From an optimization exercise on the open Yosys and OpenROAD flow, aimed at small area; shortcuts taken in it are not production practice. Where RTL was checked, it was by simulation tests only, not by an equivalence proof against the original. Not every run is shown, and edits may drop behaviour that the tests do not exercise. Only the layout flow was run in run 6; the RTL was not checked for function there. The clock cells of runs 6 to 10 come from the design's own scripts or RTL, not from TritonCTS. The clock input has no modelled driver; a real chip could not lean on it and would need a root buffer or a full tree. Power and IR drop assume default switching activity.

--- flow/run.sh ---
#!/bin/bash
# synth_recipe.tcl (not shown) runs the flow's synth.tcl, then flattens the netlist and writes it again
# the make line also repeats each setting of config.mk as NAME=value (left out here)
make -C /OpenROAD-flow-scripts/flow DESIGN_CONFIG=/design/flow/config.mk WORK_HOME=/design/flow/orfs CLKGATE_MAP_FILE= SYNTH_SCRIPT=/design/flow/synth_recipe.tcl finish
--- flow/config.mk ---
export PLATFORM = sky130hd
export DESIGN_NAME = top
export DESIGN_NICKNAME = top
export VERILOG_FILES = /design/flow/design.v
export SDC_FILE = /design/flow/constraint.sdc
export NUM_CORES = 4
export LEC_CHECK = 0
export CAP_MARGIN = 20
export CORE_MARGIN = 2
export CORE_UTILIZATION = 40
export SLEW_MARGIN = 20
--- flow/constraint.sdc ---
create_clock -name core_clock -period 10.0 [get_ports {clk}]
set_input_delay 2.0000 -clock core_clock [delete_from_list [all_inputs] [get_ports {clk}]]
set_output_delay 2.0000 -clock core_clock [all_outputs]
set_load 0.01 [all_outputs]
--- flow/design.v ---
module cycle #(
    parameter INC_DEC_INTERVAL = 12000,      
    parameter INC_DEC_MAX = 300,             
    parameter PWM_INTERVAL = 1200,           
    parameter INC_DEC_VAL = PWM_INTERVAL / INC_DEC_MAX,
    parameter START_STATE = 0
)(
    input logic clk, 
    input logic rst,
    output logic [$clog2(PWM_INTERVAL) - 1:0] pwm_value
);
    localparam PWM_INC = 3'b000;
    localparam PWM_DEC = 3'b001;
    localparam PWM_HLD_HI1 = 3'b010;
    localparam PWM_HLD_HI2 = 3'b011;
    localparam PWM_HLD_LOW1 = 3'b100;
    localparam PWM_HLD_LOW2 = 3'b101;
    localparam [$clog2(PWM_INTERVAL) - 1:0] START_PWM =
        (START_STATE == PWM_HLD_HI1 || START_STATE == PWM_HLD_HI2) ? PWM_INTERVAL : 0;
    logic [2:0] current_state;
    logic [2:0] next_state;
    logic [$clog2(INC_DEC_INTERVAL) - 1:0] count;
    logic [$clog2(INC_DEC_MAX) - 1:0] inc_dec_count;
    logic time_to_inc_dec;
    logic time_to_transition;
    assign time_to_inc_dec = (count == INC_DEC_INTERVAL - 1);
    assign time_to_transition = time_to_inc_dec && (inc_dec_count == INC_DEC_MAX - 1);
    always_ff @(posedge clk) begin
        if (rst)
            current_state <= START_STATE;
        else if (time_to_transition)
            current_state <= next_state;
    end
    always_comb begin
        next_state = 3'bx;
        case (current_state)
            PWM_INC:
                next_state = PWM_HLD_HI1;
            PWM_HLD_HI1:
                next_state = PWM_HLD_HI2;
            PWM_HLD_HI2:
                next_state = PWM_DEC;
            PWM_DEC:
                next_state = PWM_HLD_LOW1;
            PWM_HLD_LOW1:
                next_state = PWM_HLD_LOW2;
            PWM_HLD_LOW2:
                next_state = PWM_INC;
        endcase
    end
    always_ff @(posedge clk) begin
        if (rst)
            count <= 0;
        else if (count == INC_DEC_INTERVAL - 1)
            count <= 0;
        else
            count <= count + 1;
    end
    always_ff @(posedge clk) begin
        if (rst)
            pwm_value <= START_PWM;
        else if (time_to_inc_dec) begin
            case (current_state)
                PWM_INC:
                    pwm_value <= pwm_value + INC_DEC_VAL;
                PWM_DEC:
                    pwm_value <= pwm_value - INC_DEC_VAL;
                PWM_HLD_HI1:
                    pwm_value <= pwm_value;
                PWM_HLD_HI2:
                    pwm_value <= pwm_value;
                PWM_HLD_LOW1:
                    pwm_value <= pwm_value;
                PWM_HLD_LOW2:
                    pwm_value <= pwm_value;
            endcase
        end
    end
    always_ff @(posedge clk) begin
        if (rst)
            inc_dec_count <= 0;
        else if (time_to_inc_dec) begin
            if (inc_dec_count == INC_DEC_MAX - 1)
                inc_dec_count <= 0;
            else
                inc_dec_count <= inc_dec_count + 1;
        end
    end
endmodule
module pwm #(
    parameter PWM_INTERVAL = 1200        
)(
    input logic clk,  
    input logic rst,
    input logic [$clog2(PWM_INTERVAL) - 1:0] pwm_value, 
    output logic pwm_out
);
    logic [$clog2(PWM_INTERVAL) - 1:0] pwm_count;
    always_ff @(posedge clk) begin
        if (rst) begin
            pwm_count <= 0;
        end
        else if (pwm_count == PWM_INTERVAL - 1) begin
            pwm_count <= 0;
        end
        else begin
            pwm_count <= pwm_count + 1;
        end
    end
    assign pwm_out = (pwm_count > pwm_value) ? 1'b0 : 1'b1;
endmodule
module top #(
  parameter PWM_INTERVAL = 1200
)(
  input logic clk,
  input logic rst,
  output logic RGB_R,
  output logic RGB_G,
  output logic RGB_B
);
    logic [$clog2(PWM_INTERVAL) - 1:0] pwm_value_r;
    logic [$clog2(PWM_INTERVAL) - 1:0] pwm_value_g;
    logic [$clog2(PWM_INTERVAL) - 1:0] pwm_value_b;
    logic pwm_out_r;
    logic pwm_out_g;
    logic pwm_out_b;
    cycle #(
        .INC_DEC_INTERVAL (6000),
        .INC_DEC_MAX      (300),
        .PWM_INTERVAL     (PWM_INTERVAL),
        .START_STATE      (3)
    ) u1r (
        .clk            (clk), 
        .rst            (rst),
        .pwm_value      (pwm_value_r)
    );
    cycle #(
        .INC_DEC_INTERVAL (6000),
        .INC_DEC_MAX      (300),
        .PWM_INTERVAL     (PWM_INTERVAL),
        .START_STATE      (0)
    ) u1g (
        .clk            (clk), 
        .rst            (rst),
        .pwm_value      (pwm_value_g)
    );
    cycle #(
        .INC_DEC_INTERVAL (6000),
        .INC_DEC_MAX      (300),
        .PWM_INTERVAL     (PWM_INTERVAL),
        .START_STATE      (4)
    ) u1b (
        .clk            (clk), 
        .rst            (rst),
        .pwm_value      (pwm_value_b)
    );
    pwm #(
        .PWM_INTERVAL   (PWM_INTERVAL)
    ) u2 (
        .clk            (clk), 
        .rst            (rst),
        .pwm_value      (pwm_value_r), 
        .pwm_out        (pwm_out_r)
    );
    pwm #(
        .PWM_INTERVAL   (PWM_INTERVAL)
    ) u3 (
        .clk            (clk), 
        .rst            (rst),
        .pwm_value      (pwm_value_g), 
        .pwm_out        (pwm_out_g)
    );
    pwm #(
        .PWM_INTERVAL   (PWM_INTERVAL)
    ) u4 (
        .clk            (clk), 
        .rst            (rst),
        .pwm_value      (pwm_value_b), 
        .pwm_out        (pwm_out_b)
    );
    assign RGB_R = ~pwm_out_r;
    assign RGB_G = ~pwm_out_g;
    assign RGB_B = ~pwm_out_b;
endmodule
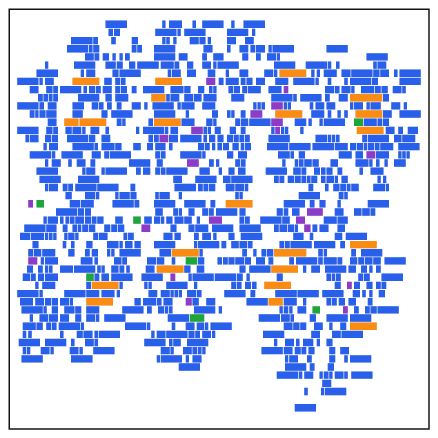
Figure 1: run 1, cell sizes after repair.
Scale: 3 px per um.
Key: drive 1 or less = blue [cells 833]; drive 2 = purple [cells 21]; drive 6 and up = orange [cells 22]; drive 3 to 4 = green [cells 7]

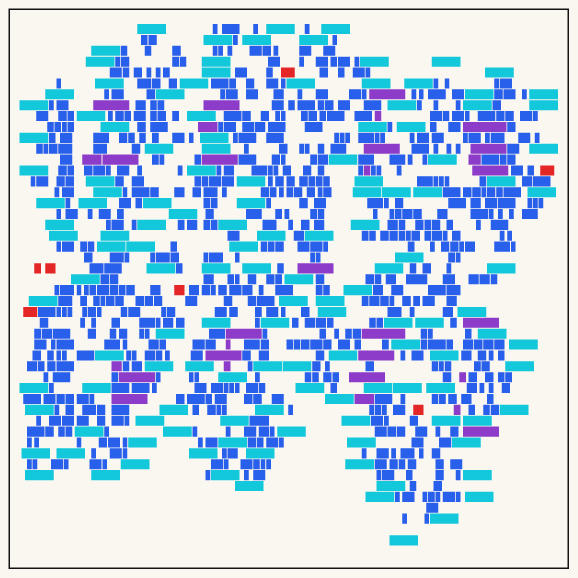
Figure 2: run 1, placed cells, one colour a class.
Scale: 4 px per um.
Key: all other logic = blue [cells 711, share of their area 57%]; flip-flops = cyan [cells 135, share of their area 35%]; other buffers and delay cells = red [cells 7, share of their area 0.74%]; clock drivers and dummy loads = purple [cells 30, share of their area 7.3%]

==> metrics.yaml, run 1 <==
floorplanning:
  io_pins: 5
  rows: 49
  initial_core_util: 0.408
  die_area_mm2: 0.0194
  die_y_um: 139
synthesis:
  syn_inst: 885
  synth_cell_types: 56
  synth_largest_area_cell: "dfxtp_1"
  yosys.area_share.simple: 0.299
  synth_compound_area_frac: 0.103
  yosysSeqAreaShare: 0.369
  synthAdderAreaFrac: 0.0717
  synth-main-ff-cell: "dfxtp_1"
  synthTopCellsByArea: "dfxtp_1 (37%), ha_1 (7.2%), nor2_1 (6.3%)"
  synth_top_area_frac: 0.369
  synth_seq_cells: 135
  synth_top_family_by_area: "simple AND/OR/NAND/NOR gates"
sta:
  worst_pin_slew_ps: 824
  fin_skew_ps: 7.33
  finalCritPeriodShare: 0.448
  finalHoldViolCount: 0
  slew_viol_final: 0
  holdWs_ps: 450
worst_setup_path:
  path_cells: "inv_1, ha_1, nor2b_1, o211ai_1, a31o_2, a31oi_1, clkdlybuf4s50_1"
  slowest_stage: "clkdlybuf4s50_1"
  crit_start: "u1r.pwm_value[3]"
  start_kind: "flop"
  regToRegSetupSlack_ps: 7460
  path_class: "flop to output port"
  reg2reg_to: "u1b.pwm_value[10]"
cts:
  cts_tree: "yes"
  ctsResizeCount: 0
  clock_latency_ps: 420
power_and_ir_drop:
  seqPwrFrac: 0.460
  power_density_mw_per_mm2: 148
  p_sw_frac: 0.216
  ir_drop_v: 0.000107
  p_comb_frac: 0.032
global_routing:
  antenna_found_initial: 0
  use_met1: 0.202
  grt_max_degree: 65
  grt_overflow: 0
  use_met2: 0.252
layout:
  design_area_mm2: 0.00810
  area_growth_pct: 10.5
  drive_gt1_frac: 0.0566
routing:
  wl_per_cell_um: 12.9
  num_vias: 5990
  via_per_inst: 5.39
  wl_um: 14300
status:
  run_status: "finished clean"
run:
  maxCapViolations: 0
placement:
  finalWeightedCongestion: 0.786
  placedInstanceArea_mm2: 0.00752
hold_path:
  hold_path_class: "flop to flop"
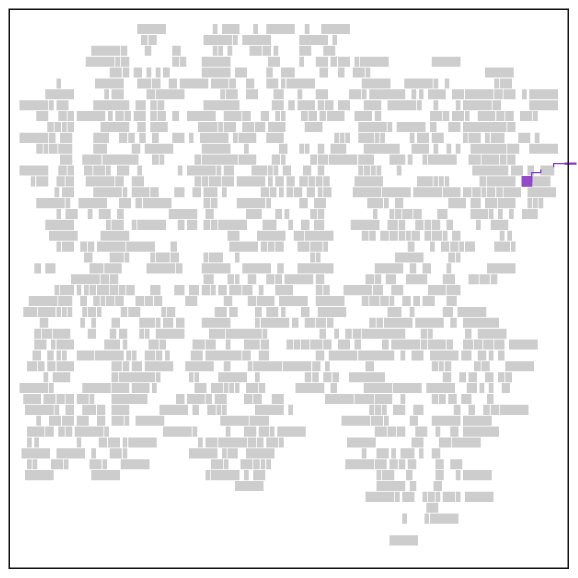
Figure 3: run 1, wires at chosen ports, followed through buffers.
Scale: 4 px per um.
Key: `RGB_G` = purple [direction output, edge right, end cells 1, wire 9.30 um]

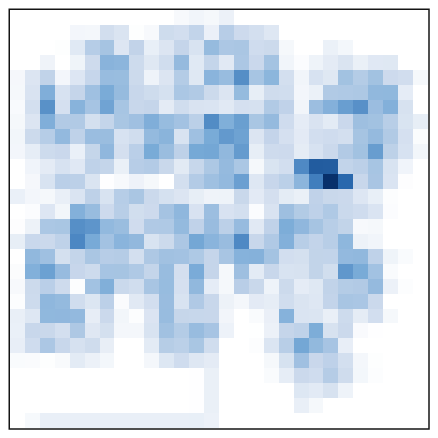
Figure 4: run 1, wire density map.
Scale: 3 px per um. 28 x 28 tiles, from white (low) to dark blue (high), scaled to the fullest tile. Values are wire area over tile area, all layers added.
The fullest tile reaches 0.61. The mean over all tiles is 0.11. The densest ninth of the die: centre.

run 1: how the worst min path moves through the flow:
stage | to | from | cells past startpoint
3_3_place_gp | u1r.count[0] | u1r.count[0] | 1
4_1_cts | u1r.count[0] | u1r.count[0] | 1
5_1_grt | u1b.count[0] | u1b.count[0] | 1
2_1_floorplan | u1r.count[0] | u1r.count[0] | 1
3_5_place_dp | u1r.count[0] | u1r.count[0] | 1
6_report | u1r.count[0] | u1r.count[0] | 1
run 1: layout make-up:
| class | instances | area, um2 |
|---|---|---|
| clock inverters | 9 | 101 |
| flip-flops and latches | 135 | 2700 |
| clock buffers | 21 | 470 |
| fillers | 1789 | 9860 |
| well taps | 229 | 287 |
| multi-input cells | 666 | 4310 |
| repair buffers | 7 | 57.6 |
| inverters | 45 | 169 |
run 1: power by group through the flow:
stage | clock network [mW] | registers [mW] | logic (mW)
floorplan | 0 | 0.561 | 0.0301
global placement | 0 | 0.564 | 0.0393
detailed placement | 0 | 0.564 | 0.0399
CTS | 0.629 | 0.552 | 0.0402
global route | 0.654 | 0.554 | 0.0463
finish | 0.610 | 0.553 | 0.0390
run 1: state kept, by name (all words and copies together), names as in the netlist, 11 cells and up:
signal	count
u1b.count	13
u1r.count	13
u2.pwm_count	11
u4.pwm_count	11
u1g.count	13
u3.pwm_count	11
run 1: per-layer routing:
layer / vias to the layer above / routed length (um) / share of wire
li1: 3153 / - / -
met1: 2771 / 7250 / 0.51
met2: 60 / 6540 / 0.46
met3: 6 / 394 / 0.028
met4: 0 / 106 / 0.0074
met5: - / 0 / 0
run 1: per-stage QoR:
step / setup slack, ps / util / power (mW) / instances
CTS: 5480 / 0.451 / 1.22 / 1112
global route: 5320 / 0.451 / 1.25 / 1112
detailed placement: 5930 / 0.419 / 0.604 / 1082
floorplan: 6440 / - / 0.592 / 885
global placement: 5910 / 0.419 / 0.603 / 1082
finish: 5520 / 0.451 / 1.20 / 1112
run 1: cells by family (layout without fill, tap and decap cells):
kind of cell    count (synthesis)  after routing
simple gates                  411            411
flops                         135            135
compound gates                123            123
buf+inv                        84             82
xor+xnor                       69             69
fa+ha+maj                      42             42
mux                            21             21
run 1: cell usage in the layout (no fill, tap or decap), types with 4 or more instances in the layout:
cell type / count
mux2_1: 6
o21ai_0: 29
or4_1: 13
nor2b_1: 7
dfxtp_1: 135
nand2b_1: 4
nand4_1: 53
nand2_1: 43
mux2i_1: 10
nor4b_1: 4
nor3_1: 17
a21oi_1: 47
xor2_1: 41
nor4_1: 12
o31ai_1: 11
mux2_2: 5
ha_1: 42
nor2_1: 123
o211ai_1: 4
nor3b_1: 4
and2_1: 11
and4_1: 12
and3_1: 17
a211oi_1: 8
or3_1: 28
nand3_1: 45
xnor2_1: 28
clkinv_2: 5
inv_1: 45
clkbuf_16: 17
Figure 5. Clock nets (run 1).
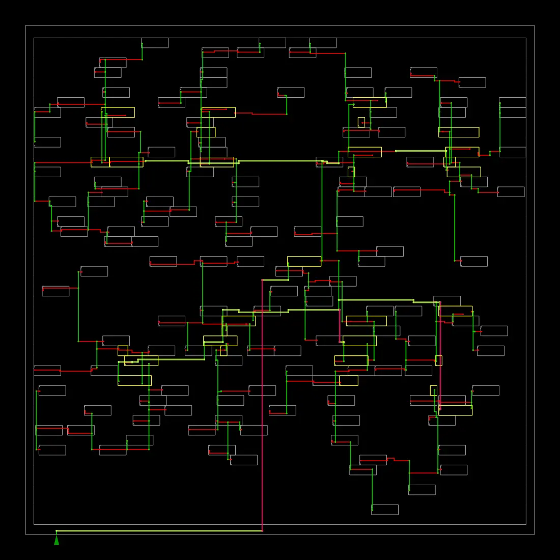

==> run 2, diff against run 1 <==
==> flow/design.v (replaced) <==
module top #(
  parameter PWM_INTERVAL = 1200
)(
  input  logic clk,
  input  logic rst,
  output logic RGB_R,
  output logic RGB_G,
  output logic RGB_B
);
    logic [1:0] r;       
    logic [8:0] q;       
    logic [2:0] sub;     
    logic [8:0] w;       
    logic [2:0] j;       
    logic       o;       
    logic       nz;      
    logic dir, wrap, step, turn, match;
    logic [8:0] x;
    assign dir  = j[0] ^ j[1] ^ j[2];                              
    assign wrap = (r == 2'd3) & q[8] & q[5] & q[3] & q[1] & q[0];  
    assign step = wrap & sub[2];                                   
    assign turn = step & (dir ? (&w[8:1])                          
                              : (w[8] & w[5] & w[3] & w[1] & w[0]));  
    assign x     = q ^ w;
    assign match = (r == 2'd0) & (dir ? (&x) : ~(|x));             
    always_ff @(posedge clk) begin
        if (rst) begin
            r   <= '0;
            q   <= '0;
            sub <= '0;
            w   <= '0;
            j   <= '0;
            o   <= 1'b0;
            nz  <= 1'b0;
        end else begin
            r  <= r + 2'd1;
            nz <= ~wrap;
            o  <= ~wrap & (o | match);
            if (wrap)
                q <= '0;
            else if (r == 2'd3)
                q <= q + 9'd1;
            if (step)
                sub <= '0;
            else if (wrap)
                sub <= sub + 3'd1;
            if (turn)
                w <= dir ? 9'd0 : 9'd211;
            else if (step)
                w <= w + 9'd1;
            if (turn)
                j <= {j[1], j[0], ~j[2]};
        end
    end
    logic g_fade, g_low, r_fade, r_low, b_fade, b_low;
    assign g_fade = ~(j[0] ^ j[2]);
    assign g_low  = j[2] & ~j[0];
    assign r_fade = j[0] ^ j[1];
    assign r_low  = j[0] & j[1];
    assign b_fade = j[1] ^ j[2];
    assign b_low  = ~j[1] & ~j[2];
    assign RGB_G = g_fade ? o : (g_low & nz);
    assign RGB_R = r_fade ? o : (r_low & nz);
    assign RGB_B = b_fade ? o : (b_low & nz);
endmodule
--- a/flow/config.mk
+++ b/flow/config.mk
@@ -8,4 +8,7 @@
 export CAP_MARGIN = 20
 export CORE_MARGIN = 2
 export CORE_UTILIZATION = 40
+export CTS_BUF_LIST = sky130_fd_sc_hd__clkbuf_8
+export CTS_CLUSTER_DIAMETER = 500
+export CTS_CLUSTER_SIZE = 50
 export SLEW_MARGIN = 20
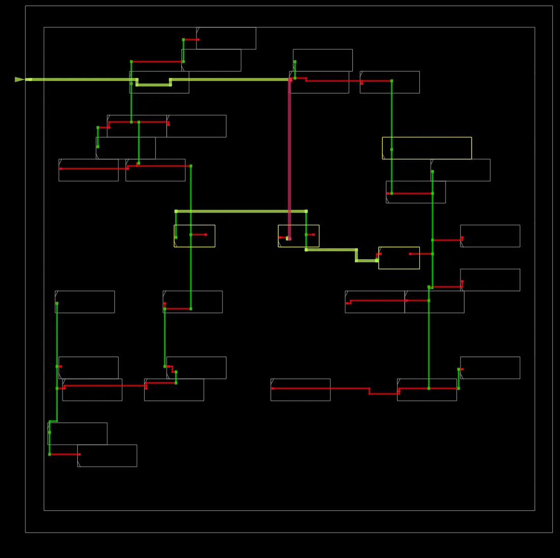
Figure 6: run 2, clock nets.
TritonCTS sink count: 28
Worst-Skew Late Latency: 270 ps
Num CTS Buffers: 3
Seq Cell Count: 28
P_clk: 87.7 uW

==> metrics.yaml, run 2 <==
status:
  run_status: "finished clean"
worst_setup_path:
  reg2reg_to: "j[0]"
  path_cells: "inv_1, ha_1, o21ai_0, clkdlybuf4s50_1"
  slowest_stage: "clkdlybuf4s50_1"
  start_kind: "flop"
  crit_start: "j[2]"
  path_class: "flop to output port"
layout:
  reg_top3: "q x9, w x9"
  area_growth_pct: 9.85
  layout_commonest_cell: "dfxtp_1"
  layout_common_cells: "dfxtp_1 (28), nor2_1 (26), nand2_1 (20)"
synthesis:
  synth_top_area_frac: 0.374  # +0.00542
  synth-main-ff-cell: "dfxtp_1"
  syn_inst: 177  # -80%
  synth_largest_area_cell: "dfxtp_1"
  synthTopCellsByArea: "dfxtp_1 (37%), xnor2_1 (11%), ha_1 (6.7%)"
  yosysSeqAreaShare: 0.374  # +0.00542
power_and_ir_drop:
  p_comb_frac: 0.041  # +0.009
  power_density_mw_per_mm2: 128  # -14%
routing:
  via_per_inst: 5.22  # -3.0%
  num_vias: 1191  # -80%
  wl_um: 2910  # -80%
hold_path:
  hold_path_depth: 1  # unchanged
  hold_path_class: "flop to flop"
  hp-start: "r[0]"
  hold_end: "r[0]"
sta:
  fin_skew_ps: 1.77  # -5.56 ps
  finalHoldViolCount: 0  # unchanged
  slew_viol_final: 0  # unchanged
global_routing:
  grt_max_degree: 17  # -74%
  antenna_found_initial: 0  # unchanged
floorplanning:
  initial_core_util: 0.413  # +0.00430
cts:
  ctsResizeCount: 0  # unchanged
  cts_tree: "yes"
run:
  maxCapViolations: 0  # unchanged
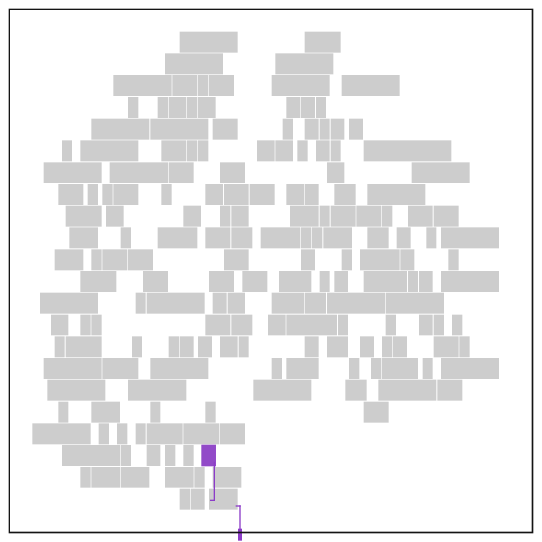
Figure 7: run 2, wires at chosen ports, followed through buffers.
Scale: 8 px per um.
Key: `RGB_G` = purple [direction output, edge bottom, end cells 1, wire 8.60 um]

run 2: cell types whose count changed in the layout (fill, tap and decap cells not counted), sizes merged, moves of 27 or more:
| cell | change |
|---|---|
| dfxtp | -107 |
| inv | -35 |
| ha | -34 |
| nand3 | -38 |
| or3 | -27 |
| nand4 | -47 |
| xor2 | -37 |
| nor2 | -97 |
| a21oi | -43 |
run 2: worst max path at each step:
stage,end
finish,RGB_B
global route,RGB_B
CTS,RGB_B
detailed placement,q[3]
global placement,q[8]
floorplan,RGB_B
run 2: per-layer routing:
metal,vias up,share of wire,wire (um),global-route usage
li1,611,-,-,-
met4,0,0.011,31,0.0391
met3,4,0.031,90,0.0428
met1,558,0.49,1410,0.194
met2,18,0.47,1370,0.256
met5,-,0,0,0
run 2: layout make-up:
cell class,count,area (um2)
fill,388,1990
multi-input combinational,134,877
sequential,28,561
tap,48,60.1
clock buffer,3,41.3
timing repair buffer,4,40.0
inverter,10,37.5
clock inverter,1,30.0
run 2: worst max-delay path: cells and delay by family, from the launching register on:
family,cells,cell delay (ps)
adder cells (fa/ha/maj),1,290
buffers and inverters,2,630
AO/OA/AOI/OAI,1,160
flip-flops,1,400
run 2: cells by family (layout without fill, tap and decap cells):
| group | Yosys count | after routing | share of synthesized area |
|---|---|---|---|
| adder cells (fa/ha/maj) | 8 | 8 | 0.0668 |
| AND/OR/NAND/NOR | 81 | 81 | 0.265 |
| buffers and inverters | 15 | 18 | 0.0409 |
| AO/OA/AOI/OAI | 18 | 18 | 0.0902 |
| flip-flops | 28 | 28 | 0.374 |
| multiplexers | 5 | 5 | 0.0342 |
| XOR/XNOR | 22 | 22 | 0.129 |
run 2: stage by stage:
stage          hold WS, ps  total power, mW  cells  instance area (um2)  setup WS, ps
2_1_floorplan          402            0.123    177                 1500          7010
3_3_place_gp           414            0.126    224                 1580          6540
3_5_place_dp           426            0.126    224                 1580          6460
4_1_cts                450            0.214    228                 1650          6210
5_1_grt                487            0.220    228                 1650          6120
6_report               440            0.211    228                 1650          6230
run 2: power groups by stage:
stage	clock network, mW	registers (mW)	logic (mW)
after floorplan	0	0.117	0.00586
after global placement	0	0.117	0.00852
after detailed placement	0	0.117	0.00880
after CTS	0.0903	0.115	0.00887
after global routing	0.0949	0.115	0.0100
final	0.0877	0.115	0.00870
==> run 3, diff against run 2 <==
--- a/flow/config.mk
+++ b/flow/config.mk
@@ -8,7 +8,4 @@
 export CAP_MARGIN = 20
 export CORE_MARGIN = 2
 export CORE_UTILIZATION = 40
-export CTS_BUF_LIST = sky130_fd_sc_hd__clkbuf_8
-export CTS_CLUSTER_DIAMETER = 500
-export CTS_CLUSTER_SIZE = 50
 export SLEW_MARGIN = 20
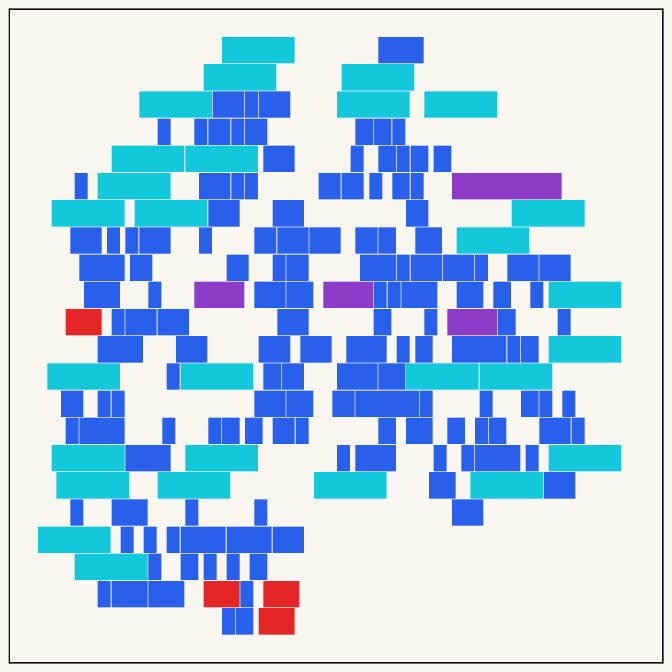
Figure 8: run 3, placed cells, one colour a class.
Scale: 10 px per um.
Seq/total area: 0.340
core area: 0.00363 mm2
row count: 22
Final Cell Area: 0.00165 mm2

==> metrics.yaml, run 3 <==
status:
  run_status: "finished clean"
sta:
  finalHoldViolCount: 0  # unchanged
  fin_skew_ps: 1.77  # unchanged
  slew_viol_final: 0  # unchanged
synthesis:
  syn_inst: 177  # unchanged
  synth_largest_area_cell: "dfxtp_1"
  synth_top_area_frac: 0.374  # unchanged
  synth-main-ff-cell: "dfxtp_1"
cts:
  cts_made_buffers: 3  # unchanged
  cts_num_sinks: 28  # unchanged
  cts_tree: "yes"
  clock_latency_ps: 270  # about the same
global_routing:
  grt_max_degree: 17  # unchanged
layout:
  multiInputGateArea_um2: 877  # unchanged
  layout_common_cells: "dfxtp_1 (28), nor2_1 (26), nand2_1 (20)"
  seq_area_um2: 561  # unchanged
hold_path:
  hold_end: "r[0]"
  hp-start: "r[0]"
  hold_path_depth: 1  # unchanged
  hold_path_class: "flop to flop"
power_and_ir_drop:
  power_density_mw_per_mm2: 128  # unchanged
  p_comb_frac: 0.041  # about the same
routing:
  met2_length_um: 1370  # unchanged
  top_layer: "met4"
  wl_met1_um: 1410  # unchanged
placement:
  place_worst_setup_slack_ps: 6460  # unchanged
worst_setup_path:
  path_class: "flop to output port"
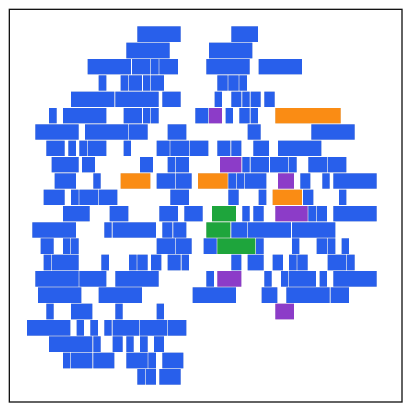
Figure 9: run 3, cell sizes after repair.
Scale: 6 px per um.
Key: drive 3 to 4 = green [cells 3]; drive 2 = purple [cells 6]; drive 6 and up = orange [cells 4]; drive 1 or less = blue [cells 167]

-- run 3: cell counts after synthesis --
Identical to the previous run, type by type.
-- run 3: cell type report --
class	count	share of cell area
clock buffer	3	0.0251
multi-input combinational	134	0.533
sequential	28	0.340
timing repair buffer	4	0.0243
tap	48	0.0365
clock inverter	1	0.0182
inverter	10	0.0228
-- run 3: cells by family (layout without fill, tap and decap cells) --
group           after synthesis  in the layout  share of synthesized area
compound gates               18             18                     0.0902
buf+inv                      15             18                     0.0409
fa+ha+maj                     8              8                     0.0668
simple gates                 81             81                      0.265
mux                           5              5                     0.0342
xor+xnor                     22             22                      0.129
flops                        28             28                      0.374
-- run 3: power by group through the flow --
| stage | registers, mW | logic [mW] | clock network, mW |
|---|---|---|---|
| 2_1_floorplan | 0.117 | 0.00586 | 0 |
| 3_3_place_gp | 0.117 | 0.00852 | 0 |
| 3_5_place_dp | 0.117 | 0.00880 | 0 |
| 4_1_cts | 0.115 | 0.00887 | 0.0903 |
| 5_1_grt | 0.115 | 0.0100 | 0.0949 |
| 6_report | 0.115 | 0.00870 | 0.0877 |
-- run 3: stage by stage --
stage	hold WS (ps)	area (um2)	instances
global placement	414	1580	224
detailed placement	426	1580	224
floorplan	402	1500	177
CTS	450	1650	228
global route	487	1650	228
finish	440	1650	228
-- run 3: routing by layer --
metal / global-route usage / vias to the layer above
met5: 0 / -
met1: 0.194 / 558
met3: 0.0428 / 4
met2: 0.256 / 18
li1: - / 611
met4: 0.0391 / 0
-- run 3: worst max-delay path by stage --
stage / endpoint / slack [ps] / cells past startpoint
after floorplan: RGB_B / 7010 / 3
after global placement: q[8] / 6540 / 3
after CTS: RGB_B / 6210 / 4
after global routing: RGB_B / 6120 / 4
final: RGB_B / 6230 / 4
after detailed placement: q[3] / 6460 / 3
-- run 3: critical path: cells and delay by family (launching register included) --
family                     cells  cell delay, ps
buffers and inverters          2             630
AOI/OAI and AO/OA              1             160
DFF                            1             400
adders and majority gates      1             290
Figure 10. Wire density map (run 3).
Scale: 6 px per um. 13 x 13 tiles, from white (low) to dark blue (high), scaled to the fullest tile. Values are wire area over tile area, all layers added.
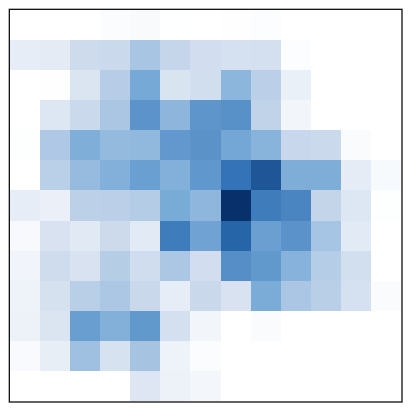

==> run 4, diff against run 3 <==
==> flow/flow/run.sh (new file) <==
#!/bin/bash
# Standard synthesis, then an area re-mapping of its combinational logic
# (flip-flops untouched), then the standard layout steps with a lighter
# clock tree and port buffers.
set -euo pipefail
HERE=$(pwd)
R=$HERE/orfs/results/sky130hd/top/base

bash standard.sh synth > synth.log 2>&1

cp $R/1_2_yosys.v $HERE/standard_synth.v
LIB_FILE=$FLOW_HOME/platforms/sky130hd/lib/sky130_fd_sc_hd__tt_025C_1v80.lib \
NETLIST_IN=$HERE/standard_synth.v NETLIST_OUT=$HERE/resyn.v \
ABC_SCRIPT="+strash;&get -n;&deepsyn -T 60;&put;dch -f;amap" \
  yosys -c flow/resyn.tcl > resyn.log 2>&1
cp $HERE/resyn.v $R/1_2_yosys.v
touch $R/1_2_yosys.v

export BUFFER_PORTS_ARGS="-buffer_cell sky130_fd_sc_hd__buf_1"
export CTS_ARGS="-buf_list sky130_fd_sc_hd__clkbuf_8 -root_buf sky130_fd_sc_hd__clkbuf_8 -dont_use_dummy_load -repair_clock_nets"
bash standard.sh finish > layout.log 2>&1
==> flow/flow/resyn.tcl (new file) <==
# Re-map the combinational logic of the standard synthesis netlist for area.
# The flip-flops are kept as they are (same instances, names and cells).
yosys -import
set lib $::env(LIB_FILE)
set in  $::env(NETLIST_IN)
set out $::env(NETLIST_OUT)
set script $::env(ABC_SCRIPT)
read_liberty -ignore_miss_func $lib
foreach ff {dfxtp_1 dfxtp_2 dfxtp_4} {
  setattr -mod -set keep_hierarchy 1 sky130_fd_sc_hd__$ff
}
read_verilog $in
hierarchy -top top
flatten
delete t:\$scopeinfo
opt_clean
abc -liberty $lib -dont_use *probe* -dont_use *lpflow* -script $script
opt_clean
setundef -zero
hilomap -singleton -hicell sky130_fd_sc_hd__conb_1 HI -locell sky130_fd_sc_hd__conb_1 LO
splitnets
opt_clean -purge
foreach ff {dfxtp_1 dfxtp_2 dfxtp_4} {
  setattr -mod -set blackbox 1 sky130_fd_sc_hd__$ff
}
tee -o resyn_stat.txt stat -liberty $lib top
select top
write_verilog -noattr -noexpr -nohex -nodec -selected $out
==> flow/standard.sh (new file) <==
#!/bin/bash
# synth_recipe.tcl (not shown) runs the flow's synth.tcl, then flattens the netlist and writes it again
# the make line also repeats each setting of config.mk as NAME=value (left out here)
make -C /OpenROAD-flow-scripts/flow DESIGN_CONFIG=/design/flow/config.mk WORK_HOME=/design/flow/orfs CLKGATE_MAP_FILE= SYNTH_SCRIPT=/design/flow/synth_recipe.tcl "${@:-finish}"
removed: flow/run.sh
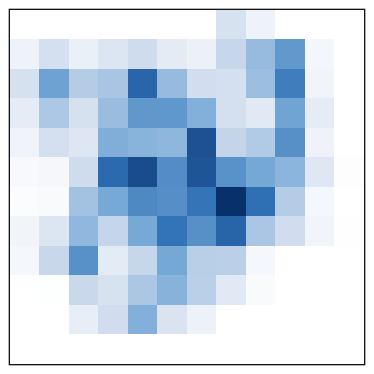
Figure 11: run 4, wire density map.
Scale: 6 px per um. 12 x 12 tiles, from white (low) to dark blue (high), scaled to the fullest tile. Values are wire area over tile area, all layers added.
31% of the tiles are nearly empty. The mean over all tiles is 0.11. The densest ninth of the die: centre.

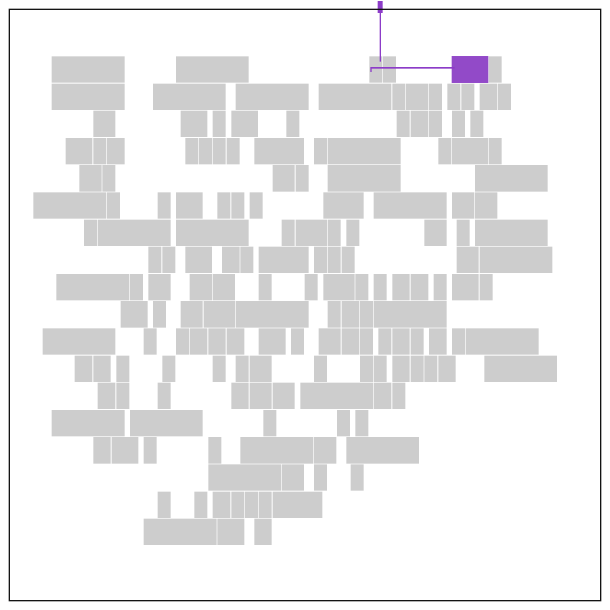
Figure 12: run 4, wires at chosen ports, followed through buffers.
Scale: 10 px per um.
I/O pin total: 5
Port Buf Inserts: 4

==> metrics.yaml, run 4 <==
worst_setup_path:
  path_class: "flop to output port"
  worstPathMaxFanout: 6
sta:
  fin_skew_ps: 9.43  # +7.65 ps
  slew_viol_final: 0  # unchanged
  finalHoldViolCount: 0  # unchanged
  holdWs_ps: 448  # +8.86 ps
  setup-violations-final: 0
  worst_pin_slew_ps: 756
run:
  maxCapViolations: 0
cts:
  cts_num_sinks: 28  # unchanged
  ctsResizeCount: 0
  clock_latency_ps: 270  # about the same
  clkTransAtPathRegs_ps: 90
  cts_made_buffers: 3  # unchanged
  cts_tree: "yes"
floorplanning:
  rows: 19  # -14%
  die_area_mm2: 0.00348
  die_w_um: 59.0
  initial_core_util: 0.431
  core-area_mm2: 0.00281  # -23%
placement:
  dp.cells: 197  # -12%
  dp_hpwl_um: 1870
  place_worst_setup_slack_ps: 6660  # +195 ps
  placedInstanceArea_mm2: 0.00126  # -20%
layout:
  final_cells: 200  # -12%
  design_area_mm2: 0.00131  # -21%
  layout_common_cells: "nor2_1 (38), dfxtp_1 (28), clkinv_1 (26)"
  nNetsFinal: 173
global_routing:
  grt_overflow: 0
  grt_max_degree: 17  # unchanged
power_and_ir_drop:
  ir_drop_v: 0.0000601
  power_density_mw_per_mm2: 147  # +15%
  intPower_uw: 147
  total_power_uw: 192
  p_comb_frac: 0.085  # +0.044
status:
  run_status: "finished clean"
hold_path:
  hold_path_class: "flop to flop"
  hold_path_depth: 1  # unchanged
synthesis:
  syn_inst: 162  # -8.5%
  syn_avg_cell_area_um2: 7.47
  syn_area_mm2: 0.00121
routing:
  drtAntennaViolNets: 0
[run 4: final cells by class]
cell class / instances / area (um2) / area share
clock buffers: 3 / 41.3 / 0.0316
inverters: 26 / 97.6 / 0.0748
multi-input cells: 108 / 552 / 0.423
flip-flops and latches: 28 / 561 / 0.430
well taps: 31 / 38.8 / 0.0297
repair buffers: 4 / 15.0 / 0.0115
[run 4: critical path: stages (launching register included)]
cell and delay, ps:
dfxtp_1 420, clkinv_1 140, nor2_1 160, o32a_1 160, buf_1 150
[run 4: worst paths after layout]
kind              from  slack, ps     to
setup / recovery  j[2]       6690  RGB_B
setup reg to reg  q[0]       6740   w[7]
hold / removal    r[0]        450   r[0]
hold reg to reg   r[0]        450   r[0]
[run 4: power groups by stage]
stage | combinational, mW | sequential (mW) | clock [mW]
5_1_grt | 0.0186 | 0.117 | 0.0655
4_1_cts | 0.0165 | 0.116 | 0.0618
2_1_floorplan | 0.0121 | 0.118 | 0
6_report | 0.0163 | 0.116 | 0.0591
3_3_place_gp | 0.0159 | 0.119 | 0
3_5_place_dp | 0.0164 | 0.119 | 0
[run 4: per-layer routing]
metal / GRT usage / part of all wire / routed length [um] / vias up
met1: 0.207 / 0.50 / 1160 / 469
met4: 0.0747 / 0.019 / 44 / 0
li1: - / - / - / 579
met3: 0.0262 / 0.044 / 102 / 5
met2: 0.230 / 0.44 / 1020 / 21
met5: 0 / 0 / 0 / -
==> run 5, diff against run 4 <==
--- a/flow/flow/run.sh
+++ b/flow/flow/run.sh
@@ -17,5 +17,6 @@
 touch $R/1_2_yosys.v
 
 export BUFFER_PORTS_ARGS="-buffer_cell sky130_fd_sc_hd__buf_1"
-export CTS_ARGS="-buf_list sky130_fd_sc_hd__clkbuf_8 -root_buf sky130_fd_sc_hd__clkbuf_8 -dont_use_dummy_load -repair_clock_nets"
+export ONE_CLOCK_BUFFER=sky130_fd_sc_hd__clkbuf_8
+export PRE_CTS_TCL=$HERE/flow/pre_cts.tcl
 bash standard.sh finish > layout.log 2>&1
==> flow/flow/pre_cts.tcl (new file) <==
# Clock tree: one buffer, placed at the centre of the flip-flops, drives
# every flip-flop clock pin. The clock port then feeds only this buffer.
set sx 0.0
set sy 0.0
set n 0
foreach inst [[ord::get_db_block] getInsts] {
  if {[[$inst getMaster] isSequential]} {
    set bb [$inst getBBox]
    set sx [expr {$sx + ([$bb xMin] + [$bb xMax]) / 2.0}]
    set sy [expr {$sy + ([$bb yMin] + [$bb yMax]) / 2.0}]
    incr n
  }
}
set cx [ord::dbu_to_microns [expr {int($sx / $n)}]]
set cy [ord::dbu_to_microns [expr {int($sy / $n)}]]
puts "pre_cts: $n flip-flops, clock buffer at $cx $cy"
insert_buffer -buffer_cell $::env(ONE_CLOCK_BUFFER) -net clk -location [list $cx $cy] \
  -buffer_name clkbuf_root -net_name clknet_root
[[ord::get_db_block] findNet clknet_root] setSigType CLOCK
global_connect
proc clock_tree_synthesis {args} {
  puts "clock_tree_synthesis skipped: the clock buffer was inserted by pre_cts.tcl"
}
--- a/flow/flow/resyn.tcl
+++ b/flow/flow/resyn.tcl
@@ -20,6 +20,7 @@
 hilomap -singleton -hicell sky130_fd_sc_hd__conb_1 HI -locell sky130_fd_sc_hd__conb_1 LO
 splitnets
 opt_clean -purge
+yosys rename -hide w:*.*
 foreach ff {dfxtp_1 dfxtp_2 dfxtp_4} {
   setattr -mod -set blackbox 1 sky130_fd_sc_hd__$ff
 }
==> metrics.yaml, run 5 <==
floorplanning:
  die_w_um: 59.0  # unchanged
  die_y_um: 59.0
  initial_core_util: 0.431  # unchanged
  rows: 19  # unchanged
  io_pins: 5  # unchanged
status:
  failing_step: "clock tree synthesis"
  run_status: "stopped before the end"
  firstError: "Error: cts.tcl, 6 invalid command name \"NULL\""
placement:
  finalWeightedCongestion: 0.803
  place_worst_setup_slack_ps: 6650  # -7.59 ps
  io_buffers: 4  # unchanged
  dp_hpwl_um: 1910  # +2.4%
synthesis:
  syn_area_mm2: 0.00121  # unchanged
  syn_inst: 162  # unchanged
  syn_nets: 164
  syn_avg_cell_area_um2: 7.47  # unchanged
  synth_warnings: 1
[run 5: how the worst min path moves through the flow]
stage / end / depth (start not counted)
after floorplan: r[0] / 1
after global placement: r[0] / 1
after detailed placement: r[0] / 1
[run 5: power by group through the flow]
stage | clock (mW) | combinational, mW | sequential, mW
floorplan | 0 | 0.0121 | 0.118
global placement | 0 | 0.0159 | 0.119
detailed placement | 0 | 0.0164 | 0.119
[run 5: metrics by stage]
step                hold WS [ps]  cell area, um2  cells
detailed placement           425            1260    197
global placement             417            1260    197
floorplan                    398            1210    162
==> run 6, diff against run 5 <==
==> flow/design.v (replaced) <==
module top #(
  parameter PWM_INTERVAL = 1200
)(
  input  logic clk,
  input  logic rst,
  output logic RGB_R,
  output logic RGB_G,
  output logic RGB_B
);
    logic [1:0] r;       
    logic [8:0] q;       
    logic [2:0] sub;     
    logic [8:0] dq;      
    logic [2:0] j;       
    logic       o;       
    logic       nz;      
    logic dir, qmax, last, wrap, step, dz, dmax, turn, dq_en, match;
    assign dir   = j[0] ^ j[1] ^ j[2];                         
    assign qmax  = q[8] & q[5] & q[3] & q[1] & q[0];           
    assign last  = qmax & sub[2] & ~sub[0];                              
    assign wrap  = (r == 2'd3) & qmax;                         
    assign step  = (r == 2'd3) & last;                         
    assign dz    = (dq == 9'd0);
    assign dmax  = dq[8] & dq[5] & dq[3] & dq[1] & dq[0];      
    assign turn  = step & (dir ? dmax : dz);                   
    assign dq_en = ((r == 2'd3) & ~(last & ~dir)) | ((r == 2'd2) & last & dir);
    assign match = (r == 2'd0) & dz & (nz | ~dir);             
    always_ff @(posedge clk) begin
        if (rst) begin
            r   <= '0;
            q   <= '0;
            sub <= '0;
            dq  <= '0;
            j   <= '0;
            o   <= 1'b0;
            nz  <= 1'b0;
        end else begin
            r  <= r + 2'd1;
            nz <= ~wrap;
            o  <= ~wrap & (o | match);
            if (wrap)
                q <= '0;
            else if (r == 2'd3)
                q <= q + 9'd1;
            if (wrap)
                sub <= {sub[1] & sub[0], sub[0], ~sub[2]};   
            if (dq_en)
                dq <= dmax ? 9'd0 : dq + 9'd1;
            if (turn)
                j <= {j[1], j[0], ~j[2]};
        end
    end
    logic g_fade, g_low, r_fade, r_low, b_fade, b_low;
    assign g_fade = ~(j[0] ^ j[2]);
    assign g_low  = j[2] & ~j[0];
    assign r_fade = j[0] ^ j[1];
    assign r_low  = j[0] & j[1];
    assign b_fade = j[1] ^ j[2];
    assign b_low  = ~j[1] & ~j[2];
    assign RGB_G = g_fade ? o : (g_low & nz);
    assign RGB_R = r_fade ? o : (r_low & nz);
    assign RGB_B = b_fade ? o : (b_low & nz);
endmodule
--- a/flow/flow/run.sh
+++ b/flow/flow/run.sh
@@ -17,6 +17,6 @@
 touch $R/1_2_yosys.v
 
 export BUFFER_PORTS_ARGS="-buffer_cell sky130_fd_sc_hd__buf_1"
-export ONE_CLOCK_BUFFER=sky130_fd_sc_hd__clkbuf_8
+export ONE_CLOCK_BUFFER=sky130_fd_sc_hd__buf_12
 export PRE_CTS_TCL=$HERE/flow/pre_cts.tcl
 bash standard.sh finish > layout.log 2>&1
--- a/flow/flow/pre_cts.tcl
+++ b/flow/flow/pre_cts.tcl
@@ -16,7 +16,11 @@
 puts "pre_cts: $n flip-flops, clock buffer at $cx $cy"
 insert_buffer -buffer_cell $::env(ONE_CLOCK_BUFFER) -net clk -location [list $cx $cy] \
   -buffer_name clkbuf_root -net_name clknet_root
-[[ord::get_db_block] findNet clknet_root] setSigType CLOCK
+foreach inst [[ord::get_db_block] getInsts] {
+  if {[string match "clkbuf_root*" [$inst getName]]} {
+    [[$inst findITerm X] getNet] setSigType CLOCK
+  }
+}
 global_connect
 proc clock_tree_synthesis {args} {
   puts "clock_tree_synthesis skipped: the clock buffer was inserted by pre_cts.tcl"
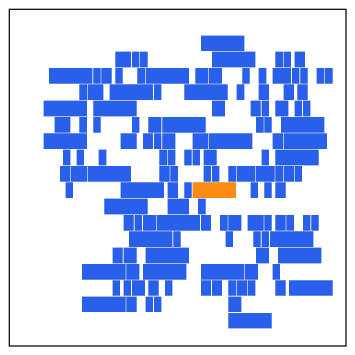
Figure 13: run 6, cell sizes after repair.
Scale: 6 px per um.
Key: drive 1 or less = blue [cells 139]; drive 6 and up = orange [cells 1]

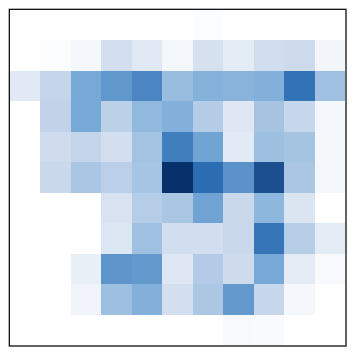
Figure 14: run 6, wire density map.
Scale: 6 px per um. 11 x 11 tiles, from white (low) to dark blue (high), scaled to the fullest tile. Values are wire area over tile area, all layers added.
The mean over all tiles is 0.091. The fullest tile reaches 0.41. 30% of the tiles are nearly empty. 14% of the tiles are over half the peak. The emptiest ninth of the die: lower left.

==> metrics.yaml, run 6 <==
routing:
  wl_per_cell_um: 10.7
  drtAntennaViolNets: 0
global_routing:
  grt_overflow: 0
  grtUsageTotal: 0.114
  grt_max_degree: 29
  antenna_found_initial: 0
worst_setup_path:
  arrival_ps: 1180
  crit_start: "j[2]"
  path_buf_inv: 2
synthesis:
  syn_area_mm2: 0.00108  # -11%
  syn_inst: 135  # -17%
  syn_avg_cell_area_um2: 7.97  # +6.7%
  synth_warnings: 1  # unchanged
  syn_nets: 137  # -16%
power_and_ir_drop:
  switchingPower_uw: 32.9
  ir_drop_v: 0.0000899
  clkPwrFrac: 0.259
  p_leak_nw: 0.378
  seqPwrFrac: 0.693
  p_sw_frac: 0.200
placement:
  finalWeightedCongestion: 0.890  # +11%
  dp_hpwl_um: 1430  # -25%
  io_buffers: 4  # unchanged
sta:
  finalHoldViolCount: 0
  finalCritPeriodShare: 0.318
  worst_pin_slew_ps: 791
floorplanning:
  io_pins: 5  # unchanged
  die_y_um: 55.9  # -5.3%
  die_w_um: 55.9  # -5.3%
  initial_core_util: 0.427  # -0.00472
  rows: 18  # -1
status:
  run_status: "finished clean"
layout:
  layout_common_cells: "nor2_1 (28), dfxtp_1 (28), clkinv_1 (17)"
cts:
  clock_latency_ps: 130
==> run 6: worst min-delay path, delay by kind of cell (launching register included) <==
kind / cells / cell delay (ps)
AOI/OAI and AO/OA: 1 / 60
DFF: 1 / 320
buffers and inverters: 1 / 40
==> run 6: worst paths after layout <==
| kind | end | slack [ps] | cells after the start |
|---|---|---|---|
| max | RGB_G | 6820 | 5 |
| max reg2reg | dq[7] | 7560 | 12 |
| min reg2reg | sub[2] | 460 | 2 |
| min | sub[2] | 460 | 2 |
==> run 6: metal layers <==
metal	global-route usage	vias to the layer above
li1	-	477
met1	0.173	396
met3	0.00930	2
met2	0.185	10
met5	0	-
met4	0.0102	0
==> run 6: layout make-up, without the clock buffers <==
type / count / area [um2] / area share
repair buffers: 4 / 15.0 / 0.0131
inverters: 17 / 63.8 / 0.0556
multi-input cells: 90 / 452 / 0.393
well taps: 30 / 37.5 / 0.0327
flip-flops and latches: 28 / 561 / 0.488
==> run 6: stage by stage <==
step / instances / setup slack, ps / utilization / power [mW] / area (um2)
3_5_place_dp: 169 / 6870 / 0.447 / 0.125 / 1130
6_report: 170 / 6820 / 0.455 / 0.165 / 1150
4_1_cts: 170 / 6870 / 0.455 / 0.158 / 1150
3_3_place_gp: 169 / 6930 / 0.447 / 0.124 / 1130
5_1_grt: 170 / 6650 / 0.455 / 0.172 / 1150
2_1_floorplan: 135 / 7140 / - / 0.122 / 1080
==> run 6: power groups by stage <==
stage	combinational, mW	sequential [mW]	clock, mW
after detailed placement	0.00785	0.117	0
after floorplan	0.00559	0.117	0
after global placement	0.00752	0.117	0
after CTS	0.00788	0.117	0.0333
after global routing	0.00880	0.115	0.0489
final	0.00784	0.114	0.0428
Figure 15. Placed cells, one colour a class (run 6).
Scale: 12 px per um.
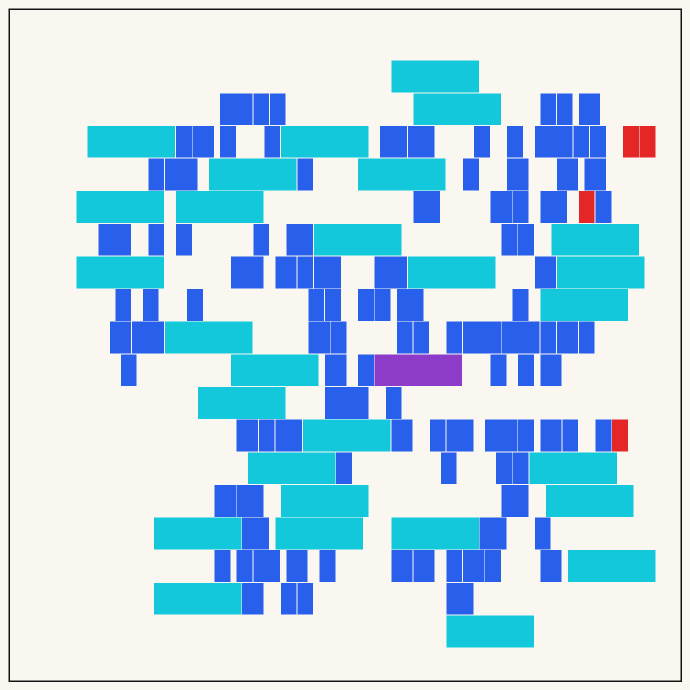

## Run 7: files that changed since run 6, shown whole
==> flow/design.v <==
module top #(
  parameter PWM_INTERVAL = 1200
)(
  input  logic clk,
  input  logic rst,
  output logic RGB_R,
  output logic RGB_G,
  output logic RGB_B
);
    localparam logic [4:0] C25_START = 5'b00101;
    logic [3:0] c16;     
    logic [1:0] c3;      
    logic [4:0] c25;     
    logic [2:0] sub;     
    logic [8:0] dq;      
    logic [2:0] j;       
    logic       o;       
    logic       nz;      
    logic [1:0] r;
    logic dir, c25_23, c25_24, at1198, wrap, sub4, step, dz, dmax, turn, dq_en, match;
    assign r      = c16[1:0];
    assign dir    = j[0] ^ j[1] ^ j[2];                         
    assign c25_23 = ~c25[3] & ~c25[1] & ~c25[0];
    assign c25_24 = ~c25[4] & ~c25[2] & ~c25[1];
    assign at1198 = (c16 == 4'd14) & c3[0] & c25_23;            
    assign wrap   = (c16 == 4'd15) & c3[1] & c25_24;            
    assign sub4   = sub[2] & ~sub[0];                           
    assign step   = wrap & sub4;                                
    assign dz     = (dq == 9'd0);
    assign dmax   = dq[8] & dq[5] & dq[3] & dq[1] & dq[0];      
    assign turn   = step & (dir ? dmax : dz);                   
    assign dq_en  = ((r == 2'd3) & ~(step & ~dir)) | (at1198 & sub4 & dir);
    assign match  = (r == 2'd0) & dz & (nz | ~dir);             
    always_ff @(posedge clk) begin
        if (rst) begin
            c16 <= '0;
            c3  <= '0;
            c25 <= C25_START;
            sub <= '0;
            dq  <= '0;
            j   <= '0;
            o   <= 1'b0;
            nz  <= 1'b0;
        end else begin
            c16 <= c16 + 4'd1;
            c3  <= {c3[0], ~c3[1] & ~c3[0]};
            c25 <= c25_24 ? C25_START : {c25[3:0], c25[4] ^ c25[1]};
            nz  <= ~wrap;
            o   <= ~wrap & (o | match);
            if (wrap)
                sub <= {sub[1] & sub[0], sub[0], ~sub[2]};
            if (dq_en)
                dq <= dmax ? 9'd0 : dq + 9'd1;
            if (turn)
                j <= {j[1], j[0], ~j[2]};
        end
    end
    logic g_fade, g_low, r_fade, r_low, b_fade, b_low;
    assign g_fade = ~(j[0] ^ j[2]);
    assign g_low  = j[2] & ~j[0];
    assign r_fade = j[0] ^ j[1];
    assign r_low  = j[0] & j[1];
    assign b_fade = j[1] ^ j[2];
    assign b_low  = ~j[1] & ~j[2];
    assign RGB_G = g_fade ? o : (g_low & nz);
    assign RGB_R = r_fade ? o : (r_low & nz);
    assign RGB_B = b_fade ? o : (b_low & nz);
endmodule
==> flow/flow/run.sh <==
#!/bin/bash
# Standard synthesis, then an area re-mapping of its combinational logic
# (flip-flops untouched), then the standard layout steps with a one-buffer
# clock tree and the smallest port buffers.
set -euo pipefail
HERE=$(pwd)
R=$HERE/orfs/results/sky130hd/top/base

bash standard.sh synth > synth.log 2>&1

cp $R/1_2_yosys.v $HERE/standard_synth.v
LIB_FILE=$FLOW_HOME/platforms/sky130hd/lib/sky130_fd_sc_hd__tt_025C_1v80.lib \
NETLIST_IN=$HERE/standard_synth.v NETLIST_OUT=$HERE/resyn.v \
  yosys -c flow/resyn.tcl > resyn.log 2>&1
cp $HERE/resyn.v $R/1_2_yosys.v
touch $R/1_2_yosys.v

export BUFFER_PORTS_ARGS="-buffer_cell sky130_fd_sc_hd__buf_1"
export ONE_CLOCK_BUFFER=sky130_fd_sc_hd__buf_12
export PRE_CTS_TCL=$HERE/flow/pre_cts.tcl
bash standard.sh finish > layout.log 2>&1
==> flow/flow/resyn.tcl <==
# Re-map the combinational logic of the standard synthesis netlist for area.
# The flip-flops are kept as they are (same instances, names and cells).
# Several ABC scripts are tried; the netlist with the smallest area is kept.
yosys -import
set lib $::env(LIB_FILE)
set in  $::env(NETLIST_IN)
set out $::env(NETLIST_OUT)
set ds "&get -n;&deepsyn -T 30;&put"
set scripts [list \
  "+strash;$ds;dch -f;amap" \
  "+strash;$ds;dch -f;amap;strash;dch -f;amap" \
  "+strash;$ds;&get -n;&dch -f;&nf -a -R 1000;&put" \
  "+strash;&get -n;&deepsyn -T 30 -S 3;&put;dch -f;amap" \
  "+strash;&get -n;&deepsyn -T 30 -S 7;&put;dch -f;amap;strash;dch -f;amap" \
]
read_liberty -ignore_miss_func $lib
set ffs {}
foreach ff {dfxtp_1 dfxtp_2 dfxtp_4} {
  setattr -mod -set keep_hierarchy 1 sky130_fd_sc_hd__$ff
}
read_verilog $in
hierarchy -top top
flatten
delete t:\$scopeinfo
opt_clean
design -save start
set best_area 1e9
set best_i -1
set i 0
foreach script $scripts {
  design -load start
  abc -liberty $lib -dont_use *probe* -dont_use *lpflow* -script $script
  opt_clean
  set st [tee -q -s result.string stat -liberty $lib top]
  regexp {Chip area for module '\\top': ([0-9.]+)} $st -> area
  puts "resyn: script $i area $area"
  if {$area < $best_area} {
    set best_area $area
    set best_i $i
    design -save best
  }
  incr i
}
puts "resyn: best script $best_i area $best_area"
design -load best
setundef -zero
hilomap -singleton -hicell sky130_fd_sc_hd__conb_1 HI -locell sky130_fd_sc_hd__conb_1 LO
splitnets
opt_clean -purge
yosys rename -hide w:*.*
foreach ff {dfxtp_1 dfxtp_2 dfxtp_4} {
  setattr -mod -set blackbox 1 sky130_fd_sc_hd__$ff
}
tee -o resyn_stat.txt stat -liberty $lib top
select top
write_verilog -noattr -noexpr -nohex -nodec -selected $out
==> flow/config.mk <==
export PLATFORM = sky130hd
export DESIGN_NAME = top
export DESIGN_NICKNAME = top
export VERILOG_FILES = /design/flow/design.v
export SDC_FILE = /design/flow/constraint.sdc
export NUM_CORES = 4
export LEC_CHECK = 0
export CAP_MARGIN = 20
export CORE_AREA = 3 3 67 67
export DIE_AREA = 0 0 70 70
export SLEW_MARGIN = 20
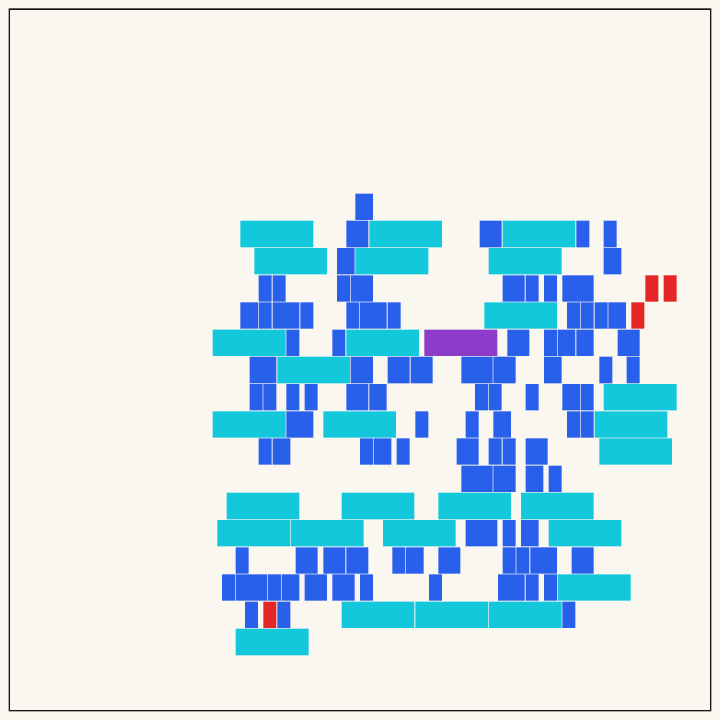
Figure 16: run 7, placed cells, one colour a class.
Scale: 10 px per um.
Key: cells driving clock nets = purple [cells 1, share of their area 1.8%]; other buffers and delay cells = red [cells 4, share of their area 1.4%]; all other logic = blue [cells 100, share of their area 45%]; flip-flops = cyan [cells 28, share of their area 51%]

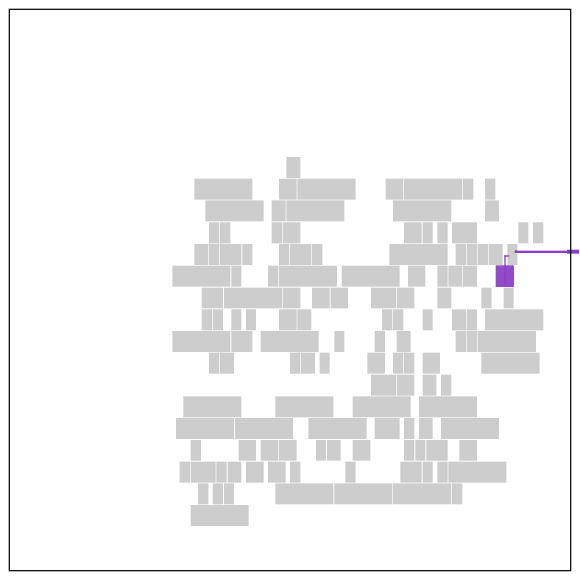
Figure 17: run 7, wires at chosen ports, followed through buffers.
Scale: 8 px per um.
Key: `RGB_G` = purple [direction output, edge right, end cells 1, wire 10.2 um]

==> metrics.yaml, run 7 <==
layout:
  regMostFlops: "dq"
  drive_gt1_frac: 0.00752
  layout_common_cells: "dfxtp_1 (28), nor2_1 (21), clkinv_1 (19)"
  final_cells: 181  # +6.5%
  design_area_mm2: 0.00115  # +0.33%
placement:
  dp.cells: 180  # +6.5%
  place_worst_setup_slack_ps: 6680  # -192 ps
  placedInstanceArea_mm2: 0.00113  # +0.33%
  io_buffers: 4  # unchanged
  finalWeightedCongestion: 0.814  # -8.5%
  dp_hpwl_um: 1350  # -5.9%
power_and_ir_drop:
  p_sw_frac: 0.207  # +0.00734
  switchingPower_uw: 35.8  # +8.7%
  seqPwrFrac: 0.691  # -0.002
  ir_drop_v: 0.0000724  # -19%
  clkPwrFrac: 0.242  # -0.017
  p_leak_nw: 0.383  # +1.4%
worst_setup_path:
  path_buf_inv: 2  # unchanged
  arrival_ps: 3160  # +1980 ps
  worstPathMaxFanout: 15
  regToRegSetupSlack_ps: 7230  # -330 ps
routing:
  via_per_inst: 4.70
  wl_per_cell_um: 9.56  # -10%
  drtAntennaViolNets: 0  # unchanged
  num_vias: 850
global_routing:
  grt_max_degree: 29  # unchanged
  antenna_found_initial: 0  # unchanged
  grtUsageTotal: 0.0716  # -0.0428
  grt_overflow: 0  # unchanged
sta:
  slew_viol_final: 0
  worst_pin_slew_ps: 792  # +0.296 ps
  rsz0062_at_grt: "false"
  period_needed_ps: 3160
  finalHoldViolCount: 0  # unchanged
  finalCritPeriodShare: 0.316  # -0.00225
  final.setup.worst_slack_ps: 6840  # +22.5 ps
synthesis:
  syn_area_mm2: 0.00106  # -1.7%
  syn_avg_cell_area_um2: 8.26  # +3.6%
  syn_nets: 130  # -5.1%
  syn_inst: 128  # -5.2%
  synth_warnings: 1  # unchanged
floorplanning:
  initial_core_util: 0.278  # -0.148
  io_pins: 5  # unchanged
  die_w_um: 70  # +25%
  rows: 22  # +4
  die_y_um: 70  # +25%
status:
  run_status: "finished clean"
cts:
  clock_latency_ps: 130  # about the same
==> run 7: changes by cell type in the layout (fill, tap and decap cells not counted), moves of 2 or more <==
cell	before	now
nor2_1	28	21
nand3_1	4	0
nor2b_1	0	4
nor3_1	9	6
and3_1	4	2
clkinv_1	17	19
nand2_1	13	11
nand4_1	0	2
==> run 7: per-layer routing <==
metal / wire, um / global-route usage / share of wire
met3: 43 / 0.00576 / 0.025
met4: 34 / 0.0106 / 0.020
met1: 887 / 0.102 / 0.51
met5: 0 / 0 / 0
met2: 766 / 0.120 / 0.44
==> run 7: through the flow <==
| stage | power, mW | hold slack [ps] | utilization |
|---|---|---|---|
| floorplan | 0.130 | 398 | - |
| global placement | 0.133 | 407 | 0.298 |
| detailed placement | 0.134 | 411 | 0.298 |
| CTS | 0.167 | 415 | 0.303 |
| global route | 0.182 | 445 | 0.303 |
| finish | 0.173 | 425 | 0.303 |
==> run 7: power by group through the flow <==
stage / Sequential, mW / Clock (mW) / Combinational [mW]
floorplan: 0.121 / 0 / 0.00885
global placement: 0.122 / 0 / 0.0113
detailed placement: 0.122 / 0 / 0.0117
CTS: 0.122 / 0.0333 / 0.0117
global route: 0.120 / 0.0488 / 0.0133
finish: 0.119 / 0.0418 / 0.0116
==> run 7: cell type report, without the clock buffers <==
type	count	area, um2	share of cell area
Multi-Input combinational cell	81	425	0.369
Tap cell	48	60.1	0.0521
Timing Repair Buffer	4	15.0	0.0130
Sequential cell	28	561	0.486
Inverter	19	71.3	0.0619
==> run 7: path summary, 6_finish.rpt <==
| check | from | to | cells after the start |
|---|---|---|---|
| min reg2reg | c3[1] | c3[0] | 1 |
| min | c3[1] | c3[0] | 1 |
| max | rst | dq[6] | 4 |
| max reg2reg | j[0] | dq[7] | 15 |
==> run 7: worst reg2reg max path: stages, from the launching register on <==
cell      delay, ps
dfxtp_1         320
clkinv_1        140
nand2_1         110
o21ai_0         130
o21ai_0         330
clkinv_1        150
o22ai_1         220
nand2_1         130
nor2_1          170
nand2_1         110
nor2_1          170
nand2_1         110
nor2_1          200
and2_0          200
nor2_1           60
nor3_1          150
Figure 18. Cell sizes after repair (run 7).
Scale: 6 px per um.
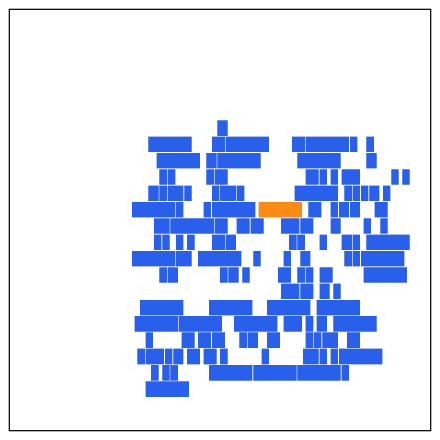

==> run 8: a larger rewrite; changed files in full <==
==> flow/design.v <==
module top #(
  parameter PWM_INTERVAL = 1200
)(
  input  logic clk,
  input  logic rst,
  output logic RGB_R,
  output logic RGB_G,
  output logic RGB_B
);
    localparam logic [4:0] C25_START = 5'b00101;
    logic [3:0] c16;     
    logic [1:0] c3;      
    logic [4:0] c25;     
    logic [2:0] sub;     
    logic [8:0] dq;      
    logic       dir;     
    logic [1:0] c;       
    logic       o;       
    logic       nz;      
    logic [1:0] r;
    logic c25_23, c25_24, at1198, wrap, sub4, step, dz, dmax, turn, dq_en, match;
    assign r      = c16[1:0];
    assign nz     = |{c16, c3, c25[4], c25[3], c25[1]};
    assign c25_23 = ~c25[3] & ~c25[1] & ~c25[0];
    assign c25_24 = ~c25[4] & ~c25[2] & ~c25[1];
    assign at1198 = (c16 == 4'd14) & c3[0] & c25_23;            
    assign wrap   = (c16 == 4'd15) & c3[1] & c25_24;            
    assign sub4   = sub[2] & ~sub[0];                           
    assign step   = wrap & sub4;                                
    assign dz     = (dq == 9'd0);
    assign dmax   = dq[8] & dq[5] & dq[3] & dq[1] & dq[0];      
    assign turn   = step & (dir ? dmax : dz);                   
    assign dq_en  = ((r == 2'd3) & ~(step & ~dir)) | (at1198 & sub4 & dir);
    assign match  = (r == 2'd0) & dz & (nz | ~dir);             
    always_ff @(posedge clk) begin
        if (rst) begin
            c16 <= '0;
            c3  <= '0;
            c25 <= C25_START;
            sub <= '0;
            dq  <= '0;
            dir <= 1'b0;
            c   <= '0;
            o   <= 1'b0;
        end else begin
            c16 <= c16 + 4'd1;
            c3  <= {c3[0], ~c3[1] & ~c3[0]};
            c25 <= c25_24 ? C25_START : {c25[3:0], c25[4] ^ c25[1]};
            o   <= ~wrap & (o | match);
            if (wrap)
                sub <= {sub[1] & sub[0], sub[0], ~sub[2]};
            if (dq_en)
                dq <= dmax ? 9'd0 : dq + 9'd1;
            if (turn) begin
                dir <= ~dir;
                c   <= {c[0], ~c[1] & ~c[0]};
            end
        end
    end
    assign RGB_G = (c == 2'b00) ? o : (nz & (dir ? c[1] : c[0]));
    assign RGB_R = c[0]         ? o : (nz & (dir ^ c[1]));
    assign RGB_B = c[1]         ? o : (nz & ~(dir ^ c[0]));
endmodule
==> flow/flow/run.sh <==
#!/bin/bash
# Standard synthesis, then an area re-mapping of its combinational logic
# (flip-flops untouched, several ABC scripts tried in parallel, smallest
# kept), then the standard layout steps with a one-buffer clock tree and the
# smallest port buffers.
set -euo pipefail
HERE=$(pwd)
R=$HERE/orfs/results/sky130hd/top/base

bash standard.sh synth > synth.log 2>&1

cp $R/1_2_yosys.v $HERE/standard_synth.v
mkdir -p $HERE/resyn
export LIB_FILE=$FLOW_HOME/platforms/sky130hd/lib/sky130_fd_sc_hd__tt_025C_1v80.lib
export NETLIST_IN=$HERE/standard_synth.v
scripts=()
for s in 1 3 5 7 11 13 17 19 23 29 31 37; do
  scripts+=("+strash;&get -n;&deepsyn -T 30 -S $s;&put;dch -f;amap;strash;dch -f;amap")
done
scripts+=("+strash;&get -n;&deepsyn -T 30;&put;&get -n;&dch -f;&nf -a -R 1000;&put")
scripts+=("+strash;&get -n;&deepsyn -T 30;&put;dch -f;amap")
i=0
for sc in "${scripts[@]}"; do
  (ABC_SCRIPT="$sc" NETLIST_OUT=$HERE/resyn/r$i.v \
     yosys -c flow/resyn.tcl > $HERE/resyn/r$i.log 2>&1 || true) &
  i=$((i+1))
  if (( i % 4 == 0 )); then wait; fi
done
wait
best=""; best_area=""
for a in $HERE/resyn/r*.v.area; do
  v=$(cat $a)
  echo "$(basename $a .v.area) $v" >> $HERE/resyn/areas.txt
  if [[ -z "$best" ]] || awk -v x="$v" -v y="$best_area" 'BEGIN{exit !(x<y)}'; then
    best=${a%.area}; best_area=$v
  fi
done
echo "best $best $best_area" >> $HERE/resyn/areas.txt
cp $best $HERE/resyn.v
cp $HERE/resyn.v $R/1_2_yosys.v
touch $R/1_2_yosys.v

export BUFFER_PORTS_ARGS="-buffer_cell sky130_fd_sc_hd__buf_1"
export ONE_CLOCK_BUFFER=sky130_fd_sc_hd__buf_12
export PRE_CTS_TCL=$HERE/flow/pre_cts.tcl
bash standard.sh finish > layout.log 2>&1
==> flow/flow/resyn.tcl <==
# Re-map the combinational logic of the standard synthesis netlist for area
# with one ABC script. The flip-flops are kept as they are (same instances,
# names and cells). run.sh runs this with several scripts and keeps the
# smallest result.
yosys -import
set lib $::env(LIB_FILE)
set in  $::env(NETLIST_IN)
set out $::env(NETLIST_OUT)
set script $::env(ABC_SCRIPT)
read_liberty -ignore_miss_func $lib
foreach ff {dfxtp_1 dfxtp_2 dfxtp_4} {
  setattr -mod -set keep_hierarchy 1 sky130_fd_sc_hd__$ff
}
read_verilog $in
hierarchy -top top
flatten
delete t:\$scopeinfo
opt_clean
abc -liberty $lib -dont_use *probe* -dont_use *lpflow* -script $script
opt_clean
setundef -zero
hilomap -singleton -hicell sky130_fd_sc_hd__conb_1 HI -locell sky130_fd_sc_hd__conb_1 LO
splitnets
opt_clean -purge
yosys rename -hide w:*.*
foreach ff {dfxtp_1 dfxtp_2 dfxtp_4} {
  setattr -mod -set blackbox 1 sky130_fd_sc_hd__$ff
}
set st [tee -q -s result.string stat -liberty $lib top]
regexp {Chip area for module '\\top': ([0-9.]+)} $st -> area
set f [open $out.area w]
puts $f $area
close $f
select top
write_verilog -noattr -noexpr -nohex -nodec -selected $out
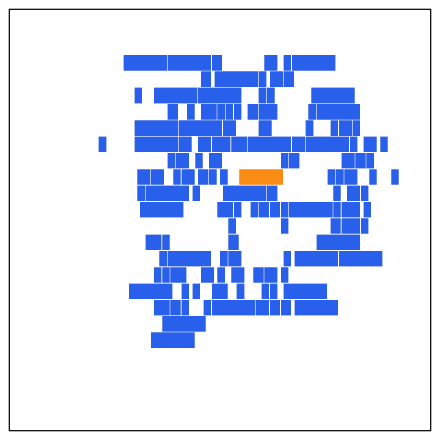
Figure 19: run 8, cell sizes after repair.
Scale: 6 px per um.
Key: drive 1 or less = blue [cells 131]; drive 6 and up = orange [cells 1]

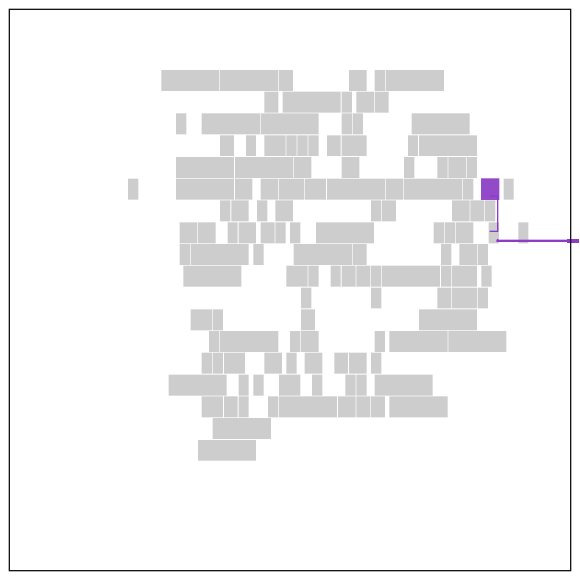
Figure 20: run 8, wires at chosen ports, followed through buffers.
Scale: 8 px per um.

==> metrics.yaml, run 8 <==
synthesis:
  syn_inst: 127  # -0.78%
  syn_area_mm2: 0.00104  # -1.8%
  synth_warnings: 1  # unchanged
  syn_avg_cell_area_um2: 8.18  # -1.0%
power_and_ir_drop:
  switchingPower_uw: 36.4  # +1.9%
  clkPwrFrac: 0.245  # +0.003
  p_sw_frac: 0.215  # +0.00784
  p_leak_nw: 0.384  # +0.23%
  seqPwrFrac: 0.678  # -0.013
  ir_drop_v: 0.0000768  # +6.1%
layout:
  regMostFlops: "dq"
  layout_common_cells: "dfxtp_1 (27), nor2_1 (21), clkinv_1 (20)"
  design_area_mm2: 0.00113  # -1.6%
  multiInputGateArea_um2: 423  # -0.59%
  layout_commonest_cell: "dfxtp_1"
  seq_area_um2: 541  # -3.6%
  drive_gt1_frac: 0.00758  # +0.0000570
placement:
  io_buffers: 4  # unchanged
  finalWeightedCongestion: 0.817  # +0.34%
  placedInstanceArea_mm2: 0.00111  # -1.7%
  dp_hpwl_um: 1480  # +10%
global_routing:
  grt_pass1_wl_um: 3440
  antenna_found_initial: 0  # unchanged
  grt_max_degree: 28  # -3.4%
  grtUsageTotal: 0.0784  # +0.00682
  grt_overflow: 0  # unchanged
worst_setup_path:
  r2r_start: "c25[1]"
  arrival_ps: 2030  # -1130 ps
  crit_start: "c25[1]"
  worstPathMaxFanout: 4  # -11
cts:
  cts_hold_buffers: 0
  clkTransAtPathRegs_ps: 100
  clock_latency_ps: 130  # about the same
status:
  run_status: "finished clean"
floorplanning:
  die_y_um: 70  # unchanged
  rows: 22  # unchanged
  initial_core_util: 0.273  # -0.00494
  die_w_um: 70  # unchanged
routing:
  num_vias: 840  # -1.2%
  via_per_inst: 4.67  # -0.63%
  drtAntennaViolNets: 0  # unchanged
  wl_per_cell_um: 10.6  # +11%
sta:
  worst_pin_slew_ps: 788  # -3.96 ps
  period_needed_ps: 4030  # +870 ps
  slew_viol_final: 0  # unchanged
  finalCritPeriodShare: 0.403  # +0.0870
  finalHoldViolCount: 0  # unchanged
  rsz0062_at_grt: "false"
hold_path:
  hp-start: "c16[0]"
run 8: path summary, 6_finish.rpt:
| kind | end | slack (ps) | cells past startpoint |
|---|---|---|---|
| min | c16[0] | 440 | 1 |
| min reg2reg | c16[0] | 440 | 1 |
| max reg2reg | dq[7] | 7660 | 13 |
| max | RGB_R | 5970 | 6 |
run 8: power groups by stage:
stage          combinational, mW  clock (mW)  sequential [mW]
6_report                  0.0132      0.0415            0.115
5_1_grt                   0.0152      0.0476            0.116
4_1_cts                   0.0132      0.0326            0.117
3_5_place_dp              0.0131           0            0.118
3_3_place_gp              0.0128           0            0.117
2_1_floorplan            0.00965           0            0.117
run 8: stage by stage:
stage	setup slack (ps)	std cells	util	hold slack [ps]
final	5970	180	0.298	439
after global routing	5880	180	0.298	480
after CTS	6180	180	0.298	427
after detailed placement	6180	179	0.293	425
after global placement	6230	179	0.293	406
after floorplan	6380	127	-	393
run 8: area by class of cell, without the clock buffers:
cell class | count | share of cell area
flip-flops and latches | 27 | 0.477
inverters | 20 | 0.0662
well taps | 48 | 0.0530
repair buffers | 4 | 0.0132
multi-input cells | 80 | 0.373
run 8: critical path, cell delays in order, from the launching register on:
cell and delay, ps:
dfxtp_1 340, or2_0 260, or3_1 310, or4_1 470, o21ai_0 270, o22ai_1 100, buf_1 140
run 8: routing by layer:
layer	vias up	global-route usage	wire (um)
met2	7	0.134	800
met1	381	0.109	1030
li1	452	-	-
met4	0	0.00213	0
met3	0	0.0129	78
met5	-	0	0
Figure 21. Placed cells, one colour a class (run 8).
Scale: 10 px per um.
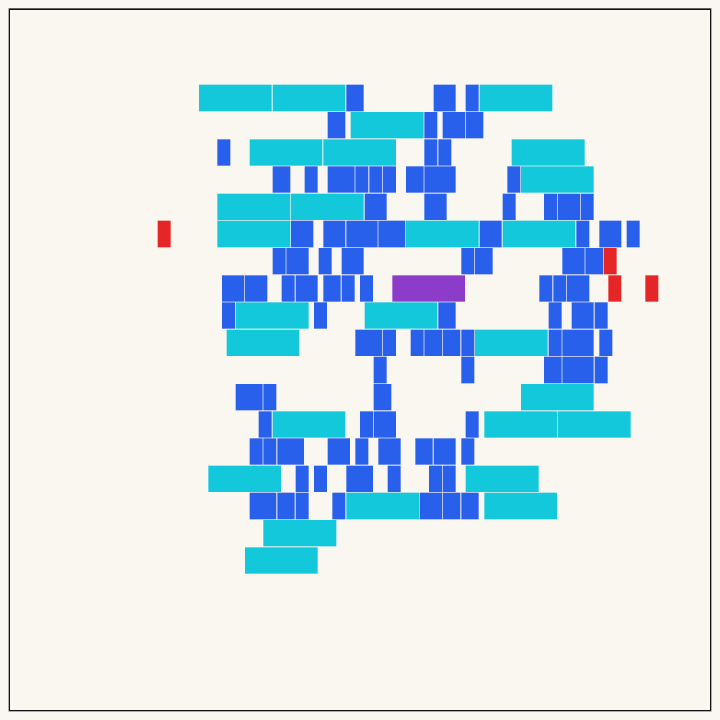

==> run 9, diff against run 8 <==
--- a/flow/flow/run.sh
+++ b/flow/flow/run.sh
@@ -14,8 +14,9 @@
 export LIB_FILE=$FLOW_HOME/platforms/sky130hd/lib/sky130_fd_sc_hd__tt_025C_1v80.lib
 export NETLIST_IN=$HERE/standard_synth.v
 scripts=()
-for s in 1 3 5 7 11 13 17 19 23 29 31 37; do
+for s in 1 3 5 7 11 13 17 19 23 29 31 37 67 73; do
   scripts+=("+strash;&get -n;&deepsyn -T 30 -S $s;&put;dch -f;amap;strash;dch -f;amap")
+  scripts+=("+strash;&get -n;&deepsyn -T 30 -S $s;&put;dch -f;amap;strash;dch -f;amap;topo;mfs3 -a")
 done
 scripts+=("+strash;&get -n;&deepsyn -T 30;&put;&get -n;&dch -f;&nf -a -R 1000;&put")
 scripts+=("+strash;&get -n;&deepsyn -T 30;&put;dch -f;amap")
--- a/flow/flow/resyn.tcl
+++ b/flow/flow/resyn.tcl
@@ -18,6 +18,9 @@
 opt_clean
 abc -liberty $lib -dont_use *probe* -dont_use *lpflow* -script $script
 opt_clean
+# Every cell must be a library cell: a script whose result is not fully
+# mapped fails here and is not used.
+select -assert-none top/t:\$*
 setundef -zero
 hilomap -singleton -hicell sky130_fd_sc_hd__conb_1 HI -locell sky130_fd_sc_hd__conb_1 LO
 splitnets
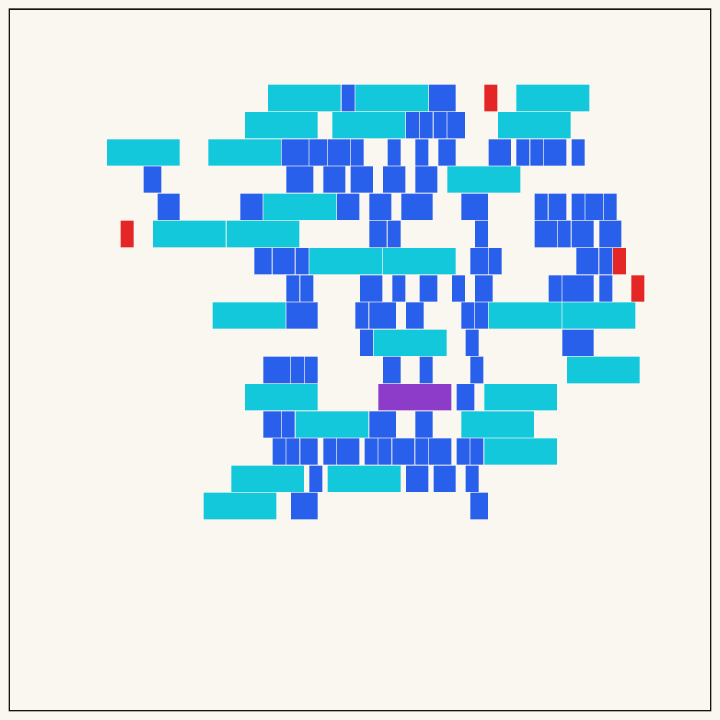
Figure 22: run 9, placed cells, one colour a class.
Scale: 10 px per um.
Key: other buffers and delay cells = red [cells 4, share of their area 1.4%]; cells driving clock nets = purple [cells 1, share of their area 1.9%]; flip-flops = cyan [cells 27, share of their area 51%]; all other logic = blue [cells 97, share of their area 46%]

==> metrics.yaml, run 9 <==
global_routing:
  antenna_found_initial: 0  # unchanged
  grt_max_degree: 28  # unchanged
  grt_overflow: 0  # unchanged
  grtUsageTotal: 0.0828  # +0.00437
  grt_pass1_wl_um: 3610  # +5.0%
routing:
  wl_per_cell_um: 11.3  # +6.4%
  wl_um: 2000
  drtAntennaViolNets: 0  # unchanged
  num_vias: 854  # +1.7%
  via_per_inst: 4.82  # +3.4%
cts:
  clock_latency_ps: 130  # about the same
  clkTransAtPathRegs_ps: 100  # about the same
  cts_hold_buffers: 0  # unchanged
placement:
  placedInstanceArea_mm2: 0.00111  # -0.56%
  place_worst_setup_slack_ps: 6180  # -1.28 ps
  dp.cells: 176  # -1.7%
  dp_hpwl_um: 1530  # +3.1%
  io_buffers: 4  # unchanged
  finalWeightedCongestion: 0.812  # -0.65%
synthesis:
  syn_inst: 124  # -2.4%
  synth_warnings: 1  # unchanged
  syn_avg_cell_area_um2: 8.32  # +1.8%
  syn_area_mm2: 0.00103  # -0.60%
power_and_ir_drop:
  p_leak_nw: 0.370  # -3.7%
  ir_drop_v: 0.0000712  # -7.3%
sta:
  rsz0062_at_grt: "false"
  finalHoldViolCount: 0  # unchanged
  holdWs_ps: 436  # -2.92 ps
  period_needed_ps: 3990  # -42.4 ps
  finalCritPeriodShare: 0.399  # -0.00424
  slew_viol_final: 0  # unchanged
  fin_skew_ps: 3.64
  final.setup.worst_slack_ps: 6010  # +42.4 ps
  worst_pin_slew_ps: 777  # -10.5 ps
layout:
  final_cells: 177  # -1.7%
  drive_gt1_frac: 0.00775  # +0.000176
  reg_top3: "dq x9, c25 x5, c16 x4"
  final_util: 0.297  # -0.00165
  layout_commonest_cell: "dfxtp_1"
  design_area_mm2: 0.00113  # -0.55%
  layout_common_cells: "dfxtp_1 (27), nor2_1 (19), clkinv_1 (17)"
  regMostFlops: "dq"
floorplanning:
  initial_core_util: 0.272  # -0.00165
  die_y_um: 70  # unchanged
  die_w_um: 70  # unchanged
  rows: 22  # unchanged
worst_setup_path:
  arrival_ps: 1990  # -40 ps
  worstPathMaxFanout: 4  # unchanged
status:
  run_status: "finished clean"
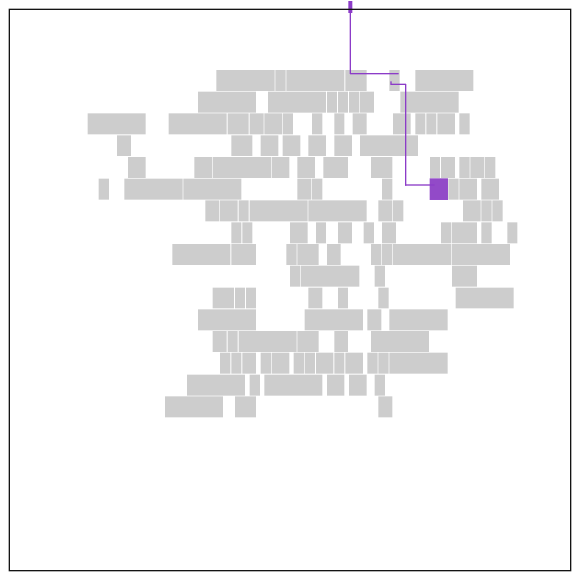
Figure 23: run 9, wires at chosen ports, followed through buffers.
Scale: 8 px per um.
Key: `RGB_G` = purple [direction output, edge top, end cells 1, wire 32.0 um]

## run 9: worst paths after layout
kind | startpoint | end | slack (ps) | cells after the start
max | c25[1] | RGB_R | 6010 | 6
min | c16[0] | c16[0] | 440 | 1
max reg2reg | c25[1] | dq[7] | 7600 | 14
min reg2reg | c16[0] | c16[0] | 440 | 1
## run 9: routing by layer
metal | vias up | share of wire | GRT usage
li1 | 448 | - | -
met5 | - | 0 | 0
met1 | 398 | 0.55 | 0.116
met2 | 6 | 0.41 | 0.142
met3 | 2 | 0.028 | 0.00863
met4 | 0 | 0.0090 | 0.00851
## run 9: final cells by class, without the clock buffers
class                           instances  area [um2]  area share
Sequential cell                        27         541       0.479
Multi-Input combinational cell         80         428       0.380
Inverter                               17        63.8      0.0566
Timing Repair Buffer                    4        15.0      0.0133
Tap cell                               48        60.1      0.0533
## run 9: power by group
| group | internal [mW] | switching [mW] |
|---|---|---|
| clock | 0.0163 | 0.0257 |
| sequential | 0.112 | 0.00294 |
| combinational | 0.00504 | 0.00803 |
| total | 0.133 | 0.0367 |
## run 9: worst max-delay path, stage by stage (launching register included)
cell     delay, ps
dfxtp_1        340
or2_0          250
or3_1          310
or4_1          450
o21ai_0        250
o22ai_1        110
buf_1          140
Figure 24. Wire density map (run 9).
Scale: 6 px per um. 14 x 14 tiles, from white (low) to dark blue (high), scaled to the fullest tile. Values are wire area over tile area, all layers added.
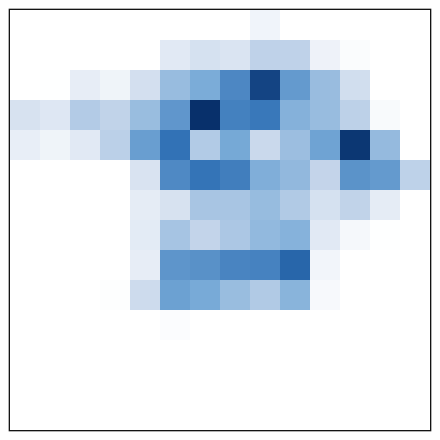

==> run 10, diff against run 9 <==
==> flow/design.v (replaced) <==
module top #(
  parameter PWM_INTERVAL = 1200
)(
  input  logic clk,
  input  logic rst,
  output logic RGB_R,
  output logic RGB_G,
  output logic RGB_B
);
    localparam logic [3:0] C16_INV = 4'b0000;
    localparam logic [3:0] C16_RST = 4'b0000;
    localparam logic [1:0] C3_INV = 2'b00;
    localparam logic [1:0] C3_RST = 2'b00;
    localparam logic [4:0] C25_INV = 5'b11111;
    localparam logic [4:0] C25_RST = 5'b00101;
    localparam logic [2:0] SUB_INV = 3'b100;
    localparam logic [2:0] SUB_RST = 3'b000;
    localparam logic [8:0] DQ_INV = 9'b000000010;
    localparam logic [8:0] DQ_RST = 9'b000000000;
    localparam logic [2:0] J_INV = 3'b000;
    localparam logic [2:0] J_RST = 3'b000;
    localparam logic [0:0] O_INV = 1'b0;
    localparam logic [0:0] O_RST = 1'b0;
    localparam logic [0:0] NZ_INV = 1'b1;
    localparam logic [0:0] NZ_RST = 1'b0;
    logic [3:0] c16_s, c16, c16_n;   
    logic [1:0] c3_s, c3, c3_n;   
    logic [4:0] c25_s, c25, c25_n;   
    logic [2:0] sub_s, sub, sub_n;   
    logic [8:0] dq_s, dq, dq_n;   
    logic [2:0] j_s, j, j_n;   
    logic       o_s, o, o_n;   
    logic       nz_s, nz, nz_n;   
    assign c16 = c16_s ^ C16_INV;
    assign c3 = c3_s ^ C3_INV;
    assign c25 = c25_s ^ C25_INV;
    assign sub = sub_s ^ SUB_INV;
    assign dq = dq_s ^ DQ_INV;
    assign j = j_s ^ J_INV;
    assign o = o_s ^ O_INV;
    assign nz = nz_s ^ NZ_INV;
    logic [1:0] r;
    logic dir, c25_23, c25_24, at1198, wrap, sub4, step, dz, dmax, turn, dq_en, match;
    assign r      = c16[1:0];
    assign dir    = j[0] ^ j[1] ^ j[2];                         
    assign c25_23 = ~c25[3] & ~c25[1] & ~c25[0];
    assign c25_24 = ~c25[4] & ~c25[2] & ~c25[1];
    assign at1198 = (c16 == 4'd14) & c3[0] & c25_23;            
    assign wrap   = (c16 == 4'd15) & c3[1] & c25_24;            
    assign sub4   = sub[2] & ~sub[0];                           
    assign step   = wrap & sub4;                                
    assign dz     = (dq == 9'd0);
    assign dmax   = dq[8] & dq[5] & dq[3] & dq[1] & dq[0];      
    assign turn   = step & (dir ? dmax : dz);                   
    assign dq_en  = ((r == 2'd3) & ~(step & ~dir)) | (at1198 & sub4 & dir);
    assign match  = (r == 2'd0) & dz & (nz | ~dir);             
    assign c16_n = c16 + 4'd1;
    assign c3_n  = {c3[0], ~c3[1] & ~c3[0]};
    assign c25_n = c25_24 ? C25_RST : {c25[3:0], c25[4] ^ c25[1]};
    assign sub_n = wrap ? {sub[1] & sub[0], sub[0], ~sub[2]} : sub;
    assign dq_n  = dq_en ? (dmax ? 9'd0 : dq + 9'd1) : dq;
    assign j_n   = turn ? {j[1], j[0], ~j[2]} : j;
    assign o_n   = ~wrap & (o | match);
    assign nz_n  = ~wrap;
    always_ff @(posedge clk) begin
        if (rst) begin
            c16_s <= C16_RST ^ C16_INV;
            c3_s <= C3_RST ^ C3_INV;
            c25_s <= C25_RST ^ C25_INV;
            sub_s <= SUB_RST ^ SUB_INV;
            dq_s <= DQ_RST ^ DQ_INV;
            j_s <= J_RST ^ J_INV;
            o_s <= O_RST ^ O_INV;
            nz_s <= NZ_RST ^ NZ_INV;
        end else begin
            c16_s <= c16_n ^ C16_INV;
            c3_s <= c3_n ^ C3_INV;
            c25_s <= c25_n ^ C25_INV;
            sub_s <= sub_n ^ SUB_INV;
            dq_s <= dq_n ^ DQ_INV;
            j_s <= j_n ^ J_INV;
            o_s <= o_n ^ O_INV;
            nz_s <= nz_n ^ NZ_INV;
        end
    end
    logic g_fade, g_low, r_fade, r_low, b_fade, b_low;
    assign g_fade = ~(j[0] ^ j[2]);
    assign g_low  = j[2] & ~j[0];
    assign r_fade = j[0] ^ j[1];
    assign r_low  = j[0] & j[1];
    assign b_fade = j[1] ^ j[2];
    assign b_low  = ~j[1] & ~j[2];
    assign RGB_G = g_fade ? o : (g_low & nz);
    assign RGB_R = r_fade ? o : (r_low & nz);
    assign RGB_B = b_fade ? o : (b_low & nz);
endmodule
--- a/flow/flow/run.sh
+++ b/flow/flow/run.sh
@@ -14,9 +14,8 @@
 export LIB_FILE=$FLOW_HOME/platforms/sky130hd/lib/sky130_fd_sc_hd__tt_025C_1v80.lib
 export NETLIST_IN=$HERE/standard_synth.v
 scripts=()
-for s in 1 3 5 7 11 13 17 19 23 29 31 37 67 73; do
+for s in 1 3 5 7 11 13 17 19 23 29 31 37; do
   scripts+=("+strash;&get -n;&deepsyn -T 30 -S $s;&put;dch -f;amap;strash;dch -f;amap")
-  scripts+=("+strash;&get -n;&deepsyn -T 30 -S $s;&put;dch -f;amap;strash;dch -f;amap;topo;mfs3 -a")
 done
 scripts+=("+strash;&get -n;&deepsyn -T 30;&put;&get -n;&dch -f;&nf -a -R 1000;&put")
 scripts+=("+strash;&get -n;&deepsyn -T 30;&put;dch -f;amap")
--- a/flow/flow/resyn.tcl
+++ b/flow/flow/resyn.tcl
@@ -18,9 +18,6 @@
 opt_clean
 abc -liberty $lib -dont_use *probe* -dont_use *lpflow* -script $script
 opt_clean
-# Every cell must be a library cell: a script whose result is not fully
-# mapped fails here and is not used.
-select -assert-none top/t:\$*
 setundef -zero
 hilomap -singleton -hicell sky130_fd_sc_hd__conb_1 HI -locell sky130_fd_sc_hd__conb_1 LO
 splitnets
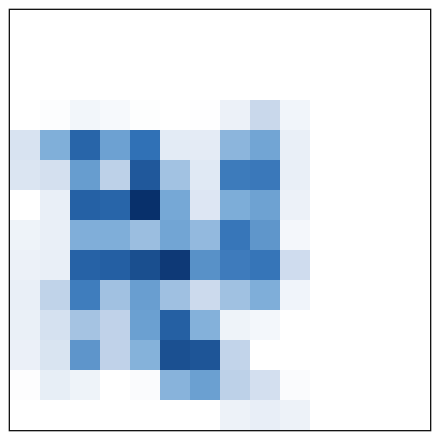
Figure 25: run 10, wire density map.
Scale: 6 px per um. 14 x 14 tiles, from white (low) to dark blue (high), scaled to the fullest tile. Values are wire area over tile area, all layers added.
DR WL/cell: 10.2 um
vias: 832
total wire length: 1790 um

==> metrics.yaml, run 10 <==
worst_setup_path:
  worstPathMaxFanout: 5  # +1
  reg2regPathDepth: 16  # +2
  arrival_ps: 1180  # -810 ps
  crit_end: "RGB_G"
  reg2reg_to: "dq_s[7]"
  crit_start: "j_s[0]"
  r2r_start: "j_s[0]"
  regToRegSetupSlack_ps: 7080  # -520 ps
cts:
  cts_hold_buffers: 0  # unchanged
  clock_latency_ps: 130  # about the same
routing:
  drtAntennaViolNets: 0  # unchanged
  via_per_inst: 4.75  # -1.5%
synthesis:
  synth_warnings: 1  # unchanged
  syn_inst: 122  # -1.6%
  syn_area_mm2: 0.00104  # +0.73%
  syn_avg_cell_area_um2: 8.52  # +2.4%
layout:
  drive_gt1_frac: 0.00787  # +0.000122
  layout_commonest_cell: "dfxtp_1"
  reg_top3: "dq_s x8, c25_s x5, c16_s x4"
floorplanning:
  die_w_um: 70  # unchanged
  rows: 22  # unchanged
  die_y_um: 70  # unchanged
global_routing:
  grt_overflow: 0  # unchanged
  grt_max_degree: 29  # +3.6%
  use_met3: 0.00432  # -0.00432
  top_usage_layer: "met2"
  grt_pass1_wl_um: 3400  # -5.7%
  grtUsageTotal: 0.0772  # -0.00564
  use_met2: 0.139  # -0.00315
sta:
  fin_skew_ps: 1.75  # -1.89 ps
  finalCritPeriodShare: 0.318  # -0.0810
  rsz0062_at_grt: "false"
status:
  run_status: "finished clean"
placement:
  finalWeightedCongestion: 0.736  # -9.3%
  place_worst_setup_slack_ps: 6710  # +531 ps
  io_buffers: 4  # unchanged
power_and_ir_drop:
  p_leak_nw: 0.372  # +0.60%
  ir_drop_v: 0.000107  # +50%
hold_path:
  hold_path_depth: 1  # unchanged
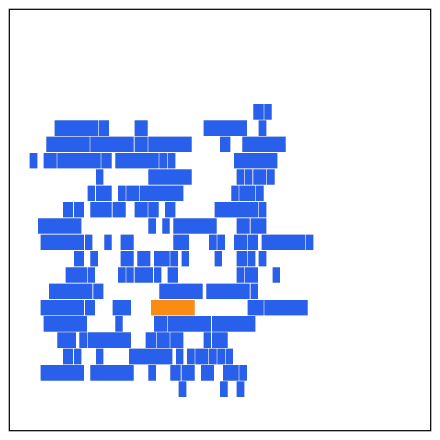
Figure 26: run 10, cell sizes after repair.
Scale: 6 px per um.
Final Cell Area: 0.00113 mm2
area grow syn2layout: 9.15%
Final WS setup: 6820 ps

run 10: worst min path at each step:
stage                         end  slack [ps]    start
after detailed placement  c3_s[0]         410  c3_s[1]
after global placement    c3_s[0]         410  c3_s[1]
final                     c3_s[0]         430  c3_s[1]
after global routing      c3_s[0]         450  c3_s[1]
after floorplan           c3_s[0]         390  c3_s[1]
after CTS                 c3_s[0]         420  c3_s[1]
run 10: critical path, cell delays in order (launching register included):
cell and delay (ps):
dfxtp_1 350, clkinv_1 140, nand2_1 110, o21ai_0 130
o22ai_1 140, buf_1 170
run 10: area by class of cell, without the clock buffers:
cell class	instances	area, um2
Tap cell	48	60.1
Multi-Input combinational cell	79	423
Sequential cell	28	561
Inverter	15	56.3
Timing Repair Buffer	4	15.0
Fill cell	417	2660
run 10: metal layers:
layer  wire length [um]  vias to the layer above
met5                  0                        -
li1                   -                      448
met3                 26                        2
met4                 25                        0
met2                886                        2
met1                851                      380
run 10: power breakdown:
group / switching, mW / total, mW / internal [mW]
registers: 0.00372 / 0.120 / 0.116
clock network: 0.0254 / 0.0417 / 0.0163
logic: 0.00601 / 0.0103 / 0.00431
total: 0.0351 / 0.172 / 0.137
run 10: through the flow:
stage	hold WS [ps]	cells	power [mW]	cell area (um2)	util
after global routing	453	175	0.181	1130	0.299
after floorplan	390	122	0.129	1040	-
after CTS	418	175	0.166	1130	0.299
after detailed placement	414	174	0.133	1110	0.293
final	431	175	0.172	1130	0.299
after global placement	409	174	0.133	1110	0.293

==> static timing again, ports no longer ideal <==
The flow's constraints put no driver on any port. The routed layouts listed below were extracted and timed again, unchanged, in two steps.
Step 1: set_driving_cell puts a clkbuf_16 on clk and a buf_2 on each other input, an assumption about the parent block.
Step 2 times the ports against the registers' clock, not the clock port: input delays grow and output delays shrink by t, the midpoint of the rising clock arrivals with the driver on.
a / b / c = no drivers / after step 1 / after step 2; a / b = the first two.
run | t, ns | setup slack, ns | worst hold slack (ns) | cell pins on the clock port's net
run 1 | 0.453 | 5.517 / 5.475 / 5.928 | 0.450 / 0.450 / 0.450 | 1
run 2 | 0.296 | 6.232 / 6.207 / 6.485 | 0.440 / 0.440 / 0.440 | 1
run 3 | 0.296 | 6.232 / 6.207 / 6.485 | 0.440 / 0.440 / 0.440 | 1
run 4 | 0.291 | 6.694 / 6.671 / 6.631 | 0.448 / 0.448 / 0.448 | 1
run 6 | 0.167 | 6.817 / 6.784 / 6.893 | 0.462 / 0.462 / 0.462 | 1
run 7 | 0.163 | 6.840 / 6.816 / 6.682 | 0.425 / 0.425 / 0.425 | 1
run 8 | 0.161 | 5.970 / 5.940 / 6.101 | 0.439 / 0.439 / 0.439 | 1
run 9 | 0.164 | 6.013 / 5.980 / 6.144 | 0.436 / 0.436 / 0.436 | 1
run 10 | 0.163 | 6.823 / 6.791 / 6.740 | 0.431 / 0.431 / 0.431 | 1
After both steps setup and hold are still met in every run listed. The setup slack of run 7, which loses most, moves by -0.024 ns with the drivers and by -0.158 ns with both steps.
